Context: an optimization exercise on an open-source flow, tuned for small area, a short achievable clock period and few clock cycles per item. The choices shown serve that exercise and are no tape-out recipe.
Where RTL was checked, it was by simulation tests only, not by an equivalence proof against the original.
Not every run is shown, and edits may drop behaviour that the tests do not exercise.
Only the layout flow was run in runs 4 to 11; the RTL was not checked for function there.

===== design/flow/constraint.sdc =====
create_clock -name core_clock -period 10.0 [get_ports {clk}]
set_input_delay 2.0000 -clock core_clock [delete_from_list [all_inputs] [get_ports {clk}]]
set_output_delay 2.0000 -clock core_clock [all_outputs]
set_load 0.01 [all_outputs]

===== design/flow/config.mk =====
export PLATFORM = sky130hd
export DESIGN_NAME = srt_4_div
export DESIGN_NICKNAME = srt_4_div
export VERILOG_FILES = /design/flow/design.v
export SDC_FILE = /design/flow/constraint.sdc
export NUM_CORES = 4
export LEC_CHECK = 0
export CAP_MARGIN = 20
export CORE_MARGIN = 2
export CORE_UTILIZATION = 40
export SLEW_MARGIN = 20

===== design/flow/design.v =====
module radix4_table
(
input signed[6:0] dividend_index, 
input[3:0] divisor_index,
output[1:0] q_table
);
wire dividend_index_neg = dividend_index[6] ;
wire dividend_index_fix = dividend_index_neg ? ~dividend_index + 1 : dividend_index ;
wire d_1000 = (divisor_index == 4'b1000);
wire d_1001 = (divisor_index == 4'b1001);
wire d_1010 = (divisor_index == 4'b1010);
wire d_1011 = (divisor_index == 4'b1011);
wire d_1100 = (divisor_index == 4'b1100);
wire d_1101 = (divisor_index == 4'b1101);
wire d_1110 = (divisor_index == 4'b1110);
wire d_1111 = (divisor_index == 4'b1111);
wire x_ge_12 = (dividend_index >= 12) ;
wire x_ge_14 = (dividend_index >= 14) ;
wire x_ge_15 = (dividend_index >= 15) ;
wire x_ge_16 = (dividend_index >= 16) ;
wire x_ge_18 = (dividend_index >= 18) ;
wire x_ge_20 = (dividend_index >= 20) ;
wire x_ge_24 = (dividend_index >= 24) ;
wire x_ge_4 = (dividend_index >= 4) ;
wire x_ge_6 = (dividend_index >= 6) ;
wire x_ge_8 = (dividend_index >= 8) ;
wire x_ge_neg4 = (dividend_index >= -4) ;
wire x_ge_neg6 = (dividend_index >= -6) ;
wire x_ge_neg8 = (dividend_index >= -8) ;
wire x_ge_neg13 = (dividend_index >= -13) ;
wire x_ge_neg15 = (dividend_index >= -15) ;
wire x_ge_neg16 = (dividend_index >= -16) ;
wire x_ge_neg18 = (dividend_index >= -18) ;
wire x_ge_neg20 = (dividend_index >= -20) ;
wire x_ge_neg22 = (dividend_index >= -22) ;
wire x_ge_neg24 = (dividend_index >= -24) ;
wire d_1000_q_2 = (d_1000 & x_ge_12 ) ;
wire d_1000_q_1 = (d_1000 & x_ge_4 & ~x_ge_12 ) ;
wire d_1000_q_0 = (d_1000 & ~x_ge_4 & x_ge_neg4 ) ;
wire d_1000_q_neg1 = (d_1000 & x_ge_neg13 & ~x_ge_neg4 ) ;
wire d_1000_q_neg2 = (d_1000 & ~x_ge_neg13  ) ;
wire d_1001_q_2 = (d_1001 & x_ge_14 ) ;
wire d_1001_q_1 = (d_1001 & x_ge_4 & ~x_ge_14 ) ;
wire d_1001_q_0 = (d_1001 & x_ge_neg6 & ~x_ge_4 ) ;
wire d_1001_q_neg1 = (d_1001 & x_ge_neg15 & ~x_ge_neg6 ) ;
wire d_1001_q_neg2 = (d_1001 & ~x_ge_neg15  ) ;
wire d_1010_q_2 = (d_1010 & x_ge_15 ) ;
wire d_1010_q_1 = (d_1010 & x_ge_4 & ~x_ge_15 ) ;
wire d_1010_q_0 = (d_1010 & x_ge_neg6 & ~x_ge_4 ) ;
wire d_1010_q_neg1 = (d_1010 & x_ge_neg16 & ~x_ge_neg6 ) ;
wire d_1010_q_neg2 = (d_1010 & ~x_ge_neg16  ) ;
wire d_1011_q_2 = (d_1011 & x_ge_16 ) ;
wire d_1011_q_1 = (d_1011 & x_ge_4 & ~x_ge_16 ) ;
wire d_1011_q_0 = (d_1011 & x_ge_neg6 & ~x_ge_4 ) ;
wire d_1011_q_neg1 = (d_1011 & x_ge_neg18 & ~x_ge_neg6 ) ;
wire d_1011_q_neg2 = (d_1011 & ~x_ge_neg18  ) ;
wire d_1100_q_2 = (d_1100 & x_ge_18 ) ;
wire d_1100_q_1 = (d_1100 & x_ge_6 & ~x_ge_18 ) ;
wire d_1100_q_0 = (d_1100 & x_ge_neg8 & ~x_ge_6 ) ;
wire d_1100_q_neg1 = (d_1100 & x_ge_neg20 & ~x_ge_neg8 ) ;
wire d_1100_q_neg2 = (d_1100 & ~x_ge_neg20  ) ;
wire d_1101_q_2 = (d_1101 & x_ge_20 ) ;
wire d_1101_q_1 = (d_1101 & x_ge_6 & ~x_ge_20 ) ;
wire d_1101_q_0 = (d_1101 & x_ge_neg8 & ~x_ge_6 ) ;
wire d_1101_q_neg1 = (d_1101 & x_ge_neg20 & ~x_ge_neg8 ) ;
wire d_1101_q_neg2 = (d_1101 & ~x_ge_neg20  ) ;
wire d_1110_q_2 = (d_1110 & x_ge_20 ) ;
wire d_1110_q_1 = (d_1110 & x_ge_8 & ~x_ge_20 ) ;
wire d_1110_q_0 = (d_1110 & x_ge_neg8 & ~x_ge_8 ) ;
wire d_1110_q_neg1 = (d_1110 & x_ge_neg22 & ~x_ge_neg8 ) ;
wire d_1110_q_neg2 = (d_1110 & ~x_ge_neg22  ) ;
wire d_1111_q_2 = (d_1111 & x_ge_24 ) ;
wire d_1111_q_1 = (d_1111 & x_ge_8 & ~x_ge_24 ) ;
wire d_1111_q_0 = (d_1111 & x_ge_neg8 & ~x_ge_8 ) ;
wire d_1111_q_neg1 = (d_1111 & x_ge_neg24 & ~x_ge_neg8 ) ;
wire d_1111_q_neg2 = (d_1111 & ~x_ge_neg24  ) ;
wire q_2 = d_1111_q_2 | d_1110_q_2 | d_1101_q_2 | d_1100_q_2
			| d_1011_q_2 | d_1010_q_2 | d_1001_q_2 | d_1000_q_2;
wire q_1 = d_1111_q_1 | d_1110_q_1 | d_1101_q_1 | d_1100_q_1
			| d_1011_q_1 | d_1010_q_1 | d_1001_q_1 | d_1000_q_1;
wire q_0 = d_1111_q_0 | d_1110_q_0 | d_1101_q_0 | d_1100_q_0
			| d_1011_q_0 | d_1010_q_0 | d_1001_q_0 | d_1000_q_0;
wire q_neg1 = d_1111_q_neg1 | d_1110_q_neg1 | d_1101_q_neg1 | d_1100_q_neg1
			| d_1011_q_neg1 | d_1010_q_neg1 | d_1001_q_neg1 | d_1000_q_neg1;
wire q_neg2 = d_1111_q_neg2 | d_1110_q_neg2 | d_1101_q_neg2 | d_1100_q_neg2
			| d_1011_q_neg2 | d_1010_q_neg2 | d_1001_q_neg2 | d_1000_q_neg2;
assign q_table = (q_2 | q_neg2) ? 2'b10 : (q_1 | q_neg1) ? 2'b01 : q_0 ? 2'b00 : 2'b00 ;
endmodule
module pre_processing#(
parameter DW = 32,
parameter V  = 2,
parameter K  = 2)
(
input				start,
input[DW-1:0]		dividend,
input[DW-1:0] 		divisor,
output[DW/2-1:0] 	iterations,
output[DW+2:0] 		divisor_star,
output[DW+5:0] 		dividend_star,
output[DW/2-1:0] 	recovery
);
reg[DW-1:0]  divisor_temp;
reg[DW+2:0]  dividend_temp;
reg[DW/2-1:0]	 recovery_temp ;
reg[DW/2-1:0]     iterations_temp;
always @(*)
begin
if(start)
begin
	casez(divisor)
	    32'b1zzz_zzzz_zzzz_zzzz_zzzz_zzzz_zzzz_zzzz : 
			begin 
				divisor_temp = divisor;
				dividend_temp = {2'b0 , dividend , 1'b0 };
				iterations_temp = 1;
				recovery_temp   = 32;
			end
		32'b01zz_zzzz_zzzz_zzzz_zzzz_zzzz_zzzz_zzzz  : 
			begin 
				divisor_temp = {divisor[30:0] , 1'b0 };
				dividend_temp = {3'b0 , dividend  };
				iterations_temp = 2;
				recovery_temp   = 31;
			end
		32'b001z_zzzz_zzzz_zzzz_zzzz_zzzz_zzzz_zzzz  : 
			begin 
				divisor_temp = {divisor[29:0] , 2'b00 };
				dividend_temp = {2'b0 , dividend , 1'b0 };
				iterations_temp = 2;
				recovery_temp   = 30;
			end
		32'b0001_zzzz_zzzz_zzzz_zzzz_zzzz_zzzz_zzzz  : 
			begin 
				divisor_temp = {divisor[28:0] , 3'b000 };
				dividend_temp = {3'b0 , dividend  };
				iterations_temp = 3;
				recovery_temp   = 29;
			end
		32'b0000_1zzz_zzzz_zzzz_zzzz_zzzz_zzzz_zzzz  : 
			begin 
				divisor_temp = {divisor[27:0] , 4'b0000 };
				dividend_temp = {2'b0 , dividend , 1'b0 };
				iterations_temp = 3;
				recovery_temp   = 28;
			end	
		32'b0000_01zz_zzzz_zzzz_zzzz_zzzz_zzzz_zzzz : 
			begin 
				divisor_temp = {divisor[26:0] , 5'b00000};
				dividend_temp = {3'b0 , dividend  };
				iterations_temp = 4;
				recovery_temp   = 27;
			end			
		32'b0000_001z_zzzz_zzzz_zzzz_zzzz_zzzz_zzzz  : 
			begin 
				divisor_temp = {divisor[25:0] , 6'b000000 };
				dividend_temp = {2'b0 , dividend , 1'b0 };
				iterations_temp = 4;
				recovery_temp   = 26;
			end	
		32'b0000_0001_zzzz_zzzz_zzzz_zzzz_zzzz_zzzz : 
			begin 
				divisor_temp = {divisor[24:0] , 7'b0000000 };
				dividend_temp = {3'b0 , dividend  };
				iterations_temp = 5;
				recovery_temp   = 25;
			end	
		32'b0000_0000_1zzz_zzzz_zzzz_zzzz_zzzz_zzzz  : 
			begin 
				divisor_temp = {divisor[23:0] , 8'b00000000 } ;
				dividend_temp = {2'b0 , dividend ,1'b0 };
				iterations_temp = 5;
				recovery_temp   = 24;
			end	
		32'b0000_0000_01zz_zzzz_zzzz_zzzz_zzzz_zzzz : 
			begin 
				divisor_temp = {divisor[22:0] , 9'b000000000 };
				dividend_temp = {3'b0 , dividend  };
				iterations_temp = 6;
				recovery_temp   = 23;
			end	
		32'b0000_0000_001z_zzzz_zzzz_zzzz_zzzz_zzzz  : 
			begin 
				divisor_temp = {divisor[21:0] , 10'b0 } ;
				dividend_temp = {2'b0 , dividend ,1'b0 };
				iterations_temp = 6;
				recovery_temp   = 22;
			end
		32'b0000_0000_0001_zzzz_zzzz_zzzz_zzzz_zzzz : 
			begin 
				divisor_temp = {divisor[20:0] , 11'b0};
				dividend_temp = {3'b0 , dividend  };
				iterations_temp = 7;
				recovery_temp   = 21;
			end	
		32'b0000_0000_0000_1zzz_zzzz_zzzz_zzzz_zzzz  : 
			begin 
				divisor_temp = {divisor[19:0] , 12'b0 } ;
				dividend_temp = {2'b0 , dividend ,1'b0 };
				iterations_temp = 7;
				recovery_temp   = 20;
			end		
		32'b0000_0000_0000_01zz_zzzz_zzzz_zzzz_zzzz : 
			begin 
				divisor_temp = {divisor[18:0] , 13'b0 };
				dividend_temp = {3'b0 , dividend  };
				iterations_temp = 8;
				recovery_temp   = 19;
			end	
		32'b0000_0000_0000_001z_zzzz_zzzz_zzzz_zzzz  : 
			begin 
				divisor_temp = {divisor[17:0] , 14'b0 } ;
				dividend_temp = {2'b0 , dividend ,1'b0 };
				iterations_temp = 8;
				recovery_temp   = 18;
			end		
		32'b0000_0000_0000_0001_zzzz_zzzz_zzzz_zzzz : 
			begin 
				divisor_temp = {divisor[16:0] , 15'b0 };
				dividend_temp = {3'b0 , dividend  };
				iterations_temp = 9;
				recovery_temp   = 17;
			end	
		32'b0000_0000_0000_0000_1zzz_zzzz_zzzz_zzzz  : 
			begin 
				divisor_temp = {divisor[15:0] , 16'b0 } ;
				dividend_temp = {2'b0 , dividend ,1'b0 };
				iterations_temp = 9;
				recovery_temp   = 16;
			end		
		32'b0000_0000_0000_0000_01zz_zzzz_zzzz_zzzz : 
			begin 
				divisor_temp = {divisor[14:0] , 17'b0 };
				dividend_temp = {3'b0 , dividend  };
				iterations_temp = 10;
				recovery_temp   = 15;
			end	
		32'b0000_0000_0000_0000_001z_zzzz_zzzz_zzzz  : 
			begin 
				divisor_temp = {divisor[13:0] , 18'b0 } ;
				dividend_temp = {2'b0 , dividend ,1'b0 };
				iterations_temp = 10;
				recovery_temp   = 14;
			end		
		32'b0000_0000_0000_0000_0001_zzzz_zzzz_zzzz : 
			begin 
				divisor_temp = {divisor[12:0] , 19'b0 };
				dividend_temp = {3'b0 , dividend  };
				iterations_temp = 11;
				recovery_temp   = 13;
			end	
		32'b0000_0000_0000_0000_0000_1zzz_zzzz_zzzz  : 
			begin 
				divisor_temp = {divisor[11:0] , 20'b0 } ;
				dividend_temp = {2'b0 , dividend ,1'b0 };
				iterations_temp = 11;
				recovery_temp   = 12;
			end		
		32'b0000_0000_0000_0000_0000_01zz_zzzz_zzzz : 
			begin 
				divisor_temp = {divisor[10:0] , 21'b0 };
				dividend_temp = {3'b0 , dividend  };
				iterations_temp = 12;
				recovery_temp   = 11;
			end	
		32'b0000_0000_0000_0000_0000_001z_zzzz_zzzz  : 
			begin 
				divisor_temp = {divisor[9:0] , 22'b0 } ;
				dividend_temp = {2'b0 , dividend ,1'b0 };
				iterations_temp = 12;
				recovery_temp   = 10;
			end		
		32'b0000_0000_0000_0000_0000_0001_zzzz_zzzz : 
			begin 
				divisor_temp = {divisor[8:0] , 23'b0 };
				dividend_temp = {3'b0 , dividend  };
				iterations_temp = 13;
				recovery_temp   = 9;
			end	
		32'b0000_0000_0000_0000_0000_0000_1zzz_zzzz  : 
			begin 
				divisor_temp = {divisor[7:0] , 24'b0 } ;
				dividend_temp = {2'b0 , dividend ,1'b0 };
				iterations_temp = 13;
				recovery_temp   = 8;
			end		
		32'b0000_0000_0000_0000_0000_0000_01zz_zzzz : 
			begin 
				divisor_temp = {divisor[6:0] , 25'b0 };
				dividend_temp = {3'b0 , dividend  };
				iterations_temp = 14;
				recovery_temp   = 7;
			end	
		32'b0000_0000_0000_0000_0000_0000_001z_zzzz  : 
			begin 
				divisor_temp = {divisor[5:0] , 26'b0 } ;
				dividend_temp = {2'b0 , dividend ,1'b0 };
				iterations_temp = 14;
				recovery_temp   = 6;
			end		
		32'b0000_0000_0000_0000_0000_0000_0001_zzzz : 
			begin 
				divisor_temp = {divisor[4:0] , 27'b0 };
				dividend_temp = {3'b0 , dividend  };
				iterations_temp = 15;
				recovery_temp   = 5;
			end	
		32'b0000_0000_0000_0000_0000_0000_0000_1zzz  : 
			begin 
				divisor_temp = {divisor[3:0] , 28'b0 } ;
				dividend_temp = {2'b0 , dividend ,1'b0 };
				iterations_temp = 15;
				recovery_temp   = 4;
			end		
		32'b0000_0000_0000_0000_0000_0000_0000_01zz : 
			begin 
				divisor_temp = {divisor[2:0] , 29'b0 };
				dividend_temp = {3'b0 , dividend  };
				iterations_temp = 16;
				recovery_temp   = 3;
			end	
		32'b0000_0000_0000_0000_0000_0000_0000_001z  : 
			begin 
				divisor_temp = {divisor[1:0] , 30'b0 } ;
				dividend_temp = {2'b0 , dividend ,1'b0 };
				iterations_temp = 16;
				recovery_temp   = 2;
			end		
		32'b0000_0000_0000_0000_0000_0000_0000_0001 : 
			begin 
				divisor_temp = {divisor[0] , 31'b0 };
				dividend_temp = {3'b0 , dividend  };
				iterations_temp = 17;
				recovery_temp   = 1;
			end	
		32'b0000_0000_0000_0000_0000_0000_0000_0000  : 
			begin 
				divisor_temp = 0 ;
				dividend_temp = 0;
				iterations_temp = 0;
				recovery_temp   = 0;
			end		
		default:
			begin
				divisor_temp = 0 ;
				dividend_temp = 0;
				iterations_temp = 0;
				recovery_temp   = 0;
			end
	endcase
end
else begin
				divisor_temp = 0 ;
				dividend_temp = 0;
				iterations_temp = 0;
				recovery_temp   = 0;
end
end
assign dividend_star = {3'b0 , dividend_temp};
assign divisor_star = {3'b0 , divisor_temp};
assign iterations = iterations_temp;
assign recovery   = recovery_temp;
endmodule
module on_the_fly_conversion(
input clk,
input rst_n,
input[2:0] q_in,
input[1:0] state_in ,
output[31:0] q_out
);
reg[31:0] qm_reg;
reg[31:0] q_reg;
wire q_in_010 = (q_in == 3'b010);
wire q_in_001 = (q_in == 3'b001);
wire q_in_000 = (q_in[1:0] == 2'b00);
wire q_in_101 = (q_in == 3'b101);
wire q_in_110 = (q_in == 3'b110);
wire active = (state_in == 2'b01);
wire hold   = (state_in == 2'b10);
wire[31:0] qm_next = hold ? qm_reg :
	   (active & q_in_010 ) ? {q_reg[29:0] , 2'b01 } :
	   (active & q_in_001) ? {q_reg[29:0] , 2'b00 } :
	   (active & q_in_000) ? {qm_reg[29:0] , 2'b11 } :
	   (active & q_in_101 )? {qm_reg[29:0] , 2'b10 } :
	   (active & q_in_110) ? {qm_reg[29:0] , 2'b01 } : 32'b0;
wire[31:0] q_next  = hold ? q_reg :
	   (active & q_in_010) ? {q_reg[29:0] , 2'b10 } :
	   (active & q_in_001) ? {q_reg[29:0] , 2'b01 } :
	   (active & q_in_000) ? {q_reg[29:0] , 2'b00 } :
	   (active & q_in_101) ? {qm_reg[29:0] , 2'b11 } :
	   (active & q_in_110) ? {qm_reg[29:0] , 2'b10 } : 32'b0;
always @(posedge clk , negedge rst_n )
begin
	if (!rst_n)
	begin
		qm_reg <= 0;
		q_reg <= 0 ;
	end
	else
	begin 
		qm_reg <= qm_next;
		q_reg <= q_next ;
	end
end
assign q_out = q_reg ;
endmodule
module srt_4_div#(
parameter DW = 32)(
input 				clk,
input 				rst_n,
input				start,
input[DW-1:0]		dividend,
input[DW-1:0] 		divisor,
output[DW-1:0] 		quotient,
output[DW-1:0] 		reminder,
output				divfinish,
output				diverror
);
wire[DW/2-1:0] 		iterations;
wire[DW+2:0] 	divisor_star;
wire[DW+5:0] 	dividend_star;
wire[DW/2-1:0] 		recovery;
pre_processing u1(
.start(start),
.dividend(dividend),
.divisor(divisor),
.iterations(iterations),
.divisor_star(divisor_star),
.dividend_star(dividend_star),
.recovery(recovery)
);
wire[DW+3:0]			w_0_4 = dividend_star[DW+3:0]; 
   localparam				idle = 2'b00 , div = 2'b01 , hold = 2'b10 , finish = 2'b11 ;
reg[1:0]				state , state_next ;
reg[DW/4:0]	   			counter , counter_next ;
reg[DW+3:0] 		    w_reg,w_temp;
reg[DW+3:0] 		    divisor_reg,divisor_temp;
reg[DW/2-1:0] 			iterations_temp,iterations_reg,recovery_temp,recovery_reg;
   reg 				divbyzero_reg, divbyzero_temp;
wire[1:0]				state_in = state ;
wire[DW+3:0] divisor_real = divisor_reg ;
wire[DW+3:0] divisor_2_real = divisor_real << 1;
wire[DW+3:0] divisor_neg  = ~divisor_real + 1'b1;
wire[DW+3:0] divisor_2_neg = divisor_neg << 1;
wire dividend_eq_0_t = (dividend == 0);
wire divisor_eq_0_t = (divisor == 0);
wire signed[6:0] dividend_index = w_reg[DW+3:DW-3];
wire[3:0] divisor_index  = divisor_reg[DW:DW-3];
wire[1:0] q_table ;
radix4_table u2(
.dividend_index(dividend_index),
.divisor_index(divisor_index),
.q_table(q_table)
);
wire[DW+3:0] w_next_temp = ({dividend_index[6] , q_table} == 3'b001) ? divisor_neg + w_reg :
								({dividend_index[6] , q_table} == 3'b010) ? w_reg + divisor_2_neg :
									({dividend_index[6] , q_table} == 3'b101) ? w_reg + divisor_real :
										({dividend_index[6] , q_table} == 3'b110) ? w_reg + divisor_2_real :
											(q_table ==2'b00) ?  w_reg : 12'b0 ;
wire[DW+3:0] w_next = w_next_temp << 2 ;
wire[2:0]	 q_in   = {dividend_index[6] , q_table} ; 
wire[DW-1:0] q_out_1;
on_the_fly_conversion u3(
.clk(clk),
.rst_n(rst_n),
.q_in(q_in),
.state_in(state_in) ,
.q_out(q_out_1)
);
always @(posedge clk , negedge rst_n )
begin
	if (!rst_n)
	begin
		state <= idle;
		divisor_reg <= 0 ;
		counter <= 0 ;
		w_reg   <= 0 ;
		iterations_reg <= 0;
		recovery_reg <= 0;
	        divbyzero_reg <= 0;
	end
	else
	begin
		state   <= state_next;
		divisor_reg <= divisor_temp ;
		counter <= counter_next;
		w_reg   <= w_temp ;
		iterations_reg <= iterations_temp;
		recovery_reg <= recovery_temp;
         	divbyzero_reg <= divbyzero_temp;
	end
end
always @(*)
begin
	case(state)
		idle : 
		begin
			if (start & ~divisor_eq_0_t)
			begin
				state_next = div;
				divisor_temp = {divisor_star , 1'b0} ;
				w_temp = w_0_4 ;   
				counter_next = 0;
				iterations_temp = iterations;
				recovery_temp = recovery;
			        divbyzero_temp = 0;
			end else 
			if (start & divisor_eq_0_t)
			begin
				state_next = hold;
				divisor_temp = 0  ;
				w_temp = 0 ;
				counter_next = 0;
				iterations_temp = 0;
				recovery_temp = 0;
			        divbyzero_temp = 1;
			end else
			begin
				state_next = idle;
				divisor_temp = 0  ;
				w_temp = 0;
				counter_next = 0;
				iterations_temp = 0;
				recovery_temp = 0;
			        divbyzero_temp = 0;
			end
		end
		div:
		begin
			if(counter != iterations_reg - 1 )
			begin
				state_next = div;
				w_temp = w_next ;
				divisor_temp = divisor_reg ;
				counter_next = counter + 1'b1;
				iterations_temp = iterations_reg;
				recovery_temp = recovery_reg;
			        divbyzero_temp = 0;
			end
			else 
				begin
					state_next = (counter == 16) ? finish : hold;
					w_temp = w_next_temp;
					divisor_temp = divisor_reg ;
					counter_next =  counter + 1'b1;
					iterations_temp = iterations_reg;
					recovery_temp = recovery_reg;
			                divbyzero_temp = 0;
				end
			end
		finish:
		begin
			state_next = idle;
			divisor_temp = 0 ;
			counter_next = 0 ;
			w_temp   = 0 ;
			iterations_temp = 0;
			recovery_temp = 0;
		        divbyzero_temp = 0;
		end
		hold:
		  begin
		     divisor_temp = divisor_reg;
		     w_temp   = w_reg;
		     iterations_temp = 0;
		     recovery_temp = recovery_reg;
		     divbyzero_temp = divbyzero_reg;
		     if (counter == 16)
		       begin
			state_next = finish;
			counter_next = 0 ;
		       end
		     else
		       begin
			  state_next = hold;
			  counter_next = counter + 1'b1;
		       end
		  end
	endcase
end
wire   w_reg_unsign = (w_reg[DW+3] == 1) ;
wire[DW+3:0]   w_reg_fix = w_reg_unsign ? w_reg + divisor_real : w_reg ;
wire[DW-1:0]   q_out_fix = w_reg_unsign ? q_out_1 - 1 : q_out_1 ;
wire[DW+32:0]   reminder_temp = ({28'b0 , w_reg_fix} << recovery_reg);
assign reminder = reminder_temp[DW+32:DW+1];
assign quotient	= q_out_fix;
assign diverror  = divbyzero_reg;
assign divfinish = (state == finish) ;
endmodule

===== design/flow/run.sh =====
#!/bin/bash
# synth_recipe.tcl (not shown) runs the flow's synth.tcl, then flattens the netlist and writes it again
# the make line also repeats each setting of config.mk as NAME=value (left out here)
make -C /OpenROAD-flow-scripts/flow DESIGN_CONFIG=/design/flow/config.mk WORK_HOME=/design/flow/orfs CLKGATE_MAP_FILE= SYNTH_SCRIPT=/design/flow/synth_recipe.tcl finish

Figure 1. Signal wires on met4 (run 1).
Cells faint in the background.
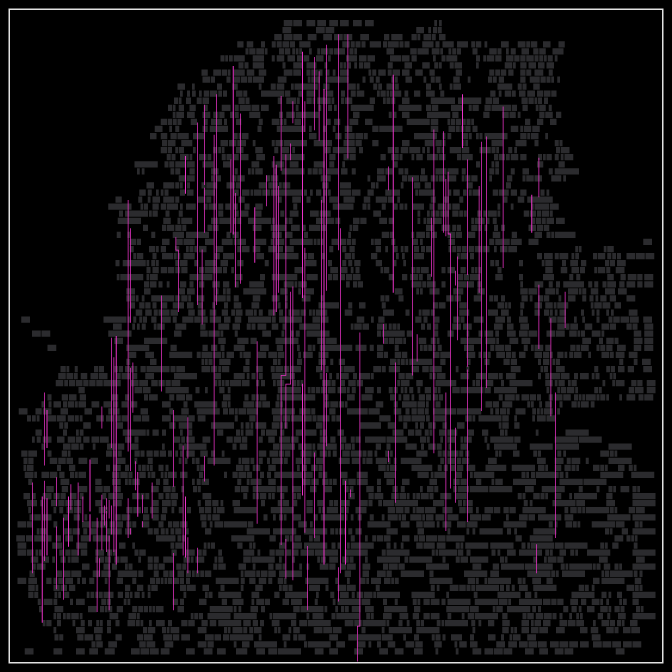
The layer carries 4880 um of wire. The layer holds 4.7% of the routed length. 104 nets have wire on it. The longest straight run is 183 um. The wires run mostly vertical.

Figure 2. The worst timing path (run 1).
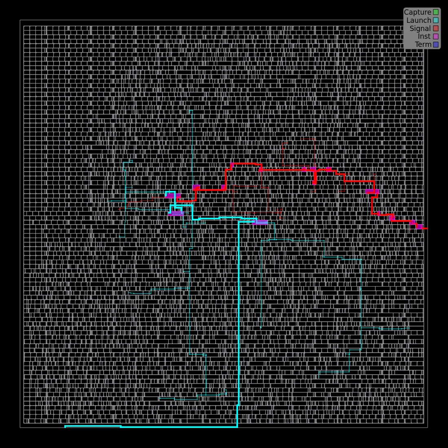
post-layout minimum cycle time: 7546 ps
Sum Neg Setup Slack: 0 ps
final instance count without filler cells: 4050

Figure 3. Pin placement (run 1).
Pins as bars across the die edge, other pins in gray.
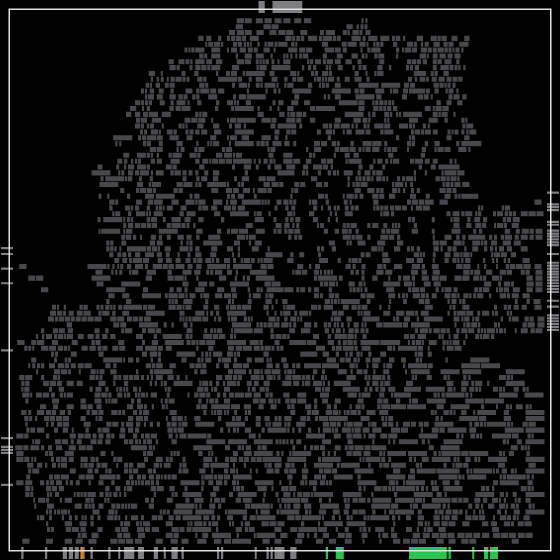
Key: rst_n = orange [pins 1, direction input, edge south]; quotient = green [pins 32, direction output, edge south]
All pins by edge: 73 south, 32 east, 18 north, 10 west.

==> flow_metrics.tcl, run 1 <==
set metrics [dict create \
    run_status "timing/DRC/antenna clean" \
    synth.most_common_cell "nand2_1" \
    dominant-cell-class "multi-input combinational cells" \
    gp_congestion 1.035 \
    synth_seq_area_share_pct 15.66 \
    synth_compound_area_share_pct 35.84 \
    worst_hold_path_depth 2 \
    async_s_r_ff_share_synth_pct 100.0 \
    core_sq_um 60360 \
    dominant_combinational_cell_family_by_area_after_synthesis "compound AO/OA/AOI/OAI gates" \
    worst-setup-path-type "reg -> out" \
    core.rowCount 90 \
    non_clock_inverter_count 83 \
    synth.cells.most_frequent "nand2_1 (368), nor2_1 (252), a21oi_1 (251)" \
    muxShareOfSynthArea_pct 6.961 \
    worst_clock_skew_ps 20.12 \
    buffer_ports.inserted 132 \
    cts_root_buf "clkbuf_16" \
    grt_first_pass_wirelength_um 159600 \
    globalRoute.busiestLayer "met2" \
    drt_pass1_iterations 9 \
    max_ffs_per_register 36 \
    design.seq.count 153 \
    num_tap_cells 782 \
    critPathMaxFanout 13 \
    die_x_um 251.2 \
    hold_slack_ps 499.8 \
    num_io_pins 133 \
    netlist.area_leader.share_pct 15.66 \
    seq-cell-share_pct 14.42 \
    crit_path_start_kind "flip-flop" \
    worst_hold_startpoint "u3.qm_reg[29]" \
    reg2regPathDepth 19 \
    clk_pin_slew_ps 80 \
    route.detailed.vias_per_inst 6.829 \
    route.vias.total 27660 \
    postCtsSetupBuffers 0 \
    grt_setup_unrepaired "false" \
    worstMarginPinSlew_ps 1258 \
    post_synth.cell_area_avg_sq_um 7.341 \
    layout.area.seq_sq_um 3831 \
    drtAntennaViolNets 0 \
    final_nets 3466 \
    final_util_pct 44.02 \
    grt.met2_usage_pct 50.08 \
    placed_area_sq_um 25940 \
    top_library_cells_by_usage_in_the_layout_fill_and_taps_aside "nand2_1 (368), nor2_1 (251), a21oi_1 (251), o21ai_0 (228), dfrtp_1 (151)" \
    clockBufferDepth 2 \
    tritoncts_num_sinks 153 \
    multi_input_cells 2802 \
    worstSkewPairLatency_ps 510 \
    finished_cell_area_sq_um 26570 \
    vias_in_the_first_global_route 25630 \
    critical_path.reg2reg.endpoint "w_reg[35]" \
    layout.non_clock_buffers 197 \
    multi_input_area_share_pct 71.58 \
    hold_path.class "reg -> reg" \
    cts_resized 0 \
    synthSimpleGateAreaFrac_pct 21.08 \
    adder_and_majority_gate_portion_of_the_synthesized_area_pct 7.545 \
    global_route_total_overflow 0 \
    met1_track_usage_gr_pct 43.40 \
    timing.final.setup_violations 0 \
    layout.filler_cells 6230 \
    die_height_um 251.2 \
    max-cap-violations 0 \
    worst_setup_path_end_kind "output pin" \
    synth-warning-count 3 \
    drc 0 \
]
Testbench counts for the RTL of run 1, summed over its fixed seeds: cycles 60,800, divisions 3,200.
run 1: critical path, cell delays in order, from the launching register on:
cell	delay, ps
dfrtp_1	480
ha_1	600
nand4_1	190
nor3_1	390
o21ai_0	240
and2_1	270
o32ai_1	390
nor2_1	150
a221oi_1	750
mux4_2	400
nor2_1	60
o32ai_1	390
o2bb2ai_1	160
clkdlybuf4s50_1	550
run 1: worst max path at each step:
stage                         endpoint  depth (start not counted)  slack (ps)             from
after CTS                 reminder[27]                         12        2650  divisor_reg[29]
final                     reminder[27]                         13        2450        w_reg[17]
after floorplan            reminder[0]                         12        4440   divisor_reg[1]
after global placement     reminder[3]                         13        3200  divisor_reg[24]
after detailed placement  reminder[27]                         12        3200  divisor_reg[29]
after global routing      reminder[27]                         12        2330  divisor_reg[29]
run 1: stage by stage:
stage | std cells | setup slack (ps)
finish | 4050 | 2454
global route | 4049 | 2332
CTS | 4049 | 2652
detailed placement | 4017 | 3204
global placement | 4017 | 3199
floorplan | 3330 | 4443
run 1: layer usage:
metal	up-vias	wire length [um]
met5	-	13
met4	2	4880
met3	268	9393
met2	1569	46200
met1	13240	43900
li1	12580	-
==> run 2: a larger rewrite; changed files in full <==
==> design/flow/design.v <==
module radix4_table;
endmodule
module pre_processing (
input  [31:0] a,
input  [31:0] d,
output [5:0]  lz_a,
output [5:0]  lz_d,
output [5:0]  k,
output [31:0] d_shl
);
function [5:0] clz32;
	input [31:0] x;
	integer i;
	begin
		clz32 = 6'd32;
		for (i = 0; i < 32; i = i + 1)
			if (x[i]) clz32 = 6'd31 - i[5:0];
	end
endfunction
assign lz_a = clz32(a);
assign lz_d = clz32(d);
assign k    = lz_d - lz_a;
assign d_shl = d << k[4:0];
endmodule
module on_the_fly_conversion;
endmodule
module srt_4_div#(
parameter DW = 32)(
input 				clk,
input 				rst_n,
input				start,
input[DW-1:0]		dividend,
input[DW-1:0] 		divisor,
output[DW-1:0] 		quotient,
output[DW-1:0] 		reminder,
output				divfinish,
output				diverror
);
reg st_prep, st_iter, st_fin;
reg [DW-1:0] r_reg;      
reg [DW-1:0] d_reg;      
reg [DW-1:0] q_reg;      
reg [4:0]    cnt;
reg          dz_reg;
wire [5:0] lz_a, lz_d;
wire [DW-1:0] d_shl;
wire [5:0] k;
wire       k_neg;
pre_processing u1 (
	.a(r_reg),
	.d(d_reg),
	.lz_a(lz_a),
	.lz_d(lz_d),
	.k(k),
	.d_shl(d_shl)
);
assign k_neg = k[5];
wire d_zero = lz_d[5];
wire [DW:0] diff = {1'b0, r_reg} - {1'b0, d_reg};
wire        q_bit = ~diff[DW];
wire last = (cnt == 5'd0);
always @(posedge clk, negedge rst_n)
begin
	if (!rst_n) begin
		st_prep <= 1'b0;
		st_iter <= 1'b0;
		st_fin  <= 1'b0;
	end else begin
		st_prep <= start;
		st_iter <= (st_prep & ~k_neg & ~d_zero) | (st_iter & ~last);
		st_fin  <= (st_prep & (k_neg | d_zero)) | (st_iter & last);
	end
end
always @(posedge clk)
begin
	if (start) begin
		r_reg <= dividend;
		d_reg <= divisor;
		q_reg <= {DW{1'b0}};
	end else if (st_prep) begin
		d_reg  <= d_shl;
		cnt    <= k[4:0];
		dz_reg <= d_zero;
	end else if (st_iter) begin
		if (q_bit)
			r_reg <= diff[DW-1:0];
		d_reg <= {1'b0, d_reg[DW-1:1]};
		q_reg <= {q_reg[DW-2:0], q_bit};
		cnt   <= cnt - 5'd1;
	end
end
assign quotient  = q_reg;
assign reminder  = r_reg;
assign divfinish = st_fin;
assign diverror  = dz_reg;
endmodule
==> design/flow/config.mk <==
export PLATFORM = sky130hd
export DESIGN_NAME = srt_4_div
export DESIGN_NICKNAME = srt_4_div
export VERILOG_FILES = /design/flow/design.v
export SDC_FILE = /design/flow/constraint.sdc
export NUM_CORES = 4
export LEC_CHECK = 0
export ABC_CLOCK_PERIOD_IN_PS = 3000
export CAP_MARGIN = 20
export CORE_MARGIN = 2
export CORE_UTILIZATION = 40
export SETUP_SLACK_MARGIN = 5
export SLEW_MARGIN = 20
Figure 4. Track usage over the die (run 2).
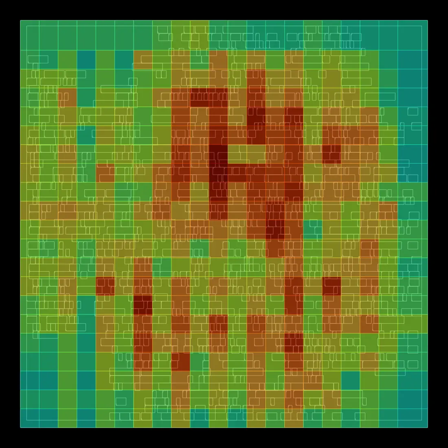
met3 Track Usage GR: 5.719%
met1 Track Usage GR: 32.55%

Figure 5. Signal wires on met4 (run 2).
Cells faint in the background.
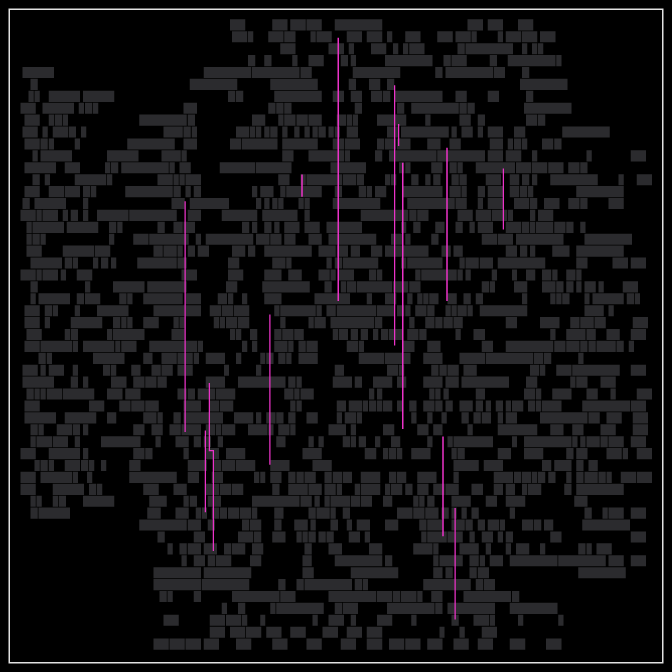
The longest straight run is 60.5 um. 12 nets have wire on it.

==> run 2 against run 1 <==
Compared with the run above:
- critical path type is now reg -> reg
- global-route usage fell by 8.1 points
- sequential share of layout area rose by 13 points
- register-to-register slack improved by 1900 ps
- hold slack got worse by 40 ps
- critical endpoint is now d_reg[31]
- still clean
- critical path depth rose by 2
==> flow_metrics.tcl, run 2 <==
set metrics [dict create \
    run_status "timing/DRC/antenna clean" \
    final_common_cell "nand2_1" \
    synth_seq_area_share_pct 33.54 \
    final_max_slew_violation_count 0 \
    synthSimpleGateAreaFrac_pct 17.38 \
    synth-warning-count 2 \
    grt_setup_unrepaired "false" \
    crit_path_start_kind "flip-flop" \
    hold_path.class "reg -> reg" \
    post_drt_wl_per_cell_um 19.33 \
    crit_start "d_reg[1]" \
    layout.area.seq_sq_um 2818 \
    worst_setup_path_end_kind "flip-flop" \
    buffer_ports.inserted 132 \
    core_sq_um 20820 \
    layout.non_clock_buffers 142 \
    detailedRoute.firstIterationViolations 751 \
    globalRoute.busiestLayer "met2" \
    non_clock_inverter_count 58 \
    reg2regPathDepth 15 \
    num_io_pins 133 \
    cts_root_buf "clkbuf_16" \
    grt_start_max_net_pins 80 \
    core.rowCount 53 \
    timing.final.setup_violations 0 \
    fin_tns_setup_ps 0 \
    die_x_um 148.9 \
    drt_pass1_iterations 5 \
    routed.top_layer "met4" \
    global_route_total_overflow 0 \
    die_height_um 148.9 \
    synth_compound_area_share_pct 26.26 \
    wirelength_met1_um 11880 \
    buf_share_pct 13.79 \
    final_nets 1221 \
    async_s_r_ff_share_synth_pct 2.857 \
    design.seq.count 105 \
    worst_hold_path_depth 2 \
    tritoncts_num_sinks 105 \
    drc 0 \
    worstMarginPinSlew_ps 1111 \
    clockBufferCount 9 \
    period_share_pct 47.70 \
    antenna_cells_inserted 0 \
    worst_r2r_startpoint "d_reg[1]" \
    grt_first_pass_wirelength_um 42330 \
    worst_hold_startpoint "q_reg[31]" \
    synth.most_common_cell "nand2_1" \
    clk_pin_slew_ps 90 \
    top_library_cells_by_usage_in_the_layout_fill_and_taps_aside "nand2_1 (171), clkdlybuf4s50_1 (131), a21oi_1 (95), o21ai_0 (85), nor2_1 (75)" \
    critical_path_required_ps 10120 \
    worst-setup-path-type "reg -> reg" \
    clockBufferDepth 2 \
    postCtsSetupBuffers 0 \
    clock_tree_from_tritoncts "yes" \
    numCtsBuffers 9 \
    critical_path.reg2reg.endpoint "d_reg[31]" \
    route.vias.total 8233 \
    netlist.area_leader.share_pct 25.02 \
    critical_path_at_ps 4890 \
    gp_congestion 0.9058 \
    multiInputGateArea_sq_um 5190 \
    adder_and_majority_gate_portion_of_the_synthesized_area_pct 6.285 \
    yosys.cell_types.count 68 \
    post-synth-top-area-cell "edfxtp_1" \
    drtAntennaViolNets 0 \
    dominant-cell-class "multi-input combinational cells" \
    worst-r2r-setup-slack_ps 5230 \
    vias_in_the_first_global_route 7818 \
    wire_length_on_met3_um 2311 \
    crit_path_end "d_reg[31]" \
    dominant_combinational_cell_family_by_area_after_synthesis "compound AO/OA/AOI/OAI gates" \
    route.detailed.vias_per_inst 5.910 \
    seq-cell-share_pct 27.40 \
    endpoint_worst_hold "q_reg[31]" \
    critPathMaxFanout 12 \
    num_tap_cells 275 \
    grt.met2_usage_pct 38.92 \
    cts_resized 0 \
    pre_cts_ws_ps 5054 \
    hold_slack_ps 459.5 \
    dp.cells 1375 \
    multi_input_area_share_pct 50.47 \
    layout.filler_cells 2074 \
    slew-limit-headroom_pct 25.59 \
    multi_input_cells 797 \
    worstSkewPairLatency_ps 370 \
    synth_xor_xnor_area_share_pct 2.711 \
    worst_clock_skew_ps 10.75 \
    amount_of_wire_on_met2_after_detailed_routing_um 12300 \
    max-cap-violations 0 \
    post_synth.cell_area_avg_sq_um 8.268 \
    muxShareOfSynthArea_pct 8.698 \
    synth.cells.most_frequent "nand2_1 (172), a21oi_1 (95), o21ai_0 (85)" \
]
Testbench counts for the RTL of run 2, summed over its fixed seeds: cycles 28,792, divisions 3,200.
Figure 6. The worst timing path (run 2).
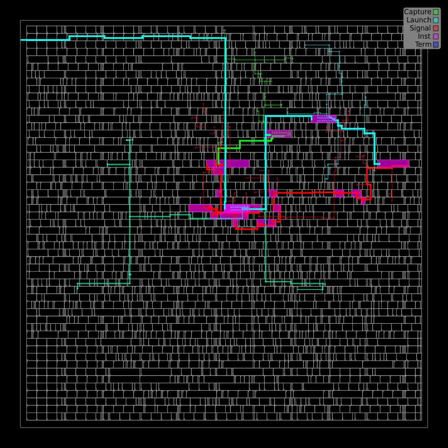
post-layout minimum cycle time: 4770 ps
post-layout worst setup margin: 5230 ps
final instance count without filler cells: 1393
fraction of the core area covered by cells at the end of the flow: 49.38%

run 2: cell types whose count changed in the layout (fill, tap and decap cells not counted), sizes merged, moves of 70 or more:
| cell | delta |
|---|---|
| a21oi | -157 |
| dfrtp | -150 |
| edfxtp | +70 |
| ha | -102 |
| mux2i | -79 |
| nand2 | -199 |
| nor2 | -177 |
| nor3 | -77 |
| o21ai | -161 |
| xnor2 | -86 |
run 2: stage by stage:
stage	utilization, %	area, sq um
after CTS	49.15	10230
after detailed placement	47.73	9938
after floorplan	-	8401
after global placement	47.73	9938
after global routing	49.38	10280
final	49.38	10280
run 2: critical path, stage by stage (launching register included):
cell and delay, ps:
edfxtp_1 510, nor2_1 90, o311ai_0 320, a311oi_1 190, o31ai_1 230, a211oi_1 110
o31ai_1 240, a211o_1 180, a21oi_1 90, fa_4 1040, buf_6 230, mux4_2 530
o211ai_1 180, o21ai_0 110, mux2_2 270, a22o_1 190
==> run 2 -> run 3 <==
==> design/flow/config.mk (replaced) <==
export PLATFORM = sky130hd
export DESIGN_NAME = srt_4_div
export DESIGN_NICKNAME = srt_4_div
export VERILOG_FILES = /design/flow/design.v
export SDC_FILE = /design/flow/constraint.sdc
export NUM_CORES = 4
export LEC_CHECK = 0
export CAP_MARGIN = 20
export CORE_MARGIN = 2
export CORE_UTILIZATION = 40
export SLEW_MARGIN = 20
Figure 7. The worst timing path (run 3).
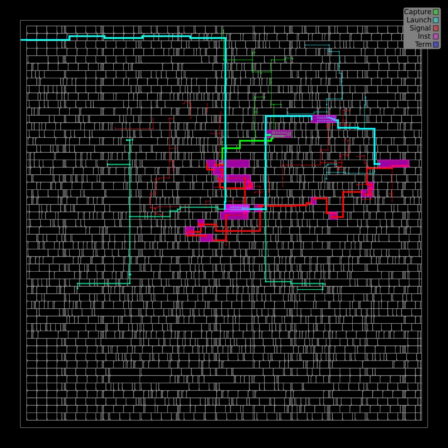
post-layout worst setup margin: 5143 ps
final instance count without filler cells: 1391

Figure 8. Track usage over the die (run 3).
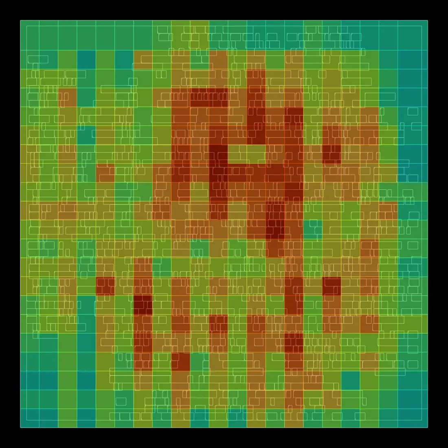
busiest grt layer: met2
total track usage: 24.05%
routed wirelength normalized by instance count: 19.22 um
fraction of met2 tracks used by global routing: 38.92%
fraction of the core area covered by cells at the end of the flow: 49.18%

==> run 3 against run 2 <==
Compared with the run above:
- still clean
- sequential share of layout area grew 0.11 points
- cell area is 0.40% lower
- die area is the same
- global-route usage unchanged
- non-clock buffer count decreased by 2
- wire length shrank 0.68%
- via count is essentially flat
- critical path depth increased by 2
- utilization shrank 0.20 points
- first-iteration DRC count up 0.53%
- critical path type unchanged
- highest routed layer unchanged
==> flow_metrics.tcl, run 3 <==
set metrics [dict create \
    run_status "timing/DRC/antenna clean" \
    worst_hold_startpoint "q_reg[31]" \
    final_nets 1219 \
    netlist.area_leader.share_pct 25.02 \
    tritoncts_num_sinks 105 \
    ratio_of_cells_with_drive_above_1_in_the_final_layout_pct 5.556 \
    yosys.cell_types.count 68 \
    numCtsBuffers 9 \
    grt_first_pass_wirelength_um 42330 \
    synth-warning-count 2 \
    clockBufferDepth 2 \
    postCtsSetupBuffers 0 \
    critical_path_cell_count 17 \
    reg2regPathDepth 17 \
    gp_congestion 0.9058 \
    crit_path_start_kind "flip-flop" \
    die_area_sq_um 22180 \
    slowest_delay_ps 1270 \
    postSynthRegisterBits 105 \
    grt_setup_unrepaired "false" \
    starting_utilization_of_the_core_area_pct 40.34 \
    period_share_pct 48.57 \
    netlist_instances 1016 \
    vias_in_the_first_global_route 7818 \
    global_route_total_overflow 0 \
    period_needed_ps 4857 \
    drtAntennaViolNets 0 \
    worstMarginPinSlew_ps 1124 \
    post-synth-top-area-cell "edfxtp_1" \
    post_synth.cell_area_avg_sq_um 8.268 \
    route.vias.total 8234 \
    worstPathCellList "nor2b_1, o21ai_0, a21oi_1, o211ai_1, a21oi_1, o31ai_1, a31oi_1, o41ai_1, ha_1, fa_4, mux4_2, nand2_1, o21ai_0, nor2_1, a21oi_1, mux2_2, a22o_1" \
    crit_path_top_delay_cell "fa_4" \
    synth.top_cells.by_area "edfxtp_1 (25%), nand2_1 (7.7%), dfxtp_1 (7.6%), ha_1 (5.8%), a21oi_1 (5.7%)" \
    critical_path_required_ps 10120 \
    htreeDepth 3 \
    core.rowCount 53 \
    drt_pass1_iterations 6 \
    grt_start_max_net_pins 80 \
    critical_path.reg2reg.endpoint "d_reg[31]" \
    synth.most_common_cell "nand2_1" \
    dp_hpwl_um 19120 \
    antenna_found_initial 0 \
    finished_cell_area_sq_um 10240 \
    crit_path_end "d_reg[31]" \
    crit_start "d_reg[1]" \
    cts_root_buf "clkbuf_16" \
    pre_cts_ws_ps 5054 \
    fin_tns_setup_ps 0 \
    fmax_ghz 0.2059 \
    core_sq_um 20820 \
    route.detailed.vias_per_inst 5.919 \
    antenna_cells_inserted 0 \
    finalWirelength_um 26740 \
    num_io_pins 133 \
    dp.cells 1375 \
    top_family_by_delay_on_critical_path "adder cells" \
    cts_resized 0 \
    die_x_um 148.9 \
    critPathMaxFanout 40 \
    final_max_slew_violation_count 0 \
    hold_path.class "reg -> reg" \
    critical_path.n_buffers_inverters 0 \
    synth_seq_area_share_pct 33.54 \
    synth.cells.most_frequent "nand2_1 (172), a21oi_1 (95), o21ai_0 (85)" \
    drc 0 \
    final_common_cell "nand2_1" \
    buffer_ports.inserted 132 \
    cts.hold.buffers_added 0 \
    worst_r2r_startpoint "d_reg[1]" \
    synth-edff-count 70 \
    top_library_cells_by_usage_in_the_layout_fill_and_taps_aside "nand2_1 (171), clkdlybuf4s50_1 (131), a21oi_1 (95), o21ai_0 (85), nor2_1 (76)" \
    worst_setup_path_end_kind "flip-flop" \
    clk_pin_slew_ps 90 \
    slew-limit-headroom_pct 24.71 \
    number_of_nets_in_the_synthesized_netlist 1124 \
    hold_slack_ps 459.4 \
    synthToLayoutAreaGrowth_pct 21.91 \
    placed_area_sq_um 9938 \
    worst_clock_skew_ps 9.880 \
    worst-setup-path-type "reg -> reg" \
    synth_ff_type "edfxtp_1" \
    syn-cell-area_sq_um 8401 \
    timing.critical_path.mode_cell "a21oi_1" \
    max-cap-violations 0 \
    clock_tree_from_tritoncts "yes" \
    endpoint_worst_hold "q_reg[31]" \
    async_s_r_ff_share_synth_pct 2.857 \
    worst_hold_path_depth 2 \
    worst-r2r-setup-slack_ps 5140 \
    timing.final.setup_violations 0 \
    critical_path_at_ps 4980 \
    detailedRoute.firstIterationViolations 755 \
    worstSkewPairLatency_ps 370 \
    die_height_um 148.9 \
    hold_violations 0 \
]
Figure 9. Cells colored by class (run 3).
Fill, decap, tap and diode cells in gray.
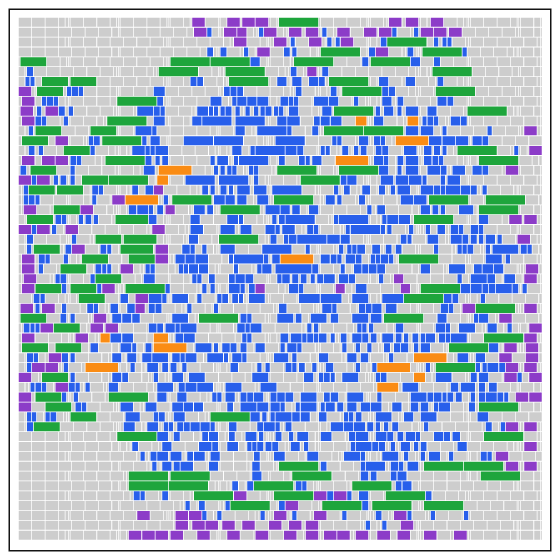
Key: remaining buffers and delay cells = purple [cells 140, share of their area 14%]; remaining logic cells = blue [cells 855, share of their area 55%]; clock drivers and dummy loads = orange [cells 16, share of their area 3.0%]; registers = green [cells 105, share of their area 28%]

[run 3: cell counts after synthesis]
No cell type changed its count.
[run 3: cell families after synthesis]
family          Yosys count  share of synthesized area, %
compound gates          346                         26.26
simple gates            333                         17.38
buf+inv                 114                         5.123
flops                   105                         33.54
mux                      51                         8.698
fa+ha+maj                41                         6.285
xor+xnor                 26                         2.711
[run 3: per-layer routing]
| layer | wire [um] | up-vias | part of all wire [%] | global-route usage, % |
|---|---|---|---|---|
| li1 | - | 3949 | - | - |
| met1 | 11760 | 3893 | 44 | 32.55 |
| met2 | 12310 | 355 | 46 | 38.92 |
| met3 | 2242 | 37 | 8.4 | 5.719 |
| met4 | 429 | 0 | 1.6 | 5.905 |
| met5 | 0 | - | 0 | 0 |
[run 3: cell type report]
cell class	count	area [sq um]
multi-input cells	797	5187
clock inverters	7	70.07
repair buffers	140	1379
inverters	58	217.7
flip-flops and latches	105	2818
fillers	2078	10580
well taps	275	344.1
clock buffers	9	225.2
==> run 3 -> run 4 <==
==> design/flow/design.v (replaced) <==
module radix4_table;
endmodule
module pre_processing (
input  [31:0] a,
input  [31:0] d,
output [5:0]  k,
output [31:0] d_shl
);
function [5:0] clz32;
	input [31:0] x;
	integer i;
	begin
		clz32 = 6'd32;
		for (i = 0; i < 32; i = i + 1)
			if (x[i]) clz32 = 6'd31 - i[5:0];
	end
endfunction
wire [5:0] lz_a = clz32(a);
wire [5:0] lz_d = clz32(d);
assign k     = lz_d - lz_a;
assign d_shl = d << {k[4:1], 1'b0};
endmodule
module on_the_fly_conversion;
endmodule
module srt_4_div#(
parameter DW = 32)(
input 				clk,
input 				rst_n,
input				start,
input[DW-1:0]		dividend,
input[DW-1:0] 		divisor,
output[DW-1:0] 		quotient,
output[DW-1:0] 		reminder,
output				divfinish,
output				diverror
);
reg st_prep, st_iter, st_fin;
reg [DW-1:0] r_reg;      
reg [DW-1:0] d_reg;      
reg [DW-1:0] q_reg;      
reg [3:0]    cnt;        
reg          dz_reg;
wire [5:0]    k;
wire [DW-1:0] d_shl;
pre_processing u1 (
	.a(r_reg),
	.d(d_reg),
	.k(k),
	.d_shl(d_shl)
);
wire [DW+1:0] t1 = {2'b00, r_reg} - {1'b0, d_reg, 1'b0};
wire          qa = ~t1[DW+1];
wire [DW-1:0] r1 = qa ? t1[DW-1:0] : r_reg;
wire [DW:0]   t2 = {1'b0, r1} - {1'b0, d_reg};
wire          qb = ~t2[DW];
wire [DW-1:0] r2 = qb ? t2[DW-1:0] : r1;
wire last = (cnt == 4'd0);
reg [DW-1:0] d_smear;
integer j;
always @(*) begin
	d_smear[DW-1] = divisor[DW-1];
	for (j = DW-2; j >= 0; j = j - 1)
		d_smear[j] = d_smear[j+1] | divisor[j];
end
wire early = ~|(dividend & ~{1'b0, d_smear[DW-1:1]});
wire in_dz = ~|divisor;
always @(posedge clk, negedge rst_n)
begin
	if (!rst_n) begin
		st_prep <= 1'b0;
		st_iter <= 1'b0;
		st_fin  <= 1'b0;
	end else begin
		st_prep <= start & ~early;
		st_iter <= st_prep | (st_iter & ~last);
		st_fin  <= (start & early) | (st_iter & last);
	end
end
always @(posedge clk)
begin
	if (start) begin
		r_reg <= dividend;
		d_reg <= divisor;
		q_reg <= {DW{1'b0}};
		dz_reg <= in_dz;
	end else if (st_prep) begin
		d_reg  <= d_shl;
		cnt    <= k[4:1];
	end else if (st_iter) begin
		r_reg <= r2;
		d_reg <= {2'b00, d_reg[DW-1:2]};
		q_reg <= {q_reg[DW-3:0], qa, qb};
		cnt   <= cnt - 4'd1;
	end
end
assign quotient  = q_reg;
assign reminder  = r_reg;
assign divfinish = st_fin;
assign diverror  = dz_reg;
endmodule
--- a/design/flow/config.mk
+++ b/design/flow/config.mk
@@ -8,4 +8,5 @@
 export CAP_MARGIN = 20
 export CORE_MARGIN = 2
 export CORE_UTILIZATION = 40
+export SETUP_SLACK_MARGIN = 5
 export SLEW_MARGIN = 20
==> run 4 against run 3 <==
Compared with the run above:
- register-to-register slack got worse by 970 ps
- die area rose by 20%
- worst setup slack got worse by 970 ps
- area after synthesis rose by 21%
- largest cell class unchanged
- critical path depth rose by 8
- still clean
- non-clock buffer count rose by 92
- critical endpoint is now r_reg[6]
- hold slack improved by 25 ps
==> flow_metrics.tcl, run 4 <==
set metrics [dict create \
    route.detailed.vias_per_inst 6.215 \
    worst_hold_path_depth 2 \
    period_share_pct 58.23 \
    ratio_of_cells_with_drive_above_1_in_the_final_layout_pct 19.06 \
    met1_track_usage_gr_pct 40.21 \
    synth_seq_area_share_pct 27.52 \
    yosys.cell_types.count 84 \
    synth_xor_xnor_area_share_pct 4.237 \
    cts_root_buf "clkbuf_16" \
    number_of_nets_in_the_synthesized_netlist 1368 \
    synthToLayoutAreaGrowth_pct 34.16 \
    drc 0 \
    top_library_cells_by_usage_in_the_layout_fill_and_taps_aside "clkdlybuf4s50_1 (131), nor2_1 (120), a21oi_1 (101), nand2_1 (91), buf_4 (75)" \
    route.vias.total 10930 \
    wirelength_met1_um 17080 \
    critPathMaxFanout 5 \
    max-cap-violations 0 \
    run_status "timing/DRC/antenna clean" \
    grt_first_pass_wirelength_um 59620 \
    reg2regPathDepth 25 \
    worst_hold_startpoint "q_reg[0]" \
    final_nets 1559 \
    clk_pin_slew_ps 80 \
    critical_path_at_ps 5900 \
    tritoncts_num_sinks 104 \
    final_common_cell "clkdlybuf4s50_1" \
    synth.top_cells.by_area "edfxtp_1 (20%), ha_1 (8.3%), dfxtp_1 (6.3%), a21oi_1 (5.6%), nor2_1 (4.7%)" \
    grt_setup_unrepaired "true" \
    detailedRoute.firstIterationViolations 1211 \
    dominant_combinational_cell_family_by_area_after_synthesis "compound AO/OA/AOI/OAI gates" \
    grt_util_all_layers_pct 29.11 \
    core.rowCount 58 \
    top_family_by_delay_on_critical_path "compound AO/OA/AOI/OAI gates" \
    endpoint_worst_hold "q_reg[0]" \
    synth-edff-count 69 \
    fmax_ghz 0.1717 \
    cts_resized 85 \
    crit_path_top_delay_cell "edfxtp_1" \
    critical_path.reg2reg.endpoint "r_reg[6]" \
    period_needed_ps 5823 \
    slowest_delay_ps 410 \
    clockBufferDepth 2 \
    drt_pass1_iterations 5 \
    gp_congestion 0.9643 \
    postSynthRegisterBits 104 \
    critical_path.n_buffers_inverters 5 \
    syn-cell-area_sq_um 10130 \
    vias_in_the_first_global_route 10310 \
    global_route_total_overflow 0 \
    crit_path_start_kind "flip-flop" \
    worst_clock_skew_ps 17.48 \
    hold_path.class "reg -> reg" \
    routed.top_layer "met4" \
    globalRoute.busiestLayer "met2" \
    worst_setup_path_end_kind "flip-flop" \
    synth.most_common_cell "nor2_1" \
    htreeDepth 3 \
    cts.hold.buffers_added 0 \
    synth-warning-count 2 \
    crit_start "r_reg[1]" \
    synthSimpleGateAreaFrac_pct 16.59 \
    finished_cell_area_sq_um 13590 \
    postCtsSetupBuffers 51 \
    netlist.area_leader.share_pct 20.46 \
    worst-r2r-setup-slack_ps 4180 \
    worst_r2r_startpoint "r_reg[1]" \
    buffer_ports.inserted 132 \
]
[run 4: cell types whose count changed in the layout (fill, tap and decap cells not counted), sizes merged, moves of 17 or more]
cell,delta
nor3,+17
a22o,+29
mux4,-17
nor2,+50
buf,+88
ha,+28
inv,+22
a21oi,+21
xnor2,+23
nand2,-80
[run 4: per-stage QoR]
stage	utilization (%)	worst slack, ps	hold slack [ps]
final	54.27	4177	484.0
after global routing	54.26	4030	511.4
after CTS	51.80	4409	494.9
after detailed placement	47.02	3146	472.5
after global placement	47.02	3283	468.6
after floorplan	-	4882	494.2
[run 4: final cells by class]
type,count,share of cell area (%)
diodes,1,0.01842
flip-flops and latches,104,20.52
well taps,330,3.039
clock buffers,9,1.657
repair buffers,232,17.16
clock inverters,7,0.6906
multi-input cells,994,54.68
inverters,81,2.238
[run 4: worst max path at each step]
stage,to,slack (ps),cells past startpoint
floorplan,r_reg[18],4880,24
global placement,r_reg[15],3280,23
detailed placement,r_reg[15],3150,23
CTS,r_reg[3],4410,25
global route,r_reg[6],4030,25
finish,r_reg[6],4180,25
[run 4: tightest hold or removal path: stages, from the launching register on]
cell and delay, ps:
dfxtp_1 330, nand2_1 70, o21ai_2 50
Figure 10. The worst timing path (run 4).
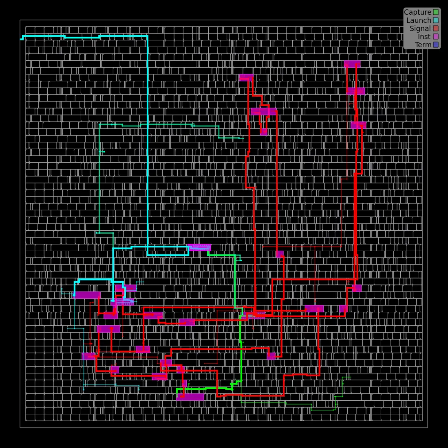
post-layout worst setup margin: 4177 ps
final instance count without filler cells: 1758

Figure 11. Pin placement (run 4).
Pins as bars across the die edge, other pins in gray.
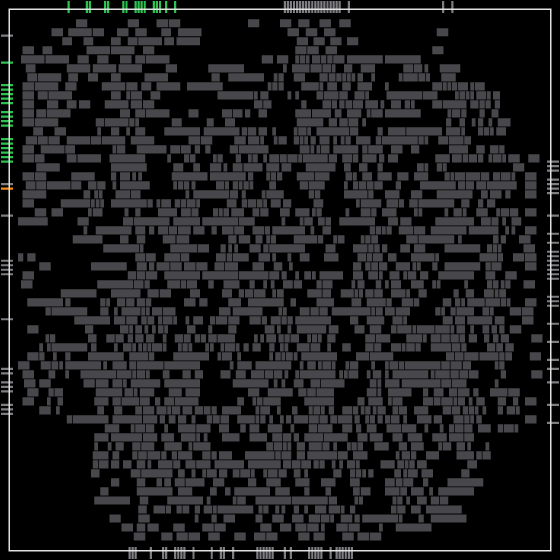
Key: rst_n = orange [pins 1, direction input, edge west]; quotient = green [pins 32, direction output, edge 16 north, 16 west]
All pins by edge: 38 north, 35 south, 33 west, 27 east.

Figure 12. Nets reached from selected ports (run 4).
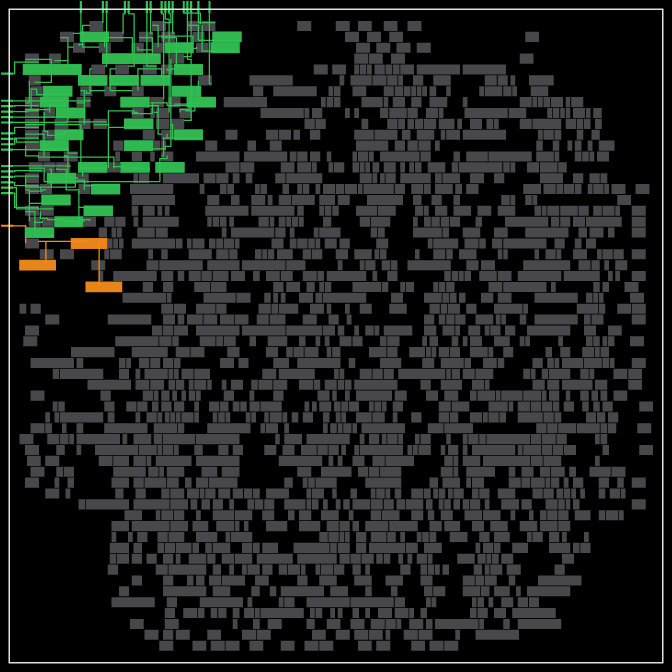
Key: quotient = green [bits 32, direction output, edge 16 north, 16 west, end cells 32, buffers 32, wire 1070 um]; rst_n = orange [bits 1, direction input, edge west, end cells 3, buffers 1, wire 36.1 um]

==> run 4 -> run 5 <==
==> design/flow/flow/run.sh (new file) <==
#!/bin/bash
# Standard ORFS layout, with timing repair aimed past the clock period:
# repair_timing works until the setup slack reaches SETUP_SLACK_MARGIN.
set -euo pipefail
MARGIN=$(cat "$(dirname "$0")/margin.txt")
bash standard.sh SETUP_SLACK_MARGIN=$MARGIN finish > make_finish.log 2>&1
==> design/flow/flow/margin.txt (new file) <==
6.5
==> design/flow/standard.sh (new file) <==
#!/bin/bash
# synth_recipe.tcl (not shown) runs the flow's synth.tcl, then flattens the netlist and writes it again
# the make line also repeats each setting of config.mk as NAME=value (left out here)
make -C /OpenROAD-flow-scripts/flow DESIGN_CONFIG=/design/flow/config.mk WORK_HOME=/design/flow/orfs CLKGATE_MAP_FILE= SYNTH_SCRIPT=/design/flow/synth_recipe.tcl "${@:-finish}"
--- a/design/flow/config.mk
+++ b/design/flow/config.mk
@@ -8,5 +8,4 @@
 export CAP_MARGIN = 20
 export CORE_MARGIN = 2
 export CORE_UTILIZATION = 40
-export SETUP_SLACK_MARGIN = 5
 export SLEW_MARGIN = 20
removed: design/flow/run.sh
Figure 13. Signal wires on met4 (run 5).
Cells faint in the background.
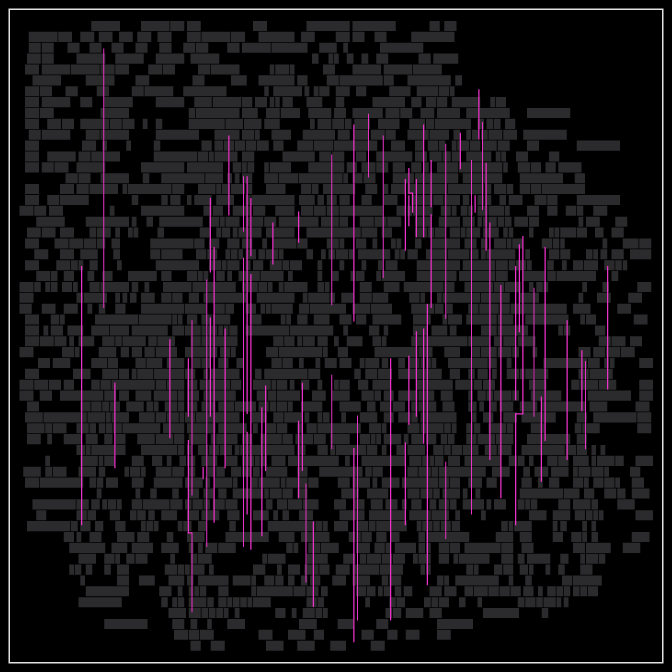
The layer carries 2170 um of wire. The layer holds 5.0% of the routed length. The wires run mostly vertical. The longest straight run is 88.4 um.

Figure 14. Track usage over the die (run 5).
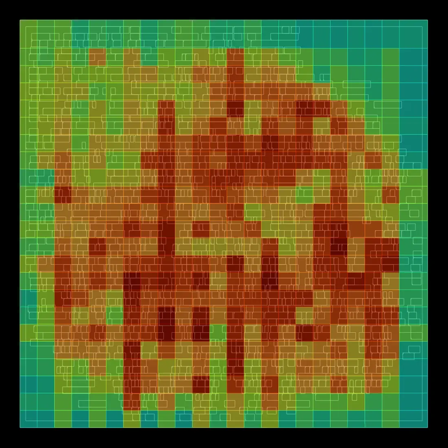
total track usage: 31.13%
fraction of the core area covered by cells at the end of the flow: 60.53%
routed wirelength normalized by instance count: 23.72 um

Figure 15. The worst timing path (run 5).
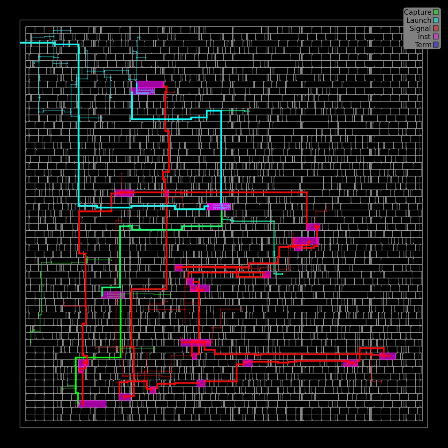
post-layout minimum cycle time: 5580 ps
post-layout worst setup margin: 4420 ps

==> run 5 against run 4 <==
Compared with the run above:
- still clean
- via count increased by 6.3%
- critical endpoint is now r_reg[9]
- largest cell class unchanged
- maximum frequency increased by 4.4%
- die area unchanged
- cell area increased by 12%
==> flow_metrics.tcl, run 5 <==
set metrics [dict create \
    run_status "timing/DRC/antenna clean" \
    gp_congestion 0.9829 \
    multiInputGateArea_sq_um 8109 \
    muxShareOfSynthArea_pct 5.448 \
    timing.final.setup_violations 0 \
    clockBufferDepth 2 \
    fin_tns_setup_ps 0 \
    async_s_r_ff_share_synth_pct 2.885 \
    cts.hold.buffers_added 0 \
    critical_path_at_ps 5680 \
    top_library_cells_by_usage_in_the_layout_fill_and_taps_aside "buf_4 (137), nor2_1 (111), clkdlybuf4s50_1 (88), nand2_1 (87), a21oi_1 (79)" \
    antenna_cells_inserted 0 \
    multi_input_area_share_pct 53.50 \
    grt_start_max_net_pins 54 \
    critical_path.reg2reg.endpoint "r_reg[9]" \
    layout.non_clock_buffers 320 \
    worst_hold_startpoint "q_reg[30]" \
    synth.most_common_cell "nor2_1" \
    buf_share_pct 21.13 \
    drtAntennaViolNets 0 \
    worst-setup-path-type "reg -> reg" \
    dominant_combinational_cell_family_by_area_after_synthesis "compound AO/OA/AOI/OAI gates" \
    synth-edff-count 69 \
    netlist.area_leader.share_pct 20.46 \
    reg2regPathDepth 21 \
    netlist_instances 1231 \
    finalWirelength_um 43870 \
    postSynthRegisterBits 104 \
    multi_input_cells 998 \
    die_height_um 163.1 \
    adder_and_majority_gate_portion_of_the_synthesized_area_pct 8.870 \
    htreeDepth 3 \
    worstMarginPinSlew_ps 855.8 \
    drc 0 \
    dominant-cell-class "multi-input combinational cells" \
    seq-cell-share_pct 18.39 \
    top_family_by_delay_on_critical_path "compound AO/OA/AOI/OAI gates" \
    dp_hpwl_um 28310 \
    wire_length_on_met3_um 3968 \
    final_max_slew_violation_count 0 \
    clock_tree_from_tritoncts "yes" \
    critical_path_required_ps 10100 \
    vias_in_the_first_global_route 10910 \
    route.vias.total 11620 \
    slew-limit-headroom_pct 41.47 \
    timing.critical_path.mode_cell "a21o_1" \
    yosys.cell_types.count 84 \
    clk_pin_slew_ps 90 \
    fmax_ghz 0.1792 \
    core.rowCount 58 \
    grt.met2_usage_pct 49.48 \
    amount_of_wire_on_met2_after_detailed_routing_um 19730 \
    crit_path_start_kind "flip-flop" \
    drt_pass1_iterations 5 \
    antenna_found_initial 0 \
    synth_compound_area_share_pct 31.50 \
    final_nets 1652 \
    hold_violations 0 \
    endpoint_worst_hold "q_reg[30]" \
    synth_ff_type "edfxtp_1" \
    globalRoute.busiestLayer "met2" \
    core_sq_um 25040 \
    clockBufferCount 9 \
    layout.area.seq_sq_um 2788 \
    worst_clock_skew_ps 9.486 \
    synth.top_cells.by_area "edfxtp_1 (20%), ha_1 (8.3%), dfxtp_1 (6.3%), a21oi_1 (5.6%), nor2_1 (4.7%)" \
    groute.layer.met3.usage_pct 6.348 \
    cts_resized 238 \
    post_synth.cell_area_avg_sq_um 8.228 \
    num_io_pins 133 \
    syn-cell-area_sq_um 10130 \
    num_tap_cells 330 \
    final-clk-cell-share_pct 2.105 \
    numCtsBuffers 9 \
    starting_utilization_of_the_core_area_pct 40.45 \
    synth-warning-count 2 \
    layout.filler_cells 2187 \
    pre_cts_ws_ps 3300 \
    synth.cells.most_frequent "nor2_1 (127), a21oi_1 (114), nand2_1 (92)" \
    synthToLayoutAreaGrowth_pct 49.64 \
    grt_first_pass_wirelength_um 63540 \
    ratio_of_cells_with_drive_above_1_in_the_final_layout_pct 31.58 \
    worst_setup_path_end_kind "flip-flop" \
    number_of_nets_in_the_synthesized_netlist 1368 \
    synthSimpleGateAreaFrac_pct 16.59 \
    hold_path.class "reg -> reg" \
    synth_seq_area_share_pct 27.52 \
    hold_slack_ps 491.6 \
    worst-r2r-setup-slack_ps 4420 \
    global_route_total_overflow 0 \
    crit_path_top_delay_cell "edfxtp_1" \
    detailedRoute.firstIterationViolations 1127 \
    met1_track_usage_gr_pct 41.12 \
    finished_cell_area_sq_um 15160 \
    final_common_cell "buf_4" \
    routed.top_layer "met4" \
    postCtsSetupBuffers 93 \
    period_share_pct 55.80 \
    critPathMaxFanout 12 \
    route.detailed.vias_per_inst 6.281 \
    post-synth-top-area-cell "edfxtp_1" \
    wirelength_met1_um 18000 \
    grt_setup_unrepaired "true" \
    cts_root_buf "clkbuf_16" \
    buffer_ports.inserted 132 \
    slowest_delay_ps 500 \
    non_clock_inverter_count 82 \
    synth_xor_xnor_area_share_pct 4.237 \
    critical_path.n_buffers_inverters 4 \
    max-cap-violations 0 \
    die_x_um 163.1 \
    placed_area_sq_um 11850 \
    worstPathCellList "inv_1, ha_1, nand4_1, nand4b_1, nand3_2, nor3_4, o31a_4, bufbuf_16, o21ai_1, ha_1, a21o_1, a21o_1, nand4b_1, a21o_1, a2111oi_4, buf_4, o21a_4, buf_12, nor2_1, a211oi_1, a21oi_1" \
    worst_r2r_startpoint "d_reg[8]" \
    worst_hold_path_depth 1 \
    worstSkewPairLatency_ps 370 \
    tritoncts_num_sinks 104 \
    design.seq.count 104 \
    die_area_sq_um 26610 \
]
==> run 5: cells by family (layout without fill, tap and decap cells) <==
kind of cell	Yosys count	count (layout)
flops	104	104
simple gates	359	360
buf+inv	136	418
fa+ha+maj	70	70
xor+xnor	49	49
compound gates	460	466
mux	53	53
==> run 5: through the flow <==
step | instances
after global routing | 1850
final | 1850
after global placement | 1649
after CTS | 1771
after detailed placement | 1649
after floorplan | 1231
==> run 5: worst max path at each step <==
| stage | endpoint | slack [ps] | depth (start not counted) | start |
|---|---|---|---|---|
| finish | r_reg[9] | 4420 | 21 | d_reg[8] |
| floorplan | r_reg[18] | 4880 | 24 | r_reg[1] |
| CTS | r_reg[3] | 4560 | 24 | r_reg[1] |
| detailed placement | r_reg[4] | 3300 | 21 | d_reg[0] |
| global placement | r_reg[30] | 3360 | 22 | d_reg[0] |
| global route | r_reg[9] | 4280 | 23 | d_reg[16] |
==> run 5 -> run 6 <==
==> design/flow/design.v (replaced) <==
module radix4_table;
endmodule
module pre_processing (
input  [31:0] dividend,
input  [31:0] divisor,
output [5:0]  lz_a,
output [5:0]  lz_d,
output        early,
input  [5:0]  lza_reg,
input  [5:0]  lzd_reg,
input  [31:0] d,
output [4:0]  k,
output [31:0] d_shl
);
function [5:0] clz32;
	input [31:0] x;
	integer i;
	begin
		clz32 = 6'd32;
		for (i = 0; i < 32; i = i + 1)
			if (x[i]) clz32 = 6'd31 - i[5:0];
	end
endfunction
assign lz_a = clz32(dividend);
assign lz_d = clz32(divisor);
reg [31:0] d_smear;
integer j;
always @(*) begin
	d_smear[31] = divisor[31];
	for (j = 30; j >= 0; j = j - 1)
		d_smear[j] = d_smear[j+1] | divisor[j];
end
assign early = ~|(dividend & ~{1'b0, d_smear[31:1]});
wire [5:0] kk = lzd_reg - lza_reg;
assign k     = kk[4:0];
assign d_shl = d << k;
endmodule
module on_the_fly_conversion;
endmodule
module srt_4_div#(
parameter DW = 32)(
input 				clk,
input 				rst_n,
input				start,
input[DW-1:0]		dividend,
input[DW-1:0] 		divisor,
output[DW-1:0] 		quotient,
output[DW-1:0] 		reminder,
output				divfinish,
output				diverror
);
reg st_prep, st_iter, st_fin;
reg [DW-1:0] r_reg;      
reg [DW-1:0] d_reg;      
reg [DW-1:0] q_reg;      
reg [4:0]    cnt;        
reg [5:0]    lza_reg, lzd_reg;
reg          dz_reg;
wire [5:0]    lz_a, lz_d;
wire          early;
wire [4:0]    k;
wire [DW-1:0] d_shl;
pre_processing u1 (
	.dividend(dividend),
	.divisor(divisor),
	.lz_a(lz_a),
	.lz_d(lz_d),
	.early(early),
	.lza_reg(lza_reg),
	.lzd_reg(lzd_reg),
	.d(d_reg),
	.k(k),
	.d_shl(d_shl)
);
wire [DW:0] diff  = {1'b0, r_reg} - {1'b0, d_reg};
wire        q_bit = ~diff[DW];
wire last = (cnt == 5'd0);
always @(posedge clk, negedge rst_n)
begin
	if (!rst_n) begin
		st_prep <= 1'b0;
		st_iter <= 1'b0;
		st_fin  <= 1'b0;
	end else begin
		st_prep <= start & ~early;
		st_iter <= st_prep | (st_iter & ~last);
		st_fin  <= (start & early) | (st_iter & last);
	end
end
always @(posedge clk)
begin
	lza_reg <= lz_a;
	lzd_reg <= lz_d;
	if (start) begin
		r_reg  <= dividend;
		d_reg  <= divisor;
		q_reg  <= {DW{1'b0}};
		dz_reg <= ~|divisor;
	end else if (st_prep) begin
		d_reg <= d_shl;
		cnt   <= k;
	end else if (st_iter) begin
		if (q_bit)
			r_reg <= diff[DW-1:0];
		d_reg <= {1'b0, d_reg[DW-1:1]};
		q_reg <= {q_reg[DW-2:0], q_bit};
		cnt   <= cnt - 5'd1;
	end
end
assign quotient  = q_reg;
assign reminder  = r_reg;
assign divfinish = st_fin;
assign diverror  = dz_reg;
endmodule
==> design/flow/flow/run.sh (replaced) <==
#!/bin/bash
# Standard ORFS layout (standard.sh) with extra make variables, one
# per line in flow/args.txt: e.g. a setup repair margin aimed past the clock
# period, and the cell used for the port buffers.
set -euo pipefail
HERE=$(dirname "$0")
mapfile -t EXTRA < <(grep -v '^\s*$' "$HERE/args.txt")
bash standard.sh "${EXTRA[@]}" finish > make_finish.log 2>&1
==> design/flow/flow/args.txt (new file) <==
SETUP_SLACK_MARGIN=6.5
BUFFER_PORTS_ARGS=-buffer_cell sky130_fd_sc_hd__buf_1
--- a/design/flow/config.mk
+++ b/design/flow/config.mk
@@ -7,5 +7,5 @@
 export LEC_CHECK = 0
 export CAP_MARGIN = 20
 export CORE_MARGIN = 2
-export CORE_UTILIZATION = 40
+export CORE_UTILIZATION = 60
 export SLEW_MARGIN = 20
removed: design/flow/flow/margin.txt
==> run 6 against run 5 <==
Compared with the run above:
- die area fell by 41%
- wire length is 38% lower
- worst setup slack better by 2100 ps
- cell area down 33%
- clock skew rose by 3.5 ps
- utilization grew 9.3 points
- final cell count fell by 26%
- still clean on timing, DRC and antenna
- critical path type is now in -> reg
- area after synthesis is 13% lower
==> flow_metrics.tcl, run 6 <==
set metrics [dict create \
    finalWirelength_um 27020 \
    fmax_ghz 0.2898 \
    worst-r2r-setup-slack_ps 6710 \
    post_synth.cell_area_avg_sq_um 8.250 \
    clockBufferDepth 2 \
    synth-edff-count 70 \
    route.detailed.vias_per_inst 6.332 \
    drc 0 \
    post-synth-top-area-cell "edfxtp_1" \
    max-cap-violations 0 \
    grt_start_max_net_pins 115 \
    postCtsSetupBuffers 0 \
    numCtsBuffers 17 \
    multiInputGateArea_sq_um 5431 \
    globalRoute.busiestLayer "met2" \
    core.rowCount 44 \
    critPathMaxFanout 114 \
    global_route_total_overflow 0 \
    groute.layer.met3.usage_pct 7.574 \
    critical_path_at_ps 3620 \
    gp_congestion 0.9300 \
    die_x_um 125.5 \
    synthSimpleGateAreaFrac_pct 18.61 \
    die_area_sq_um 15740 \
    timing.final.setup_violations 0 \
    crit_path_top_delay_cell "clkbuf_8" \
    worst_r2r_startpoint "lzd_reg[0]" \
    cts_resized 3 \
    antenna_found_initial 3 \
    slew-limit-headroom_pct 35.77 \
    worstMarginPinSlew_ps 962.3 \
    pre_cts_ws_ps 5887 \
    final_nets 1286 \
    final_common_cell "nand2_1" \
    htreeDepth 4 \
    worst-setup-path-type "in -> reg" \
    muxShareOfSynthArea_pct 9.569 \
    final_max_slew_violation_count 0 \
    synth.cells.most_frequent "nand2_1 (200), a21oi_1 (98), nor2_1 (86)" \
    critical_path_required_ps 10160 \
    adder_and_majority_gate_portion_of_the_synthesized_area_pct 5.823 \
    cts.hold.buffers_added 0 \
    layout.area.seq_sq_um 3018 \
    post_layout_worst_setup_margin_ps 6549 \
    die_height_um 125.5 \
    grt_util_all_layers_pct 33.89 \
    layout.filler_cells 1270 \
    critical_path.reg2reg.endpoint "d_reg[31]" \
    yosys.cell_types.count 79 \
    worstSkewPairLatency_ps 430 \
    clk_pin_slew_ps 60 \
    placed_area_sq_um 9432 \
    synth-warning-count 2 \
    syn-cell-area_sq_um 8852 \
    instances_no_fill 1378 \
    run_status "timing/DRC/antenna clean" \
    netlist_instances 1073 \
    drtAntennaViolNets 0 \
    dominant_combinational_cell_family_by_area_after_synthesis "compound AO/OA/AOI/OAI gates" \
    synth_ff_type "edfxtp_1" \
    period_needed_ps 3451 \
    hold_violations 0 \
    finished_cell_area_sq_um 10110 \
    endpoint_worst_hold "q_reg[6]" \
    async_s_r_ff_share_synth_pct 2.609 \
    num_io_pins 133 \
    synth.most_common_cell "nand2_1" \
    netlist.area_leader.share_pct 23.75 \
    wirelength_met1_um 11660 \
    met1_track_usage_gr_pct 49.94 \
    worst_setup_path_end_kind "flip-flop" \
    clock_tree_from_tritoncts "yes" \
    amount_of_wire_on_met2_after_detailed_routing_um 11940 \
    worst_hold_path_depth 2 \
    hold_slack_ps 463.3 \
    synth_compound_area_share_pct 23.05 \
    top_library_cells_by_usage_in_the_layout_fill_and_taps_aside "nand2_1 (197), buf_1 (131), a21oi_1 (98), nor2_1 (84), edfxtp_1 (70)" \
    worst_clock_skew_ps 12.94 \
    number_of_nets_in_the_synthesized_netlist 1180 \
    route.vias.total 8726 \
    tritoncts_num_sinks 115 \
    hold_path.class "reg -> reg" \
    synth_seq_area_share_pct 34.09 \
    crit_path_start_kind "primary input" \
    grt_first_pass_wirelength_um 41800 \
    starting_utilization_of_the_core_area_pct 61.14 \
    dp.cells 1342 \
    reg2regPathDepth 12 \
    synthToLayoutAreaGrowth_pct 14.26 \
    ratio_of_cells_with_drive_above_1_in_the_final_layout_pct 7.886 \
    worst_hold_startpoint "q_reg[5]" \
    period_share_pct 34.51 \
    final_util_pct 69.86 \
    cts_root_buf "clkbuf_16" \
    wire_length_on_met3_um 3007 \
    buffer_ports.inserted 132 \
    detailedRoute.firstIterationViolations 1115 \
    core_sq_um 14480 \
    synth.top_cells.by_area "edfxtp_1 (24%), dfxtp_1 (9.5%), nand2_1 (8.5%), a21oi_1 (5.5%), ha_1 (5.4%)" \
    vias_in_the_first_global_route 7759 \
    dp_hpwl_um 20040 \
    synth_xor_xnor_area_share_pct 3.251 \
    fin_tns_setup_ps 0 \
    grt_setup_unrepaired "true" \
    worstPathCellList "clkbuf_4, clkbuf_8, nor3b_1, a221oi_1, nand3_1" \
    postSynthRegisterBits 115 \
    slowest_delay_ps 570 \
    drt_pass1_iterations 6 \
    routed.top_layer "met4" \
]
run 6: cell types whose count changed after synthesis, sizes merged, moves of 13 or more:
cell / previous run / this run
a211oi: 26 / 9
a21oi: 116 / 100
a22o: 32 / 0
ha: 67 / 38
mux4: 0 / 15
nand2: 92 / 200
nand3: 25 / 12
nor2: 127 / 87
nor3: 28 / 15
o21a: 26 / 6
xnor2: 34 / 19
run 6: final cells by class:
class / count / share of cell area, %
clock buffers: 18 / 4.243
repair buffers: 141 / 5.901
clock inverters: 14 / 1.435
flip-flops and latches: 115 / 29.84
well taps: 184 / 2.276
inverters: 69 / 2.561
diodes: 2 / 0.04948
multi-input cells: 835 / 53.70
run 6: how the worst max path moves through the flow:
stage | slack (ps) | endpoint | startpoint
final | 6550 | r_reg[31] | start
after global routing | 6440 | r_reg[31] | start
after CTS | 6530 | st_prep | dividend[16]
after detailed placement | 5890 | r_reg[31] | start
after global placement | 5920 | r_reg[31] | start
after floorplan | 6580 | r_reg[0] | start
run 6: worst max-delay path: cells and delay by family:
kind            cells  cell delay (ps)
compound gates      1              320
buf+inv             2              900
simple gates        2              250
Figure 16. Track usage over the die (run 6).
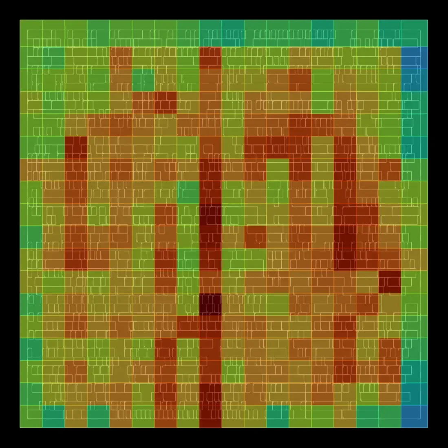
fraction of met2 tracks used by global routing: 50.75%
routed wirelength normalized by instance count: 19.61 um

Figure 17. Cells colored by class (run 6).
Fill, decap, tap and diode cells in gray.
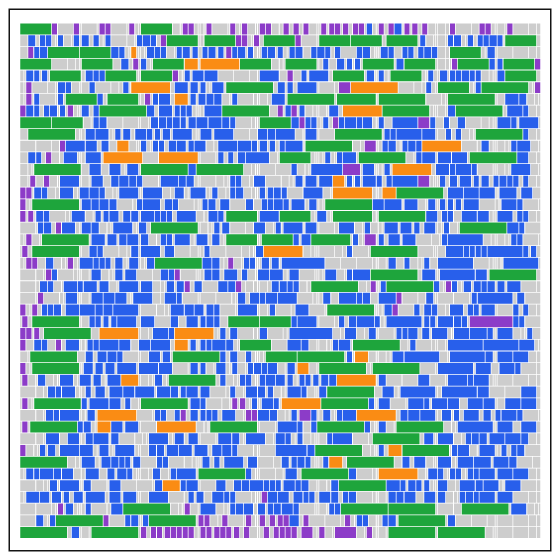
Key: remaining buffers and delay cells = purple [cells 141, share of their area 6.0%]; clock drivers and dummy loads = orange [cells 32, share of their area 5.8%]; remaining logic cells = blue [cells 904, share of their area 58%]; registers = green [cells 115, share of their area 31%]

Figure 18. Pin placement (run 6).
Pins as bars across the die edge, other pins in gray.
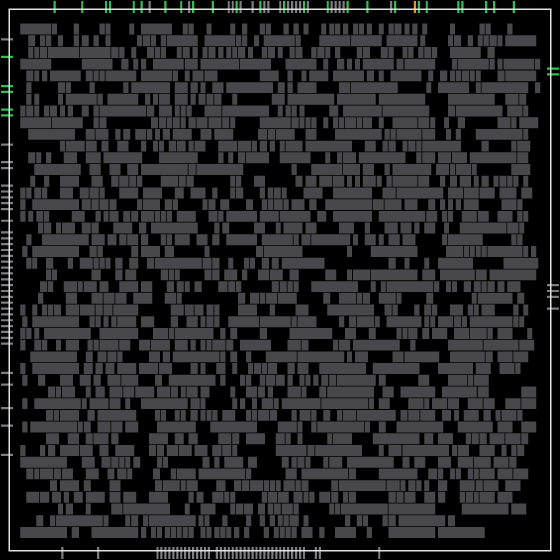
Key: quotient = green [pins 32, direction output, edge 25 north, 5 west, 2 east]; rst_n = orange [pins 1, direction input, edge north]

Figure 19. The worst timing path (run 6).
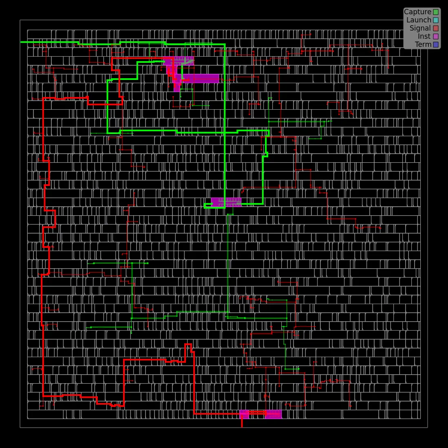

==> run 6 -> run 7 <==
--- a/design/flow/design.v
+++ b/design/flow/design.v
@@ -75,6 +75,7 @@
 wire [DW:0] diff  = {1'b0, r_reg} - {1'b0, d_reg};
 wire        q_bit = ~diff[DW];
 wire last = (cnt == 5'd0);
+wire idle = ~(st_prep | st_iter | st_fin);
 always @(posedge clk, negedge rst_n)
 begin
 	if (!rst_n) begin
@@ -91,7 +92,7 @@
 begin
 	lza_reg <= lz_a;
 	lzd_reg <= lz_d;
-	if (start) begin
+	if (idle) begin
 		r_reg  <= dividend;
 		d_reg  <= divisor;
 		q_reg  <= {DW{1'b0}};
Figure 20. The worst timing path (run 7).
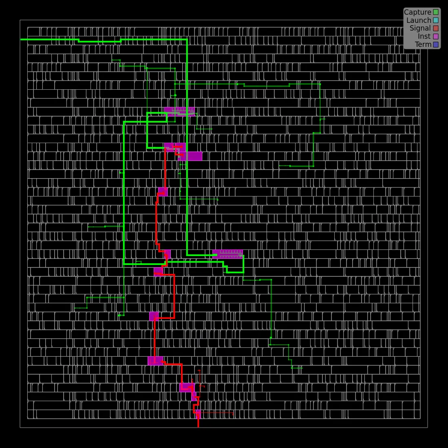
fraction of the core area covered by cells at the end of the flow: 70.66%
post-layout minimum cycle time: 3371 ps
final instance count without filler cells: 1364

Figure 21. Signal wires on met4 (run 7).
Cells faint in the background.
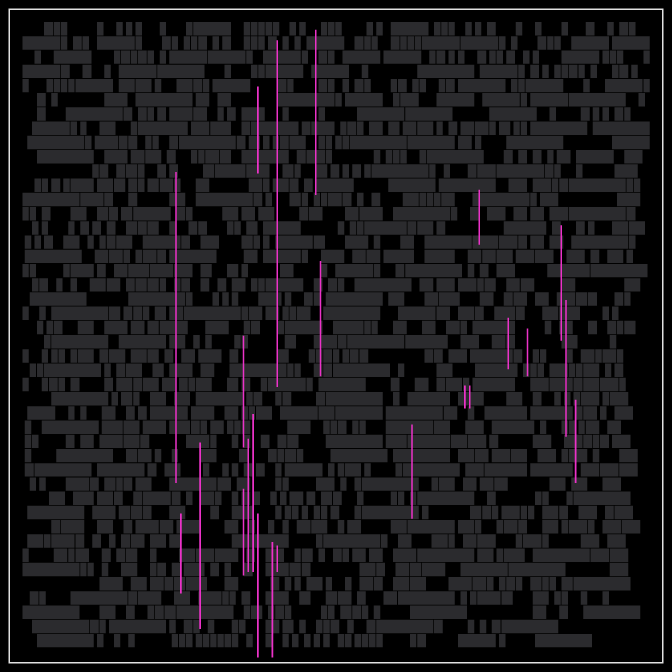
The layer holds 1.9% of the routed length. The wires run mostly vertical. The longest straight run is 66.0 um. The layer carries 509 um of wire. 20 nets have wire on it.

==> run 7 against run 6 <==
Compared with the run above:
- still clean
- count of clock-buffer cells in the layout stayed put
- global-route usage grew 0.70 points
- area after synthesis shrank 1.4%
- register-to-register slack got worse by 70 ps
==> flow_metrics.tcl, run 7 <==
set metrics [dict create \
    run_status "timing/DRC/antenna clean" \
    worst_setup_path_end_kind "flip-flop" \
    clockBufferCount 18 \
    die_x_um 124.6 \
    hold_violations 0 \
    drc 0 \
    reg2regPathDepth 12 \
    critical_path_at_ps 3690 \
    buffer_ports.inserted 132 \
    critical_path.n_buffers_inverters 1 \
    layout.non_clock_buffers 152 \
    clock_tree_from_tritoncts "yes" \
    vias_in_the_first_global_route 7881 \
    netlist_instances 1042 \
    cts_root_buf "clkbuf_16" \
    antenna_found_initial 0 \
    drtAntennaViolNets 0 \
    wire_length_on_met3_um 2367 \
    dominant-cell-class "multi-input combinational cells" \
    post_drt_wl_per_cell_um 19.64 \
    synth_ff_type "edfxtp_1" \
    drt_pass1_iterations 5 \
    route.vias.total 8543 \
    critical_path_cell_count 10 \
    final-clk-cell-share_pct 5.829 \
    buf_share_pct 6.654 \
    worstSkewPairLatency_ps 430 \
    die_area_sq_um 15530 \
    num_io_pins 133 \
    core_sq_um 14370 \
    clockBufferDepth 2 \
    route.detailed.vias_per_inst 6.263 \
    dp_hpwl_um 19470 \
    starting_utilization_of_the_core_area_pct 60.75 \
    gp_congestion 0.9572 \
    hold_path.class "reg -> reg" \
    cts_resized 6 \
    max-cap-violations 0 \
    critPathMaxFanout 5 \
    top_library_cells_by_usage_in_the_layout_fill_and_taps_aside "nand2_1 (150), buf_1 (131), a21oi_1 (108), nor2_1 (101), o21ai_0 (73)" \
    synth.top_cells.by_area "edfxtp_1 (24%), dfxtp_1 (9.6%), nand2_1 (6.5%), a21oi_1 (6.2%), mux2i_1 (6.0%)" \
    netlist.area_leader.share_pct 24.08 \
    worst_r2r_startpoint "d_reg[0]" \
    tritoncts_num_sinks 115 \
    die_height_um 124.6 \
    worst_hold_startpoint "q_reg[31]" \
    synth_seq_area_share_pct 34.58 \
    placed_area_sq_um 9369 \
    multi_input_area_share_pct 52.94 \
    finalWirelength_um 26790 \
    multiInputGateArea_sq_um 5375 \
    amount_of_wire_on_met2_after_detailed_routing_um 12040 \
    period_share_pct 33.71 \
    numCtsBuffers 17 \
    final_max_slew_violation_count 0 \
    routed.top_layer "met4" \
    multi_input_cells 811 \
    final_nets 1274 \
    global_route_total_overflow 0 \
    non_clock_inverter_count 70 \
    clk_pin_slew_ps 60 \
    num_tap_cells 184 \
    worst-setup-path-type "in -> reg" \
    worstMarginPinSlew_ps 1090 \
    async_s_r_ff_share_synth_pct 2.609 \
    layout.area.seq_sq_um 3018 \
    crit_path_end "lza_reg[1]" \
    synth.most_common_cell "nand2_1" \
    syn-cell-area_sq_um 8728 \
    synthToLayoutAreaGrowth_pct 16.33 \
    final_common_cell "nand2_1" \
    fmax_ghz 0.2966 \
    number_of_nets_in_the_synthesized_netlist 1149 \
    cts.hold.buffers_added 0 \
    antenna_cells_inserted 0 \
    seq-cell-share_pct 29.72 \
    endpoint_worst_hold "q_reg[31]" \
    crit_start "dividend[1]" \
    worst_hold_path_depth 2 \
    layout.filler_cells 1218 \
    worst-r2r-setup-slack_ps 6640 \
    timing.final.setup_violations 0 \
    htreeDepth 4 \
    synth-edff-count 70 \
    worst_clock_skew_ps 14.24 \
    crit_path_top_delay_cell "a211oi_1" \
    postCtsSetupBuffers 4 \
    slowest_delay_ps 260 \
    fin_tns_setup_ps 0 \
    top_family_by_delay_on_critical_path "compound AO/OA/AOI/OAI gates" \
    post-synth-top-area-cell "edfxtp_1" \
    ratio_of_cells_with_drive_above_1_in_the_final_layout_pct 8.475 \
    detailedRoute.firstIterationViolations 991 \
    wirelength_met1_um 11870 \
    critical_path_required_ps 10320 \
    worstPathCellList "buf_1, nor2_1, o31ai_2, a211oi_2, o31ai_1, a211oi_1, nor3_1, o31ai_1, a211oi_1, o31a_1" \
    slew-limit-headroom_pct 27.36 \
    post_synth.cell_area_avg_sq_um 8.377 \
    critical_path.reg2reg.endpoint "r_reg[20]" \
    grt_first_pass_wirelength_um 42490 \
    synth.cells.most_frequent "nand2_1 (152), a21oi_1 (108), nor2_1 (102)" \
    core.rowCount 44 \
    design.seq.count 115 \
]
Figure 22. Track usage over the die (run 7).
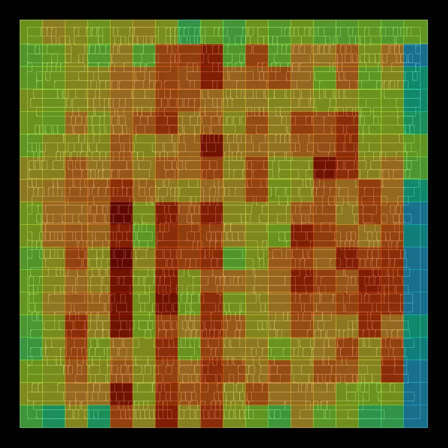
total track usage: 34.59%
met1 Track Usage GR: 51.07%
fraction of met2 tracks used by global routing: 51.75%
met3 Track Usage GR: 7.045%

==> run 7: cell count changes after synthesis, moves of 9 or more <==
cell	change
a211oi_1	+11
a21o_1	-9
a21oi_1	+10
a22oi_1	-12
mux2i_1	+9
nand2_1	-48
nor2_1	+16
o21ai_0	+10
o21ai_1	-21
==> run 7: stage by stage <==
step	setup WS (ps)	instances	hold slack, ps	utilization [%]
floorplan	6613	1042	480.5	-
global placement	6000	1323	442.6	65.20
detailed placement	5896	1323	452.4	65.20
CTS	6539	1361	460.5	69.97
global route	6499	1364	483.9	70.66
finish	6629	1364	459.8	70.66
==> run 7: cells by family (layout without fill, tap and decap cells) <==
logic type	Yosys count	count (layout)	synth area share [%]
multiplexers	70	70	10.13
AO/OA/AOI/OAI	327	327	23.71
XOR/XNOR	32	32	3.297
buffers and inverters	118	254	5.361
AND/OR/NAND/NOR	340	342	17.02
flip-flops	115	115	34.58
adder cells (fa/ha/maj)	40	40	5.906
==> run 7: per-layer routing <==
layer / global-route usage, % / vias to the layer above
li1: - / 4075
met4: 9.518 / 0
met2: 51.75 / 405
met1: 51.07 / 4010
met5: 0 / -
met3: 7.045 / 53
==> run 7 -> run 8 <==
==> design/flow/flow/args.txt (replaced) <==
SETUP_SLACK_MARGIN=7
BUFFER_PORTS_ARGS=-buffer_cell sky130_fd_sc_hd__buf_1
Figure 23. Cells colored by class (run 8).
Fill, decap, tap and diode cells in gray.
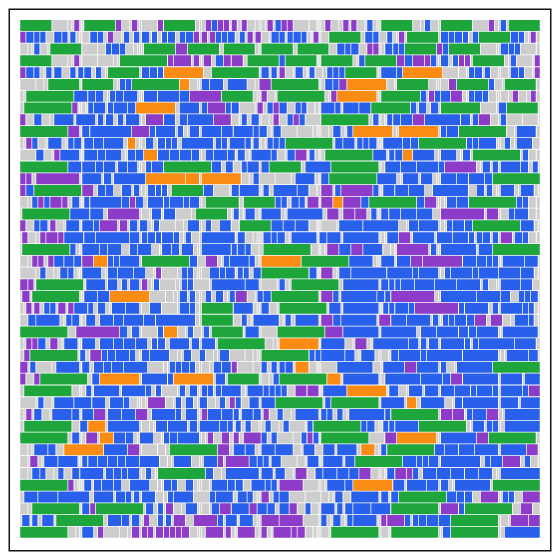
Key: remaining buffers and delay cells = purple [cells 215, share of their area 13%]; remaining logic cells = blue [cells 880, share of their area 56%]; clock drivers and dummy loads = orange [cells 32, share of their area 4.9%]; registers = green [cells 115, share of their area 26%]

Figure 24. Pin placement (run 8).
Pins as bars across the die edge, other pins in gray.
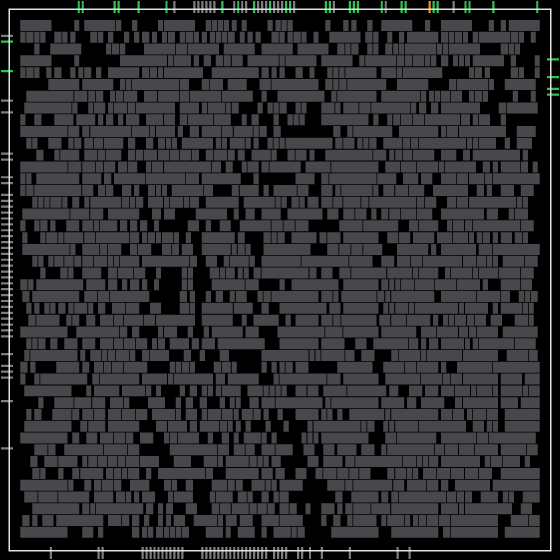
Key: quotient = green [pins 32, direction output, edge 26 north, 4 east, 2 west]; rst_n = orange [pins 1, direction input, edge north]

Figure 25. The worst timing path (run 8).
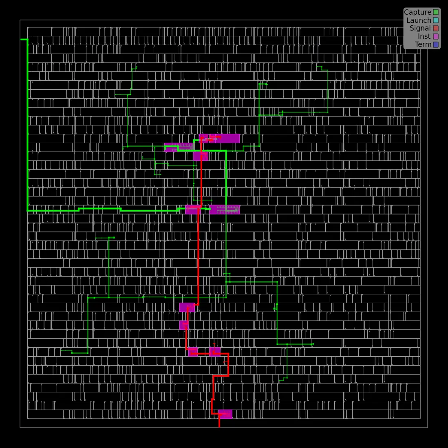
final instance count without filler cells: 1426
fraction of the core area covered by cells at the end of the flow: 81.45%
post-layout worst setup margin: 6759 ps
post-layout minimum cycle time: 3241 ps

==> run 8 against run 7 <==
Compared with the run above:
- sequential share of layout area fell by 3.9 points
- die area is the same
- cell area increased by 15%
- non-clock buffer count up 63
- critical path type unchanged
- synthesized cell count unchanged
- clock skew fell by 7.1 ps
- largest cell class unchanged
- hold slack worse by 3.3 ps
- critical path depth is 1 lower
==> flow_metrics.tcl, run 8 <==
set metrics [dict create \
    cts_root_buf "clkbuf_16" \
    postSynthRegisterBits 115 \
    final_max_slew_violation_count 0 \
    finished_cell_area_sq_um 11700 \
    grt_setup_unrepaired "true" \
    fmax_ghz 0.3085 \
    postCtsSetupBuffers 29 \
    grt_util_all_layers_pct 37.11 \
    worst_hold_startpoint "q_reg[31]" \
    hold_violations 0 \
    buffer_ports.inserted 132 \
    hold_slack_ps 456.5 \
    layout.filler_cells 922 \
    period_share_pct 32.41 \
    top_library_cells_by_usage_in_the_layout_fill_and_taps_aside "nand2_1 (144), buf_1 (100), a21oi_1 (95), nor2_1 (92), edfxtp_1 (70)" \
    clockBufferDepth 2 \
    number_of_nets_in_the_synthesized_netlist 1149 \
    cts.hold.buffers_added 0 \
    yosys.cell_types.count 71 \
    crit_path_top_delay_cell "o31a_1" \
    dp.cells 1322 \
    critPathMaxFanout 4 \
    clk_pin_slew_ps 60 \
    die_x_um 124.6 \
    critical_path.reg2reg.endpoint "r_reg[3]" \
    worst-r2r-setup-slack_ps 6820 \
    numCtsBuffers 17 \
    met1_track_usage_gr_pct 53.37 \
    route.detailed.vias_per_inst 6.692 \
    grt.met2_usage_pct 55.61 \
    gp_congestion 0.9286 \
    worst_r2r_startpoint "r_reg[0]" \
    synth_ff_type "edfxtp_1" \
    htreeDepth 4 \
    antenna_cells_inserted 0 \
    critical_path_required_ps 10340 \
    netlist_instances 1042 \
    run_status "timing/DRC/antenna clean" \
    wire_length_on_met3_um 4017 \
    global_route_total_overflow 0 \
    wirelength_met1_um 12310 \
    crit_start "divisor[3]" \
    timing.final.setup_violations 0 \
    synth_seq_area_share_pct 34.58 \
    pre_cts_ws_ps 6209 \
    amount_of_wire_on_met2_after_detailed_routing_um 14350 \
    max-cap-violations 0 \
    async_s_r_ff_share_synth_pct 2.609 \
    endpoint_worst_hold "q_reg[31]" \
    worst_setup_path_end_kind "flip-flop" \
    core.rowCount 44 \
    synth_xor_xnor_area_share_pct 3.297 \
    synthToLayoutAreaGrowth_pct 34.09 \
    synth-warning-count 2 \
    starting_utilization_of_the_core_area_pct 60.75 \
    worst_clock_skew_ps 7.175 \
    drc 0 \
    clock_tree_from_tritoncts "yes" \
    routed.top_layer "met4" \
    finalWirelength_um 31970 \
    die_area_sq_um 15530 \
    critical_path_at_ps 3590 \
    drt_pass1_iterations 6 \
    adder_and_majority_gate_portion_of_the_synthesized_area_pct 5.906 \
    synth.cells.most_frequent "nand2_1 (152), a21oi_1 (108), nor2_1 (102)" \
    synth.most_common_cell "nand2_1" \
    reg2regPathDepth 14 \
    muxShareOfSynthArea_pct 10.13 \
    post_drt_wl_per_cell_um 22.42 \
    placed_area_sq_um 9400 \
    worst_hold_path_depth 2 \
    ratio_of_cells_with_drive_above_1_in_the_final_layout_pct 25.60 \
    drtAntennaViolNets 0 \
    synthSimpleGateAreaFrac_pct 17.02 \
    slew-limit-headroom_pct 31.25 \
    fin_tns_setup_ps 0 \
    grt_first_pass_wirelength_um 45640 \
    syn-cell-area_sq_um 8728 \
    crit_path_end "lzd_reg[1]" \
    netlist.area_leader.share_pct 24.08 \
    timing.critical_path.mode_cell "o31ai_2" \
    post_synth.cell_area_avg_sq_um 8.377 \
    post-synth-top-area-cell "edfxtp_1" \
    num_io_pins 133 \
    worstPathCellList "buf_6, o31a_1, o31ai_1, a21boi_1, o31ai_2, a211oi_2, o31ai_2, a211oi_1, nor3_1" \
    route.vias.total 9543 \
    final_nets 1336 \
    crit_path_start_kind "primary input" \
    core_sq_um 14370 \
]
-- run 8: cell count changes in the layout (fill, tap and decap cells not counted), moves of 10 or more --
cell	change
a21oi_2	+12
mux2i_1	-33
o21ai_0	-35
a211oi_1	-10
buf_1	-31
a21oi_1	-13
mux2i_4	+15
buf_4	+42
buf_6	+19
o21ai_1	+28
clkbuf_2	+17
mux2i_2	+18
-- run 8: worst max-delay path: cells and delay by family --
family / cells / cell delay, ps
buffers and inverters: 1 / 100
AOI/OAI and AO/OA: 7 / 1330
and+or+nand+nor: 1 / 160
-- run 8: final cells by class --
type,count,area (sq um),share of cell area (%)
tap,184,230.2,1.967
clock inverter,14,111.4,0.9515
timing repair buffer,215,1471,12.57
inverter,70,262.8,2.245
clock buffer,18,450.4,3.849
sequential,115,3019,25.80
multi-input combinational,810,6158,52.62
==> run 8 -> run 9 <==
--- a/design/flow/design.v
+++ b/design/flow/design.v
@@ -3,22 +3,22 @@
 module pre_processing (
 input  [31:0] dividend,
 input  [31:0] divisor,
-output [5:0]  lz_a,
-output [5:0]  lz_d,
+output [4:0]  lz_a,
+output [4:0]  lz_d,
 output        early,
-input  [5:0]  lza_reg,
-input  [5:0]  lzd_reg,
+input  [4:0]  lza_reg,
+input  [4:0]  lzd_reg,
 input  [31:0] d,
 output [4:0]  k,
 output [31:0] d_shl
 );
-function [5:0] clz32;
+function [4:0] clz32;
 	input [31:0] x;
 	integer i;
 	begin
-		clz32 = 6'd32;
-		for (i = 0; i < 32; i = i + 1)
-			if (x[i]) clz32 = 6'd31 - i[5:0];
+		clz32 = 5'd31;
+		for (i = 1; i < 32; i = i + 1)
+			if (x[i]) clz32 = 5'd31 - i[4:0];
 	end
 endfunction
 assign lz_a = clz32(dividend);
@@ -31,8 +31,7 @@
 		d_smear[j] = d_smear[j+1] | divisor[j];
 end
 assign early = ~|(dividend & ~{1'b0, d_smear[31:1]});
-wire [5:0] kk = lzd_reg - lza_reg;
-assign k     = kk[4:0];
+assign k     = lzd_reg - lza_reg;
 assign d_shl = d << k;
 endmodule
 module on_the_fly_conversion;
@@ -54,9 +53,9 @@
 reg [DW-1:0] d_reg;      
 reg [DW-1:0] q_reg;      
 reg [4:0]    cnt;        
-reg [5:0]    lza_reg, lzd_reg;
+reg [4:0]    lza_reg, lzd_reg;
 reg          dz_reg;
-wire [5:0]    lz_a, lz_d;
+wire [4:0]    lz_a, lz_d;
 wire          early;
 wire [4:0]    k;
 wire [DW-1:0] d_shl;
@@ -72,8 +71,14 @@
 	.k(k),
 	.d_shl(d_shl)
 );
-wire [DW:0] diff  = {1'b0, r_reg} - {1'b0, d_reg};
-wire        q_bit = ~diff[DW];
+wire [DW-1:0] diff;
+wire          q_bit;
+sub_bk u4 (
+	.a(r_reg),
+	.b(d_reg),
+	.diff(diff),
+	.ge(q_bit)
+);
 wire last = (cnt == 5'd0);
 wire idle = ~(st_prep | st_iter | st_fin);
 always @(posedge clk, negedge rst_n)
@@ -102,7 +107,7 @@
 		cnt   <= k;
 	end else if (st_iter) begin
 		if (q_bit)
-			r_reg <= diff[DW-1:0];
+			r_reg <= diff;
 		d_reg <= {1'b0, d_reg[DW-1:1]};
 		q_reg <= {q_reg[DW-2:0], q_bit};
 		cnt   <= cnt - 5'd1;
@@ -113,3 +118,34 @@
 assign divfinish = st_fin;
 assign diverror  = dz_reg;
 endmodule
+module sub_bk (
+input  [31:0] a,
+input  [31:0] b,
+output [31:0] diff,
+output        ge
+);
+wire [31:0] p0 = a ^ ~b;
+wire [31:0] g0 = a & ~b;
+reg [32:0] g, p;
+integer i, s;
+always @(*) begin
+	g[0] = 1'b1;
+	p[0] = 1'b0;
+	for (i = 0; i < 32; i = i + 1) begin
+		g[i+1] = g0[i];
+		p[i+1] = p0[i];
+	end
+	for (s = 1; s < 64; s = s * 2)
+		for (i = 2*s-1; i <= 32; i = i + 2*s) begin
+			g[i] = g[i] | (p[i] & g[i-s]);
+			p[i] = p[i] & p[i-s];
+		end
+	for (s = 32; s >= 1; s = s / 2)
+		for (i = 3*s-1; i <= 32; i = i + 2*s) begin
+			g[i] = g[i] | (p[i] & g[i-s]);
+			p[i] = p[i] & p[i-s];
+		end
+end
+assign diff = p0 ^ g[31:0];
+assign ge   = g[32];
+endmodule
==> design/flow/flow/args.txt (replaced) <==
SETUP_SLACK_MARGIN=6.5
BUFFER_PORTS_ARGS=-buffer_cell sky130_fd_sc_hd__buf_1
Figure 26. Nets reached from selected ports (run 9).
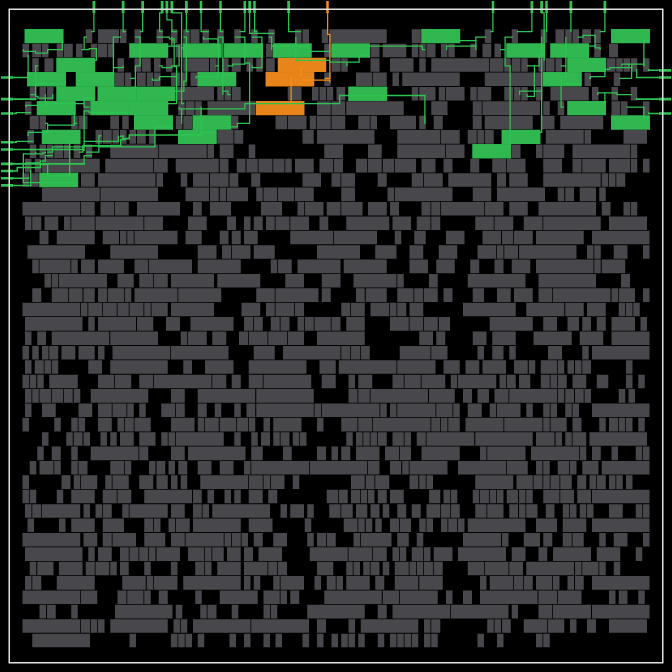
Key: quotient = green [bits 32, direction output, edge 19 north, 9 west, 4 east, end cells 32, buffers 32, wire 788 um]; rst_n = orange [bits 1, direction input, edge north, end cells 3, buffers 1, wire 27.0 um]

Figure 27. Pin placement (run 9).
Pins as bars across the die edge, other pins in gray.
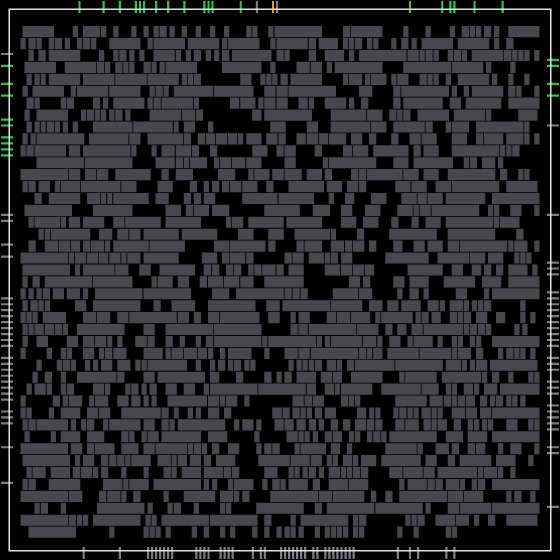
Key: rst_n = orange [pins 1, direction input, edge north]; quotient = green [pins 32, direction output, edge 19 north, 9 west, 4 east]

Figure 28. The worst timing path (run 9).
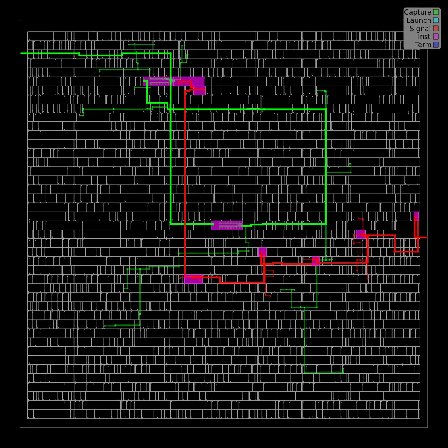
post-layout worst setup margin: 6545 ps
fraction of the core area covered by cells at the end of the flow: 73.81%
post-layout minimum cycle time: 3455 ps
final instance count without filler cells: 1294

==> run 9 against run 8 <==
Compared with the run above:
- synthesized cell count down 9.0%
- utilization down 7.6 points
- still clean on timing, DRC and antenna
- largest cell class unchanged
- register-to-register slack worse by 270 ps
==> flow_metrics.tcl, run 9 <==
set metrics [dict create \
    critical_path_required_ps 10300 \
    synth.top_cells.by_area "edfxtp_1 (25%), dfxtp_1 (9.9%), a21oi_1 (6.3%), mux4_2 (5.8%), ha_1 (5.4%)" \
    drtAntennaViolNets 0 \
    clockBufferDepth 2 \
    finalWirelength_um 26290 \
    gp_congestion 0.9517 \
    worst_setup_path_end_kind "flip-flop" \
    syn-cell-area_sq_um 8534 \
    slowest_delay_ps 610 \
    worst_hold_startpoint "q_reg[31]" \
    hold_slack_ps 452.2 \
    critical_path_at_ps 3760 \
    fmax_ghz 0.2894 \
    multiInputGateArea_sq_um 5157 \
    vias_in_the_first_global_route 7136 \
    dp_hpwl_um 18350 \
    muxShareOfSynthArea_pct 11.22 \
    grt_util_all_layers_pct 33.99 \
    clk_pin_slew_ps 60 \
    finished_cell_area_sq_um 10240 \
    run_status "timing/DRC/antenna clean" \
    crit_start "divisor[30]" \
    core.rowCount 43 \
    tritoncts_num_sinks 115 \
    grt_first_pass_wirelength_um 38740 \
    slew-limit-headroom_pct 31.47 \
    grt_setup_unrepaired "true" \
    hold_path.class "reg -> reg" \
    placed_area_sq_um 9140 \
    grt_start_max_net_pins 96 \
    final_common_cell "buf_1" \
    route.detailed.vias_per_inst 6.309 \
    buffer_ports.inserted 132 \
    worstPathCellList "buf_1, or4_1, nand2b_1, nor2_2, a311oi_2, a2bb2o_1" \
    antenna_found_initial 0 \
    cts.hold.buffers_added 0 \
    synth-warning-count 3 \
    fin_tns_setup_ps 0 \
    post_synth.cell_area_avg_sq_um 9.003 \
    async_s_r_ff_share_synth_pct 2.609 \
    top_library_cells_by_usage_in_the_layout_fill_and_taps_aside "buf_1 (132), nand2_1 (111), a21oi_1 (106), inv_1 (82), nor2_1 (75)" \
    ratio_of_cells_with_drive_above_1_in_the_final_layout_pct 13.73 \
    drt_pass1_iterations 6 \
    synth.most_common_cell "nand2_1" \
    adder_and_majority_gate_portion_of_the_synthesized_area_pct 9.412 \
    worst_hold_path_depth 2 \
    hold_violations 0 \
    num_io_pins 133 \
    clock_tree_from_tritoncts "yes" \
    synthToLayoutAreaGrowth_pct 20.04 \
    route.vias.total 8164 \
    endpoint_worst_hold "q_reg[31]" \
    dominant_combinational_cell_family_by_area_after_synthesis "compound AO/OA/AOI/OAI gates" \
    worst_r2r_startpoint "d_reg[1]" \
    netlist_instances 948 \
    max-cap-violations 0 \
    die_height_um 123.3 \
    dp.cells 1225 \
    global_route_total_overflow 0 \
    cts_root_buf "clkbuf_16" \
    worst-setup-path-type "in -> reg" \
    netlist.area_leader.share_pct 24.63 \
    drc 0 \
    synth_compound_area_share_pct 20.98 \
    pre_cts_ws_ps 6019 \
    crit_path_start_kind "primary input" \
    period_share_pct 34.55 \
    critical_path.reg2reg.endpoint "r_reg[30]" \
    synth.cells.most_frequent "nand2_1 (114), a21oi_1 (108), inv_1 (86)" \
    die_x_um 123.3 \
    final_nets 1222 \
    final_max_slew_violation_count 0 \
    postSynthRegisterBits 115 \
    starting_utilization_of_the_core_area_pct 61.48 \
    timing.final.setup_violations 0 \
    crit_path_top_delay_cell "or4_1" \
    reg2regPathDepth 13 \
    htreeDepth 4 \
    core_sq_um 13880 \
    synthSimpleGateAreaFrac_pct 14.16 \
    detailedRoute.firstIterationViolations 864 \
    number_of_nets_in_the_synthesized_netlist 1069 \
    numCtsBuffers 17 \
    post_drt_wl_per_cell_um 20.31 \
    synth-edff-count 70 \
    layout.filler_cells 1103 \
    die_area_sq_um 15190 \
    antenna_cells_inserted 0 \
    worstSkewPairLatency_ps 420 \
    synth_ff_type "edfxtp_1" \
    worst_clock_skew_ps 9.455 \
    post-synth-top-area-cell "edfxtp_1" \
    worst-r2r-setup-slack_ps 6550 \
    yosys.cell_types.count 68 \
    synth_xor_xnor_area_share_pct 2.434 \
    layout.area.seq_sq_um 3018 \
    synth_seq_area_share_pct 35.36 \
    critPathMaxFanout 6 \
    worstMarginPinSlew_ps 1028 \
    crit_path_end "st_fin" \
]
## run 9: critical path, delay by kind of cell
family,cells,cell delay [ps]
and+or+nand+nor,3,1100
AOI/OAI and AO/OA,2,500
buffers and inverters,1,160
## run 9: cell type report
cell class	instances	share of cell area (%)
clock buffer	24	5.227
tap	180	2.198
multi-input combinational	699	50.34
timing repair buffer	181	9.172
clock inverter	8	0.4152
sequential	115	29.46
inverter	87	3.188
## run 9: repair_timing
item | 4_1_cts | 5_1_grt
endpoints found under the setup margin | 37 | 38
buffers inserted | 3 | 30
resized for setup | 9 | 34
endpoints found under the hold margin | 0 | 0
pin swaps | 0 | 12
gates cloned | 0 | 3
## run 9: layer usage
layer	global-route usage (%)	wire length [um]	vias to the layer above	share of wire (%)
met5	0	0	-	0
met4	12.43	731	0	2.8
met3	8.672	2707	55	10
met2	54.29	12580	476	48
met1	44.71	10270	3859	39
li1	-	-	3774	-
==> run 9 -> run 10 <==
==> design/flow/flow/args.txt (replaced) <==
SETUP_SLACK_MARGIN=6
BUFFER_PORTS_ARGS=-buffer_cell sky130_fd_sc_hd__buf_1
==> run 10 against run 9 <==
Compared with the run above:
- still clean
- global-route usage is 0.25 points lower
- count of clock-buffer cells in the layout stayed put
- register-to-register slack worse by 310 ps
- synthesized cell count stayed put
==> flow_metrics.tcl, run 10 <==
set metrics [dict create \
    run_status "timing/DRC/antenna clean" \
    wirelength_met1_um 10190 \
    dp.cells 1225 \
    htreeDepth 4 \
    crit_path_end "d_reg[14]" \
    post-synth-top-area-cell "edfxtp_1" \
    drtAntennaViolNets 0 \
    synth_ff_type "edfxtp_1" \
    hold_violations 0 \
    cts_root_buf "clkbuf_16" \
    synthToLayoutAreaGrowth_pct 14.19 \
    async_s_r_ff_share_synth_pct 2.609 \
    yosys.cell_types.count 68 \
    critical_path.n_buffers_inverters 3 \
    routed.top_layer "met4" \
    max-cap-violations 0 \
    worst_hold_path_depth 2 \
    post_synth.cell_area_avg_sq_um 9.003 \
    synth-edff-count 70 \
    clock_tree_from_tritoncts "yes" \
    grt_setup_unrepaired "false" \
    worstSkewPairLatency_ps 420 \
    worstPathCellList "inv_1, ha_1, inv_1, fa_2, buf_4, mux2_2, a22o_1, mux2i_1, mux2i_1, a221oi_1, a21oi_1" \
    detailedRoute.firstIterationViolations 816 \
    core.rowCount 43 \
    period_share_pct 37.63 \
    worstMarginPinSlew_ps 983.5 \
    syn-cell-area_sq_um 8534 \
    num_io_pins 133 \
    cts_resized 0 \
    crit_start "lzd_reg[0]" \
    crit_path_start_kind "flip-flop" \
    die_x_um 123.3 \
    finalWirelength_um 24980 \
    amount_of_wire_on_met2_after_detailed_routing_um 11720 \
    global_route_total_overflow 0 \
    hold_path.class "reg -> reg" \
    fmax_ghz 0.2658 \
    slowest_delay_ps 510 \
    drc 0 \
    endpoint_worst_hold "q_reg[31]" \
    dp_hpwl_um 18350 \
    worst_hold_startpoint "q_reg[31]" \
    worst-setup-path-type "reg -> reg" \
    crit_path_top_delay_cell "fa_2" \
    synth.most_common_cell "nand2_1" \
    ratio_of_cells_with_drive_above_1_in_the_final_layout_pct 8.442 \
    vias_in_the_first_global_route 7131 \
    synth-warning-count 3 \
    worst-r2r-setup-slack_ps 6240 \
    buffer_ports.inserted 132 \
    final_max_slew_violation_count 0 \
    final_common_cell "buf_1" \
    tritoncts_num_sinks 115 \
    synth.cells.most_frequent "nand2_1 (114), a21oi_1 (108), inv_1 (86)" \
    top_library_cells_by_usage_in_the_layout_fill_and_taps_aside "buf_1 (132), nand2_1 (113), a21oi_1 (108), inv_1 (85), nor2_1 (77)" \
    postCtsSetupBuffers 0 \
    clk_pin_slew_ps 60 \
    synth.top_cells.by_area "edfxtp_1 (25%), dfxtp_1 (9.9%), a21oi_1 (6.3%), mux4_2 (5.8%), ha_1 (5.4%)" \
    critical_path_required_ps 10150 \
    synth_seq_area_share_pct 35.36 \
]
## run 10: cell counts after synthesis
Identical to the previous run, type by type.
## run 10: cell families (layout without fill, tap and decap cells)
| logic type | after synthesis | after routing | synth area share (%) |
|---|---|---|---|
| compound gates | 282 | 282 | 20.98 |
| simple gates | 274 | 274 | 14.16 |
| buf+inv | 134 | 264 | 6.436 |
| flops | 115 | 115 | 35.36 |
| mux | 67 | 67 | 11.22 |
| fa+ha+maj | 54 | 54 | 9.412 |
| xor+xnor | 22 | 22 | 2.434 |
## run 10: layout make-up
type	instances	area share, %
timing repair buffer	145	6.214
inverter	87	3.351
multi-input combinational	699	51.23
clock inverter	8	0.4365
clock buffer	24	5.495
tap	180	2.311
sequential	115	30.97
## run 10: worst register-to-register path, delay by kind of cell, from the launching register on
kind                     cells  cell delay, ps
AO/OA/AOI/OAI                3             710
adder cells (fa/ha/maj)      2             670
buffers and inverters        3             600
flip-flops                   1             300
multiplexers                 3            1210
Figure 29. The worst timing path (run 10).
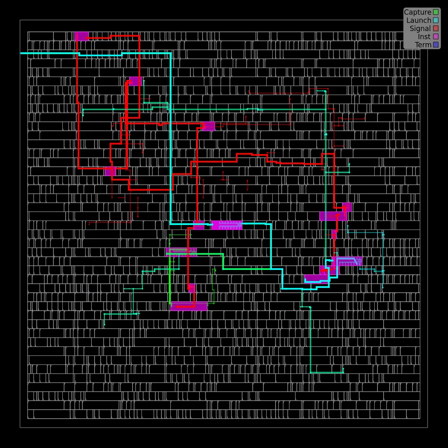
post-layout worst setup margin: 6237 ps
post-layout minimum cycle time: 3763 ps
fraction of the core area covered by cells at the end of the flow: 70.21%
final instance count without filler cells: 1258

Figure 30. Track usage over the die (run 10).
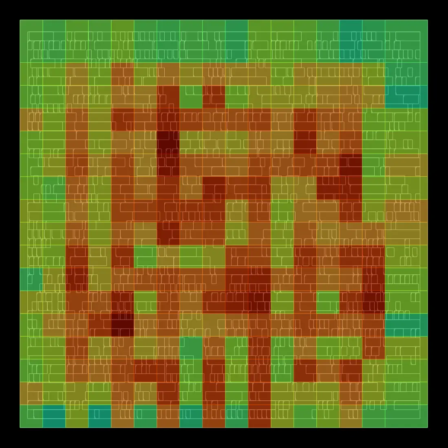
fraction of met2 tracks used by global routing: 54.02%
met1 Track Usage GR: 44.40%
routed wirelength normalized by instance count: 19.86 um
total track usage: 33.74%

Figure 31. Cells colored by class (run 10).
Fill, decap, tap and diode cells in gray.
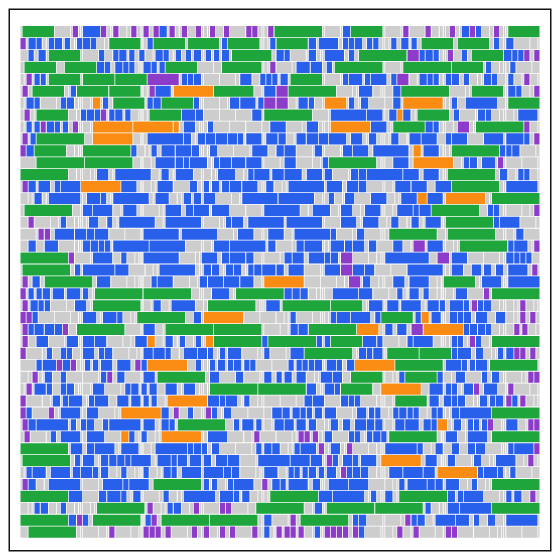
Key: clock drivers and dummy loads = orange [cells 32, share of their area 6.1%]; remaining logic cells = blue [cells 786, share of their area 56%]; registers = green [cells 115, share of their area 32%]; remaining buffers and delay cells = purple [cells 145, share of their area 6.4%]

==> run 10 -> run 11 <==
--- a/design/flow/design.v
+++ b/design/flow/design.v
@@ -97,21 +97,18 @@
 begin
 	lza_reg <= lz_a;
 	lzd_reg <= lz_d;
-	if (idle) begin
-		r_reg  <= dividend;
-		d_reg  <= divisor;
-		q_reg  <= {DW{1'b0}};
+	if (idle | (st_iter & q_bit))
+		r_reg <= idle ? dividend : diff;
+	if (idle)
+		d_reg <= divisor;
+	else if (st_prep)
+		d_reg <= d_shl;
+	else
+		d_reg <= {1'b0, d_reg[DW-1:1]};
+	q_reg <= idle ? {DW{1'b0}} : {q_reg[DW-2:0], q_bit & st_iter};
+	cnt <= st_prep ? k : cnt - 5'd1;
+	if (idle)
 		dz_reg <= ~|divisor;
-	end else if (st_prep) begin
-		d_reg <= d_shl;
-		cnt   <= k;
-	end else if (st_iter) begin
-		if (q_bit)
-			r_reg <= diff;
-		d_reg <= {1'b0, d_reg[DW-1:1]};
-		q_reg <= {q_reg[DW-2:0], q_bit};
-		cnt   <= cnt - 5'd1;
-	end
 end
 assign quotient  = q_reg;
 assign reminder  = r_reg;
==> design/flow/flow/args.txt (replaced) <==
SETUP_SLACK_MARGIN=6.5
BUFFER_PORTS_ARGS=-buffer_cell sky130_fd_sc_hd__buf_1
==> run 11 against run 10 <==
Compared with the run above:
- critical endpoint is now st_fin
- wire length down 0.86%
- hold slack worse by 0.53 ps
- critical path depth down 2
- flip-flop and latch count unchanged
- critical path type is now in -> reg
- first-iteration DRC count up 17%
- area after synthesis down 7.4%
- sequential share of layout area down 2.8 points
- non-clock buffer count up 8
==> flow_metrics.tcl, run 11 <==
set metrics [dict create \
    hold_path.class "reg -> reg" \
    route.detailed.vias_per_inst 6.250 \
    antenna_cells_inserted 0 \
    antenna_found_initial 0 \
    async_s_r_ff_share_synth_pct 2.609 \
    die_x_um 118.8 \
    starting_utilization_of_the_core_area_pct 62.11 \
    synth.cells.most_frequent "nor2_1 (132), a21oi_1 (111), inv_1 (86)" \
    clk_pin_slew_ps 60 \
    worst-r2r-setup-slack_ps 6500 \
    max-cap-violations 0 \
    numCtsBuffers 17 \
    synthSimpleGateAreaFrac_pct 16.85 \
    synth-warning-count 3 \
    synth_xor_xnor_area_share_pct 2.866 \
    synthToLayoutAreaGrowth_pct 21.47 \
    postSynthRegisterBits 115 \
    gp_congestion 0.9565 \
    grt_start_max_net_pins 64 \
    finished_cell_area_sq_um 9598 \
    synth.top_cells.by_area "dfxtp_1 (20%), edfxtp_1 (13%), a21oi_1 (7.0%), mux4_2 (6.8%), nor2_1 (6.3%)" \
    tritoncts_num_sinks 115 \
    drc 0 \
    seq-cell-share_pct 28.17 \
    worstSkewPairLatency_ps 430 \
    worst_r2r_startpoint "d_reg[9]" \
    worst_clock_skew_ps 7.120 \
    critPathMaxFanout 6 \
    num_io_pins 133 \
    buf_share_pct 7.300 \
    multi_input_cells 683 \
    htreeDepth 4 \
    syn-cell-area_sq_um 7901 \
    adder_and_majority_gate_portion_of_the_synthesized_area_pct 10.17 \
    route.vias.total 7756 \
    multiInputGateArea_sq_um 5082 \
    grt_setup_unrepaired "true" \
    netlist_instances 926 \
    hold_slack_ps 451.7 \
    clock_tree_from_tritoncts "yes" \
    run_status "timing/DRC/antenna clean" \
    worst_hold_startpoint "q_reg[25]" \
    worst_hold_path_depth 1 \
    placed_area_sq_um 8591 \
    cts_root_buf "clkbuf_16" \
    non_clock_inverter_count 86 \
    grt_first_pass_wirelength_um 37410 \
    dp.cells 1197 \
    layout.non_clock_buffers 153 \
    layout.area.seq_sq_um 2704 \
    buffer_ports.inserted 132 \
    netlist.area_leader.share_pct 19.51 \
    top_library_cells_by_usage_in_the_layout_fill_and_taps_aside "nor2_1 (129), buf_1 (128), a21oi_1 (107), inv_1 (83), nand2_1 (66)" \
    worst-setup-path-type "in -> reg" \
    synth_compound_area_share_pct 20.21 \
    finalWirelength_um 24760 \
    timing.final.setup_violations 0 \
    fmax_ghz 0.2771 \
    die_area_sq_um 14100 \
    dominant-cell-class "multi-input combinational cells" \
    crit_start "divisor[27]" \
    synth_seq_area_share_pct 33.76 \
    number_of_nets_in_the_synthesized_netlist 1047 \
    post_synth.cell_area_avg_sq_um 8.533 \
    clockBufferDepth 2 \
    crit_path_start_kind "primary input" \
    critical_path.reg2reg.endpoint "r_reg[15]" \
    multi_input_area_share_pct 52.95 \
    post-synth-top-area-cell "dfxtp_1" \
    fin_tns_setup_ps 0 \
    design.seq.count 115 \
    final_nets 1177 \
    muxShareOfSynthArea_pct 9.897 \
    clockBufferCount 20 \
    reg2regPathDepth 13 \
    worstMarginPinSlew_ps 1019 \
]
run 11: cell count changes after synthesis, sizes merged, moves of 7 or more:
cell / before / now
a211oi: 9 / 18
and2: 0 / 32
buf: 24 / 10
clkbuf: 23 / 33
dfxtp: 42 / 77
edfxtp: 70 / 35
mux2: 9 / 1
mux2i: 36 / 23
nand2: 115 / 66
nand3: 24 / 5
nor2: 79 / 132
o211ai: 16 / 7
o21a: 14 / 4
o22ai: 3 / 10
run 11: timing repair:
item                                    in CTS  in global routing
buffers inserted                             6                  4
resized for setup                           15                 56
hold buffers                                 0                  0
gates cloned                                 1                  1
pin swaps                                    9                 20
endpoints found under the setup margin      42                 42
hold endpoints to repair                     0                  0
run 11: worst max-delay path, stage by stage:
cell and delay, ps:
buf_1 190, nor4_2 370, nand2_1 150, nor3_4 190, inv_2 80, a2111o_1 330
nor3b_2 230, a21oi_2 140, a32o_1 240
run 11: layer usage:
| layer | GRT usage, % | part of all wire [%] |
|---|---|---|
| met5 | 1.838 | 0 |
| met4 | 10.49 | 2.4 |
| met3 | 8.060 | 11 |
| met2 | 52.33 | 46 |
| met1 | 47.87 | 41 |
Figure 32. Cells colored by class (run 11).
Fill, decap, tap and diode cells in gray.
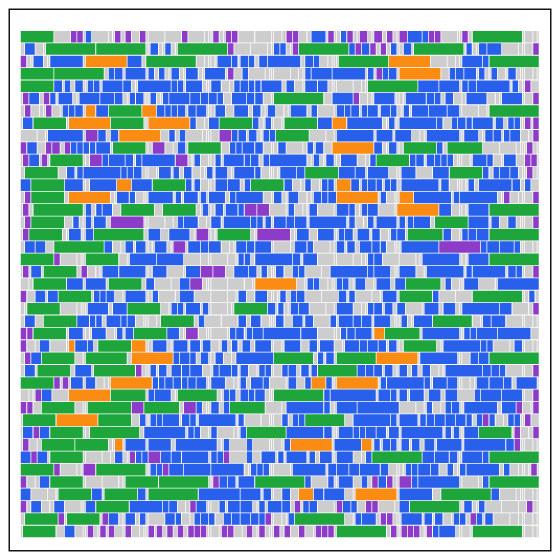
Key: clock drivers and dummy loads = orange [cells 32, share of their area 6.1%]; remaining buffers and delay cells = purple [cells 153, share of their area 7.5%]; registers = green [cells 115, share of their area 29%]; remaining logic cells = blue [cells 769, share of their area 58%]

Figure 33. The worst timing path (run 11).
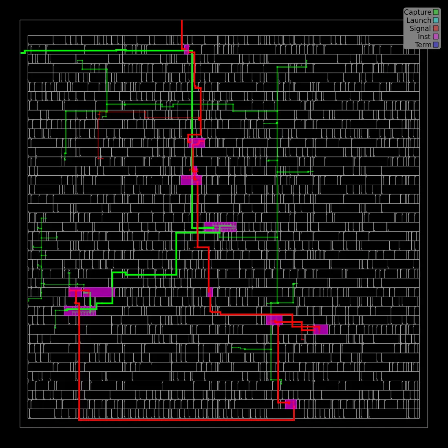
fraction of the core area covered by cells at the end of the flow: 75.44%
post-layout minimum cycle time: 3608 ps
final instance count without filler cells: 1241
post-layout worst setup margin: 6392 ps

Figure 34. Track usage over the die (run 11).
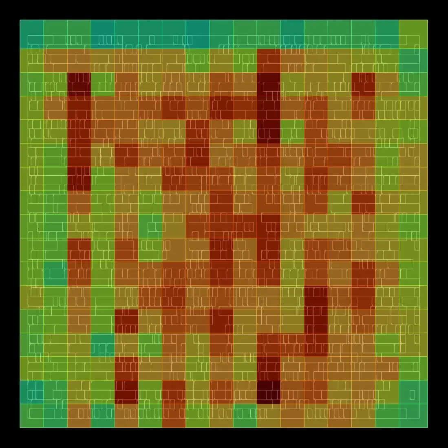
routed wirelength normalized by instance count: 19.95 um
met1 Track Usage GR: 47.87%
total track usage: 34.17%
met3 Track Usage GR: 8.060%
fraction of met2 tracks used by global routing: 52.33%

## afterwards: timing with drivers on the ports
The results above use ideal ports. As a check the final layouts listed here were re-extracted and re-timed, cells and wires unchanged.
Step 1 assumes that a clkbuf_16 drives the clock port and a buf_2 every other input.
Step 2 adds t to the input delays and takes it off the output delays; t is the mean of the earliest and latest rising clock arrival at the registers after step 1. Input paths then give back, and output paths get back, about the clock's delay inside the block.
Slacks: ideal / step 1 / step 2; pairs: ideal / step 1.
run	t (ns)	slack for setup (ns)	worst register clock-pin slew, ns	pins driven straight from the clock port
run 1	0.558	2.454 / 2.396 / 2.954	0.09 / 0.09	1
run 2	0.411	5.230 / 5.230 / 5.230	0.09 / 0.09	1
run 3	0.411	5.143 / 5.143 / 5.143	0.09 / 0.09	1
run 4	0.417	4.177 / 4.177 / 4.177	0.10 / 0.10	1
run 5	0.415	4.420 / 4.420 / 4.420	0.09 / 0.09	1
run 6	0.467	6.549 / 6.571 / 6.104	0.06 / 0.06	1
run 7	0.467	6.629 / 6.638 / 6.190	0.06 / 0.06	1
run 8	0.466	6.759 / 6.753 / 6.287	0.06 / 0.06	1
run 9	0.461	6.545 / 6.553 / 6.105	0.06 / 0.06	1
run 10	0.463	6.237 / 6.237 / 5.933	0.06 / 0.06	1
run 11	0.467	6.392 / 6.413 / 5.946	0.06 / 0.06	1
After both steps setup and hold are still met in every run listed. For run 8, which loses most, drivers alone change the setup slack by -0.006 ns; drivers and shift together by -0.472 ns.
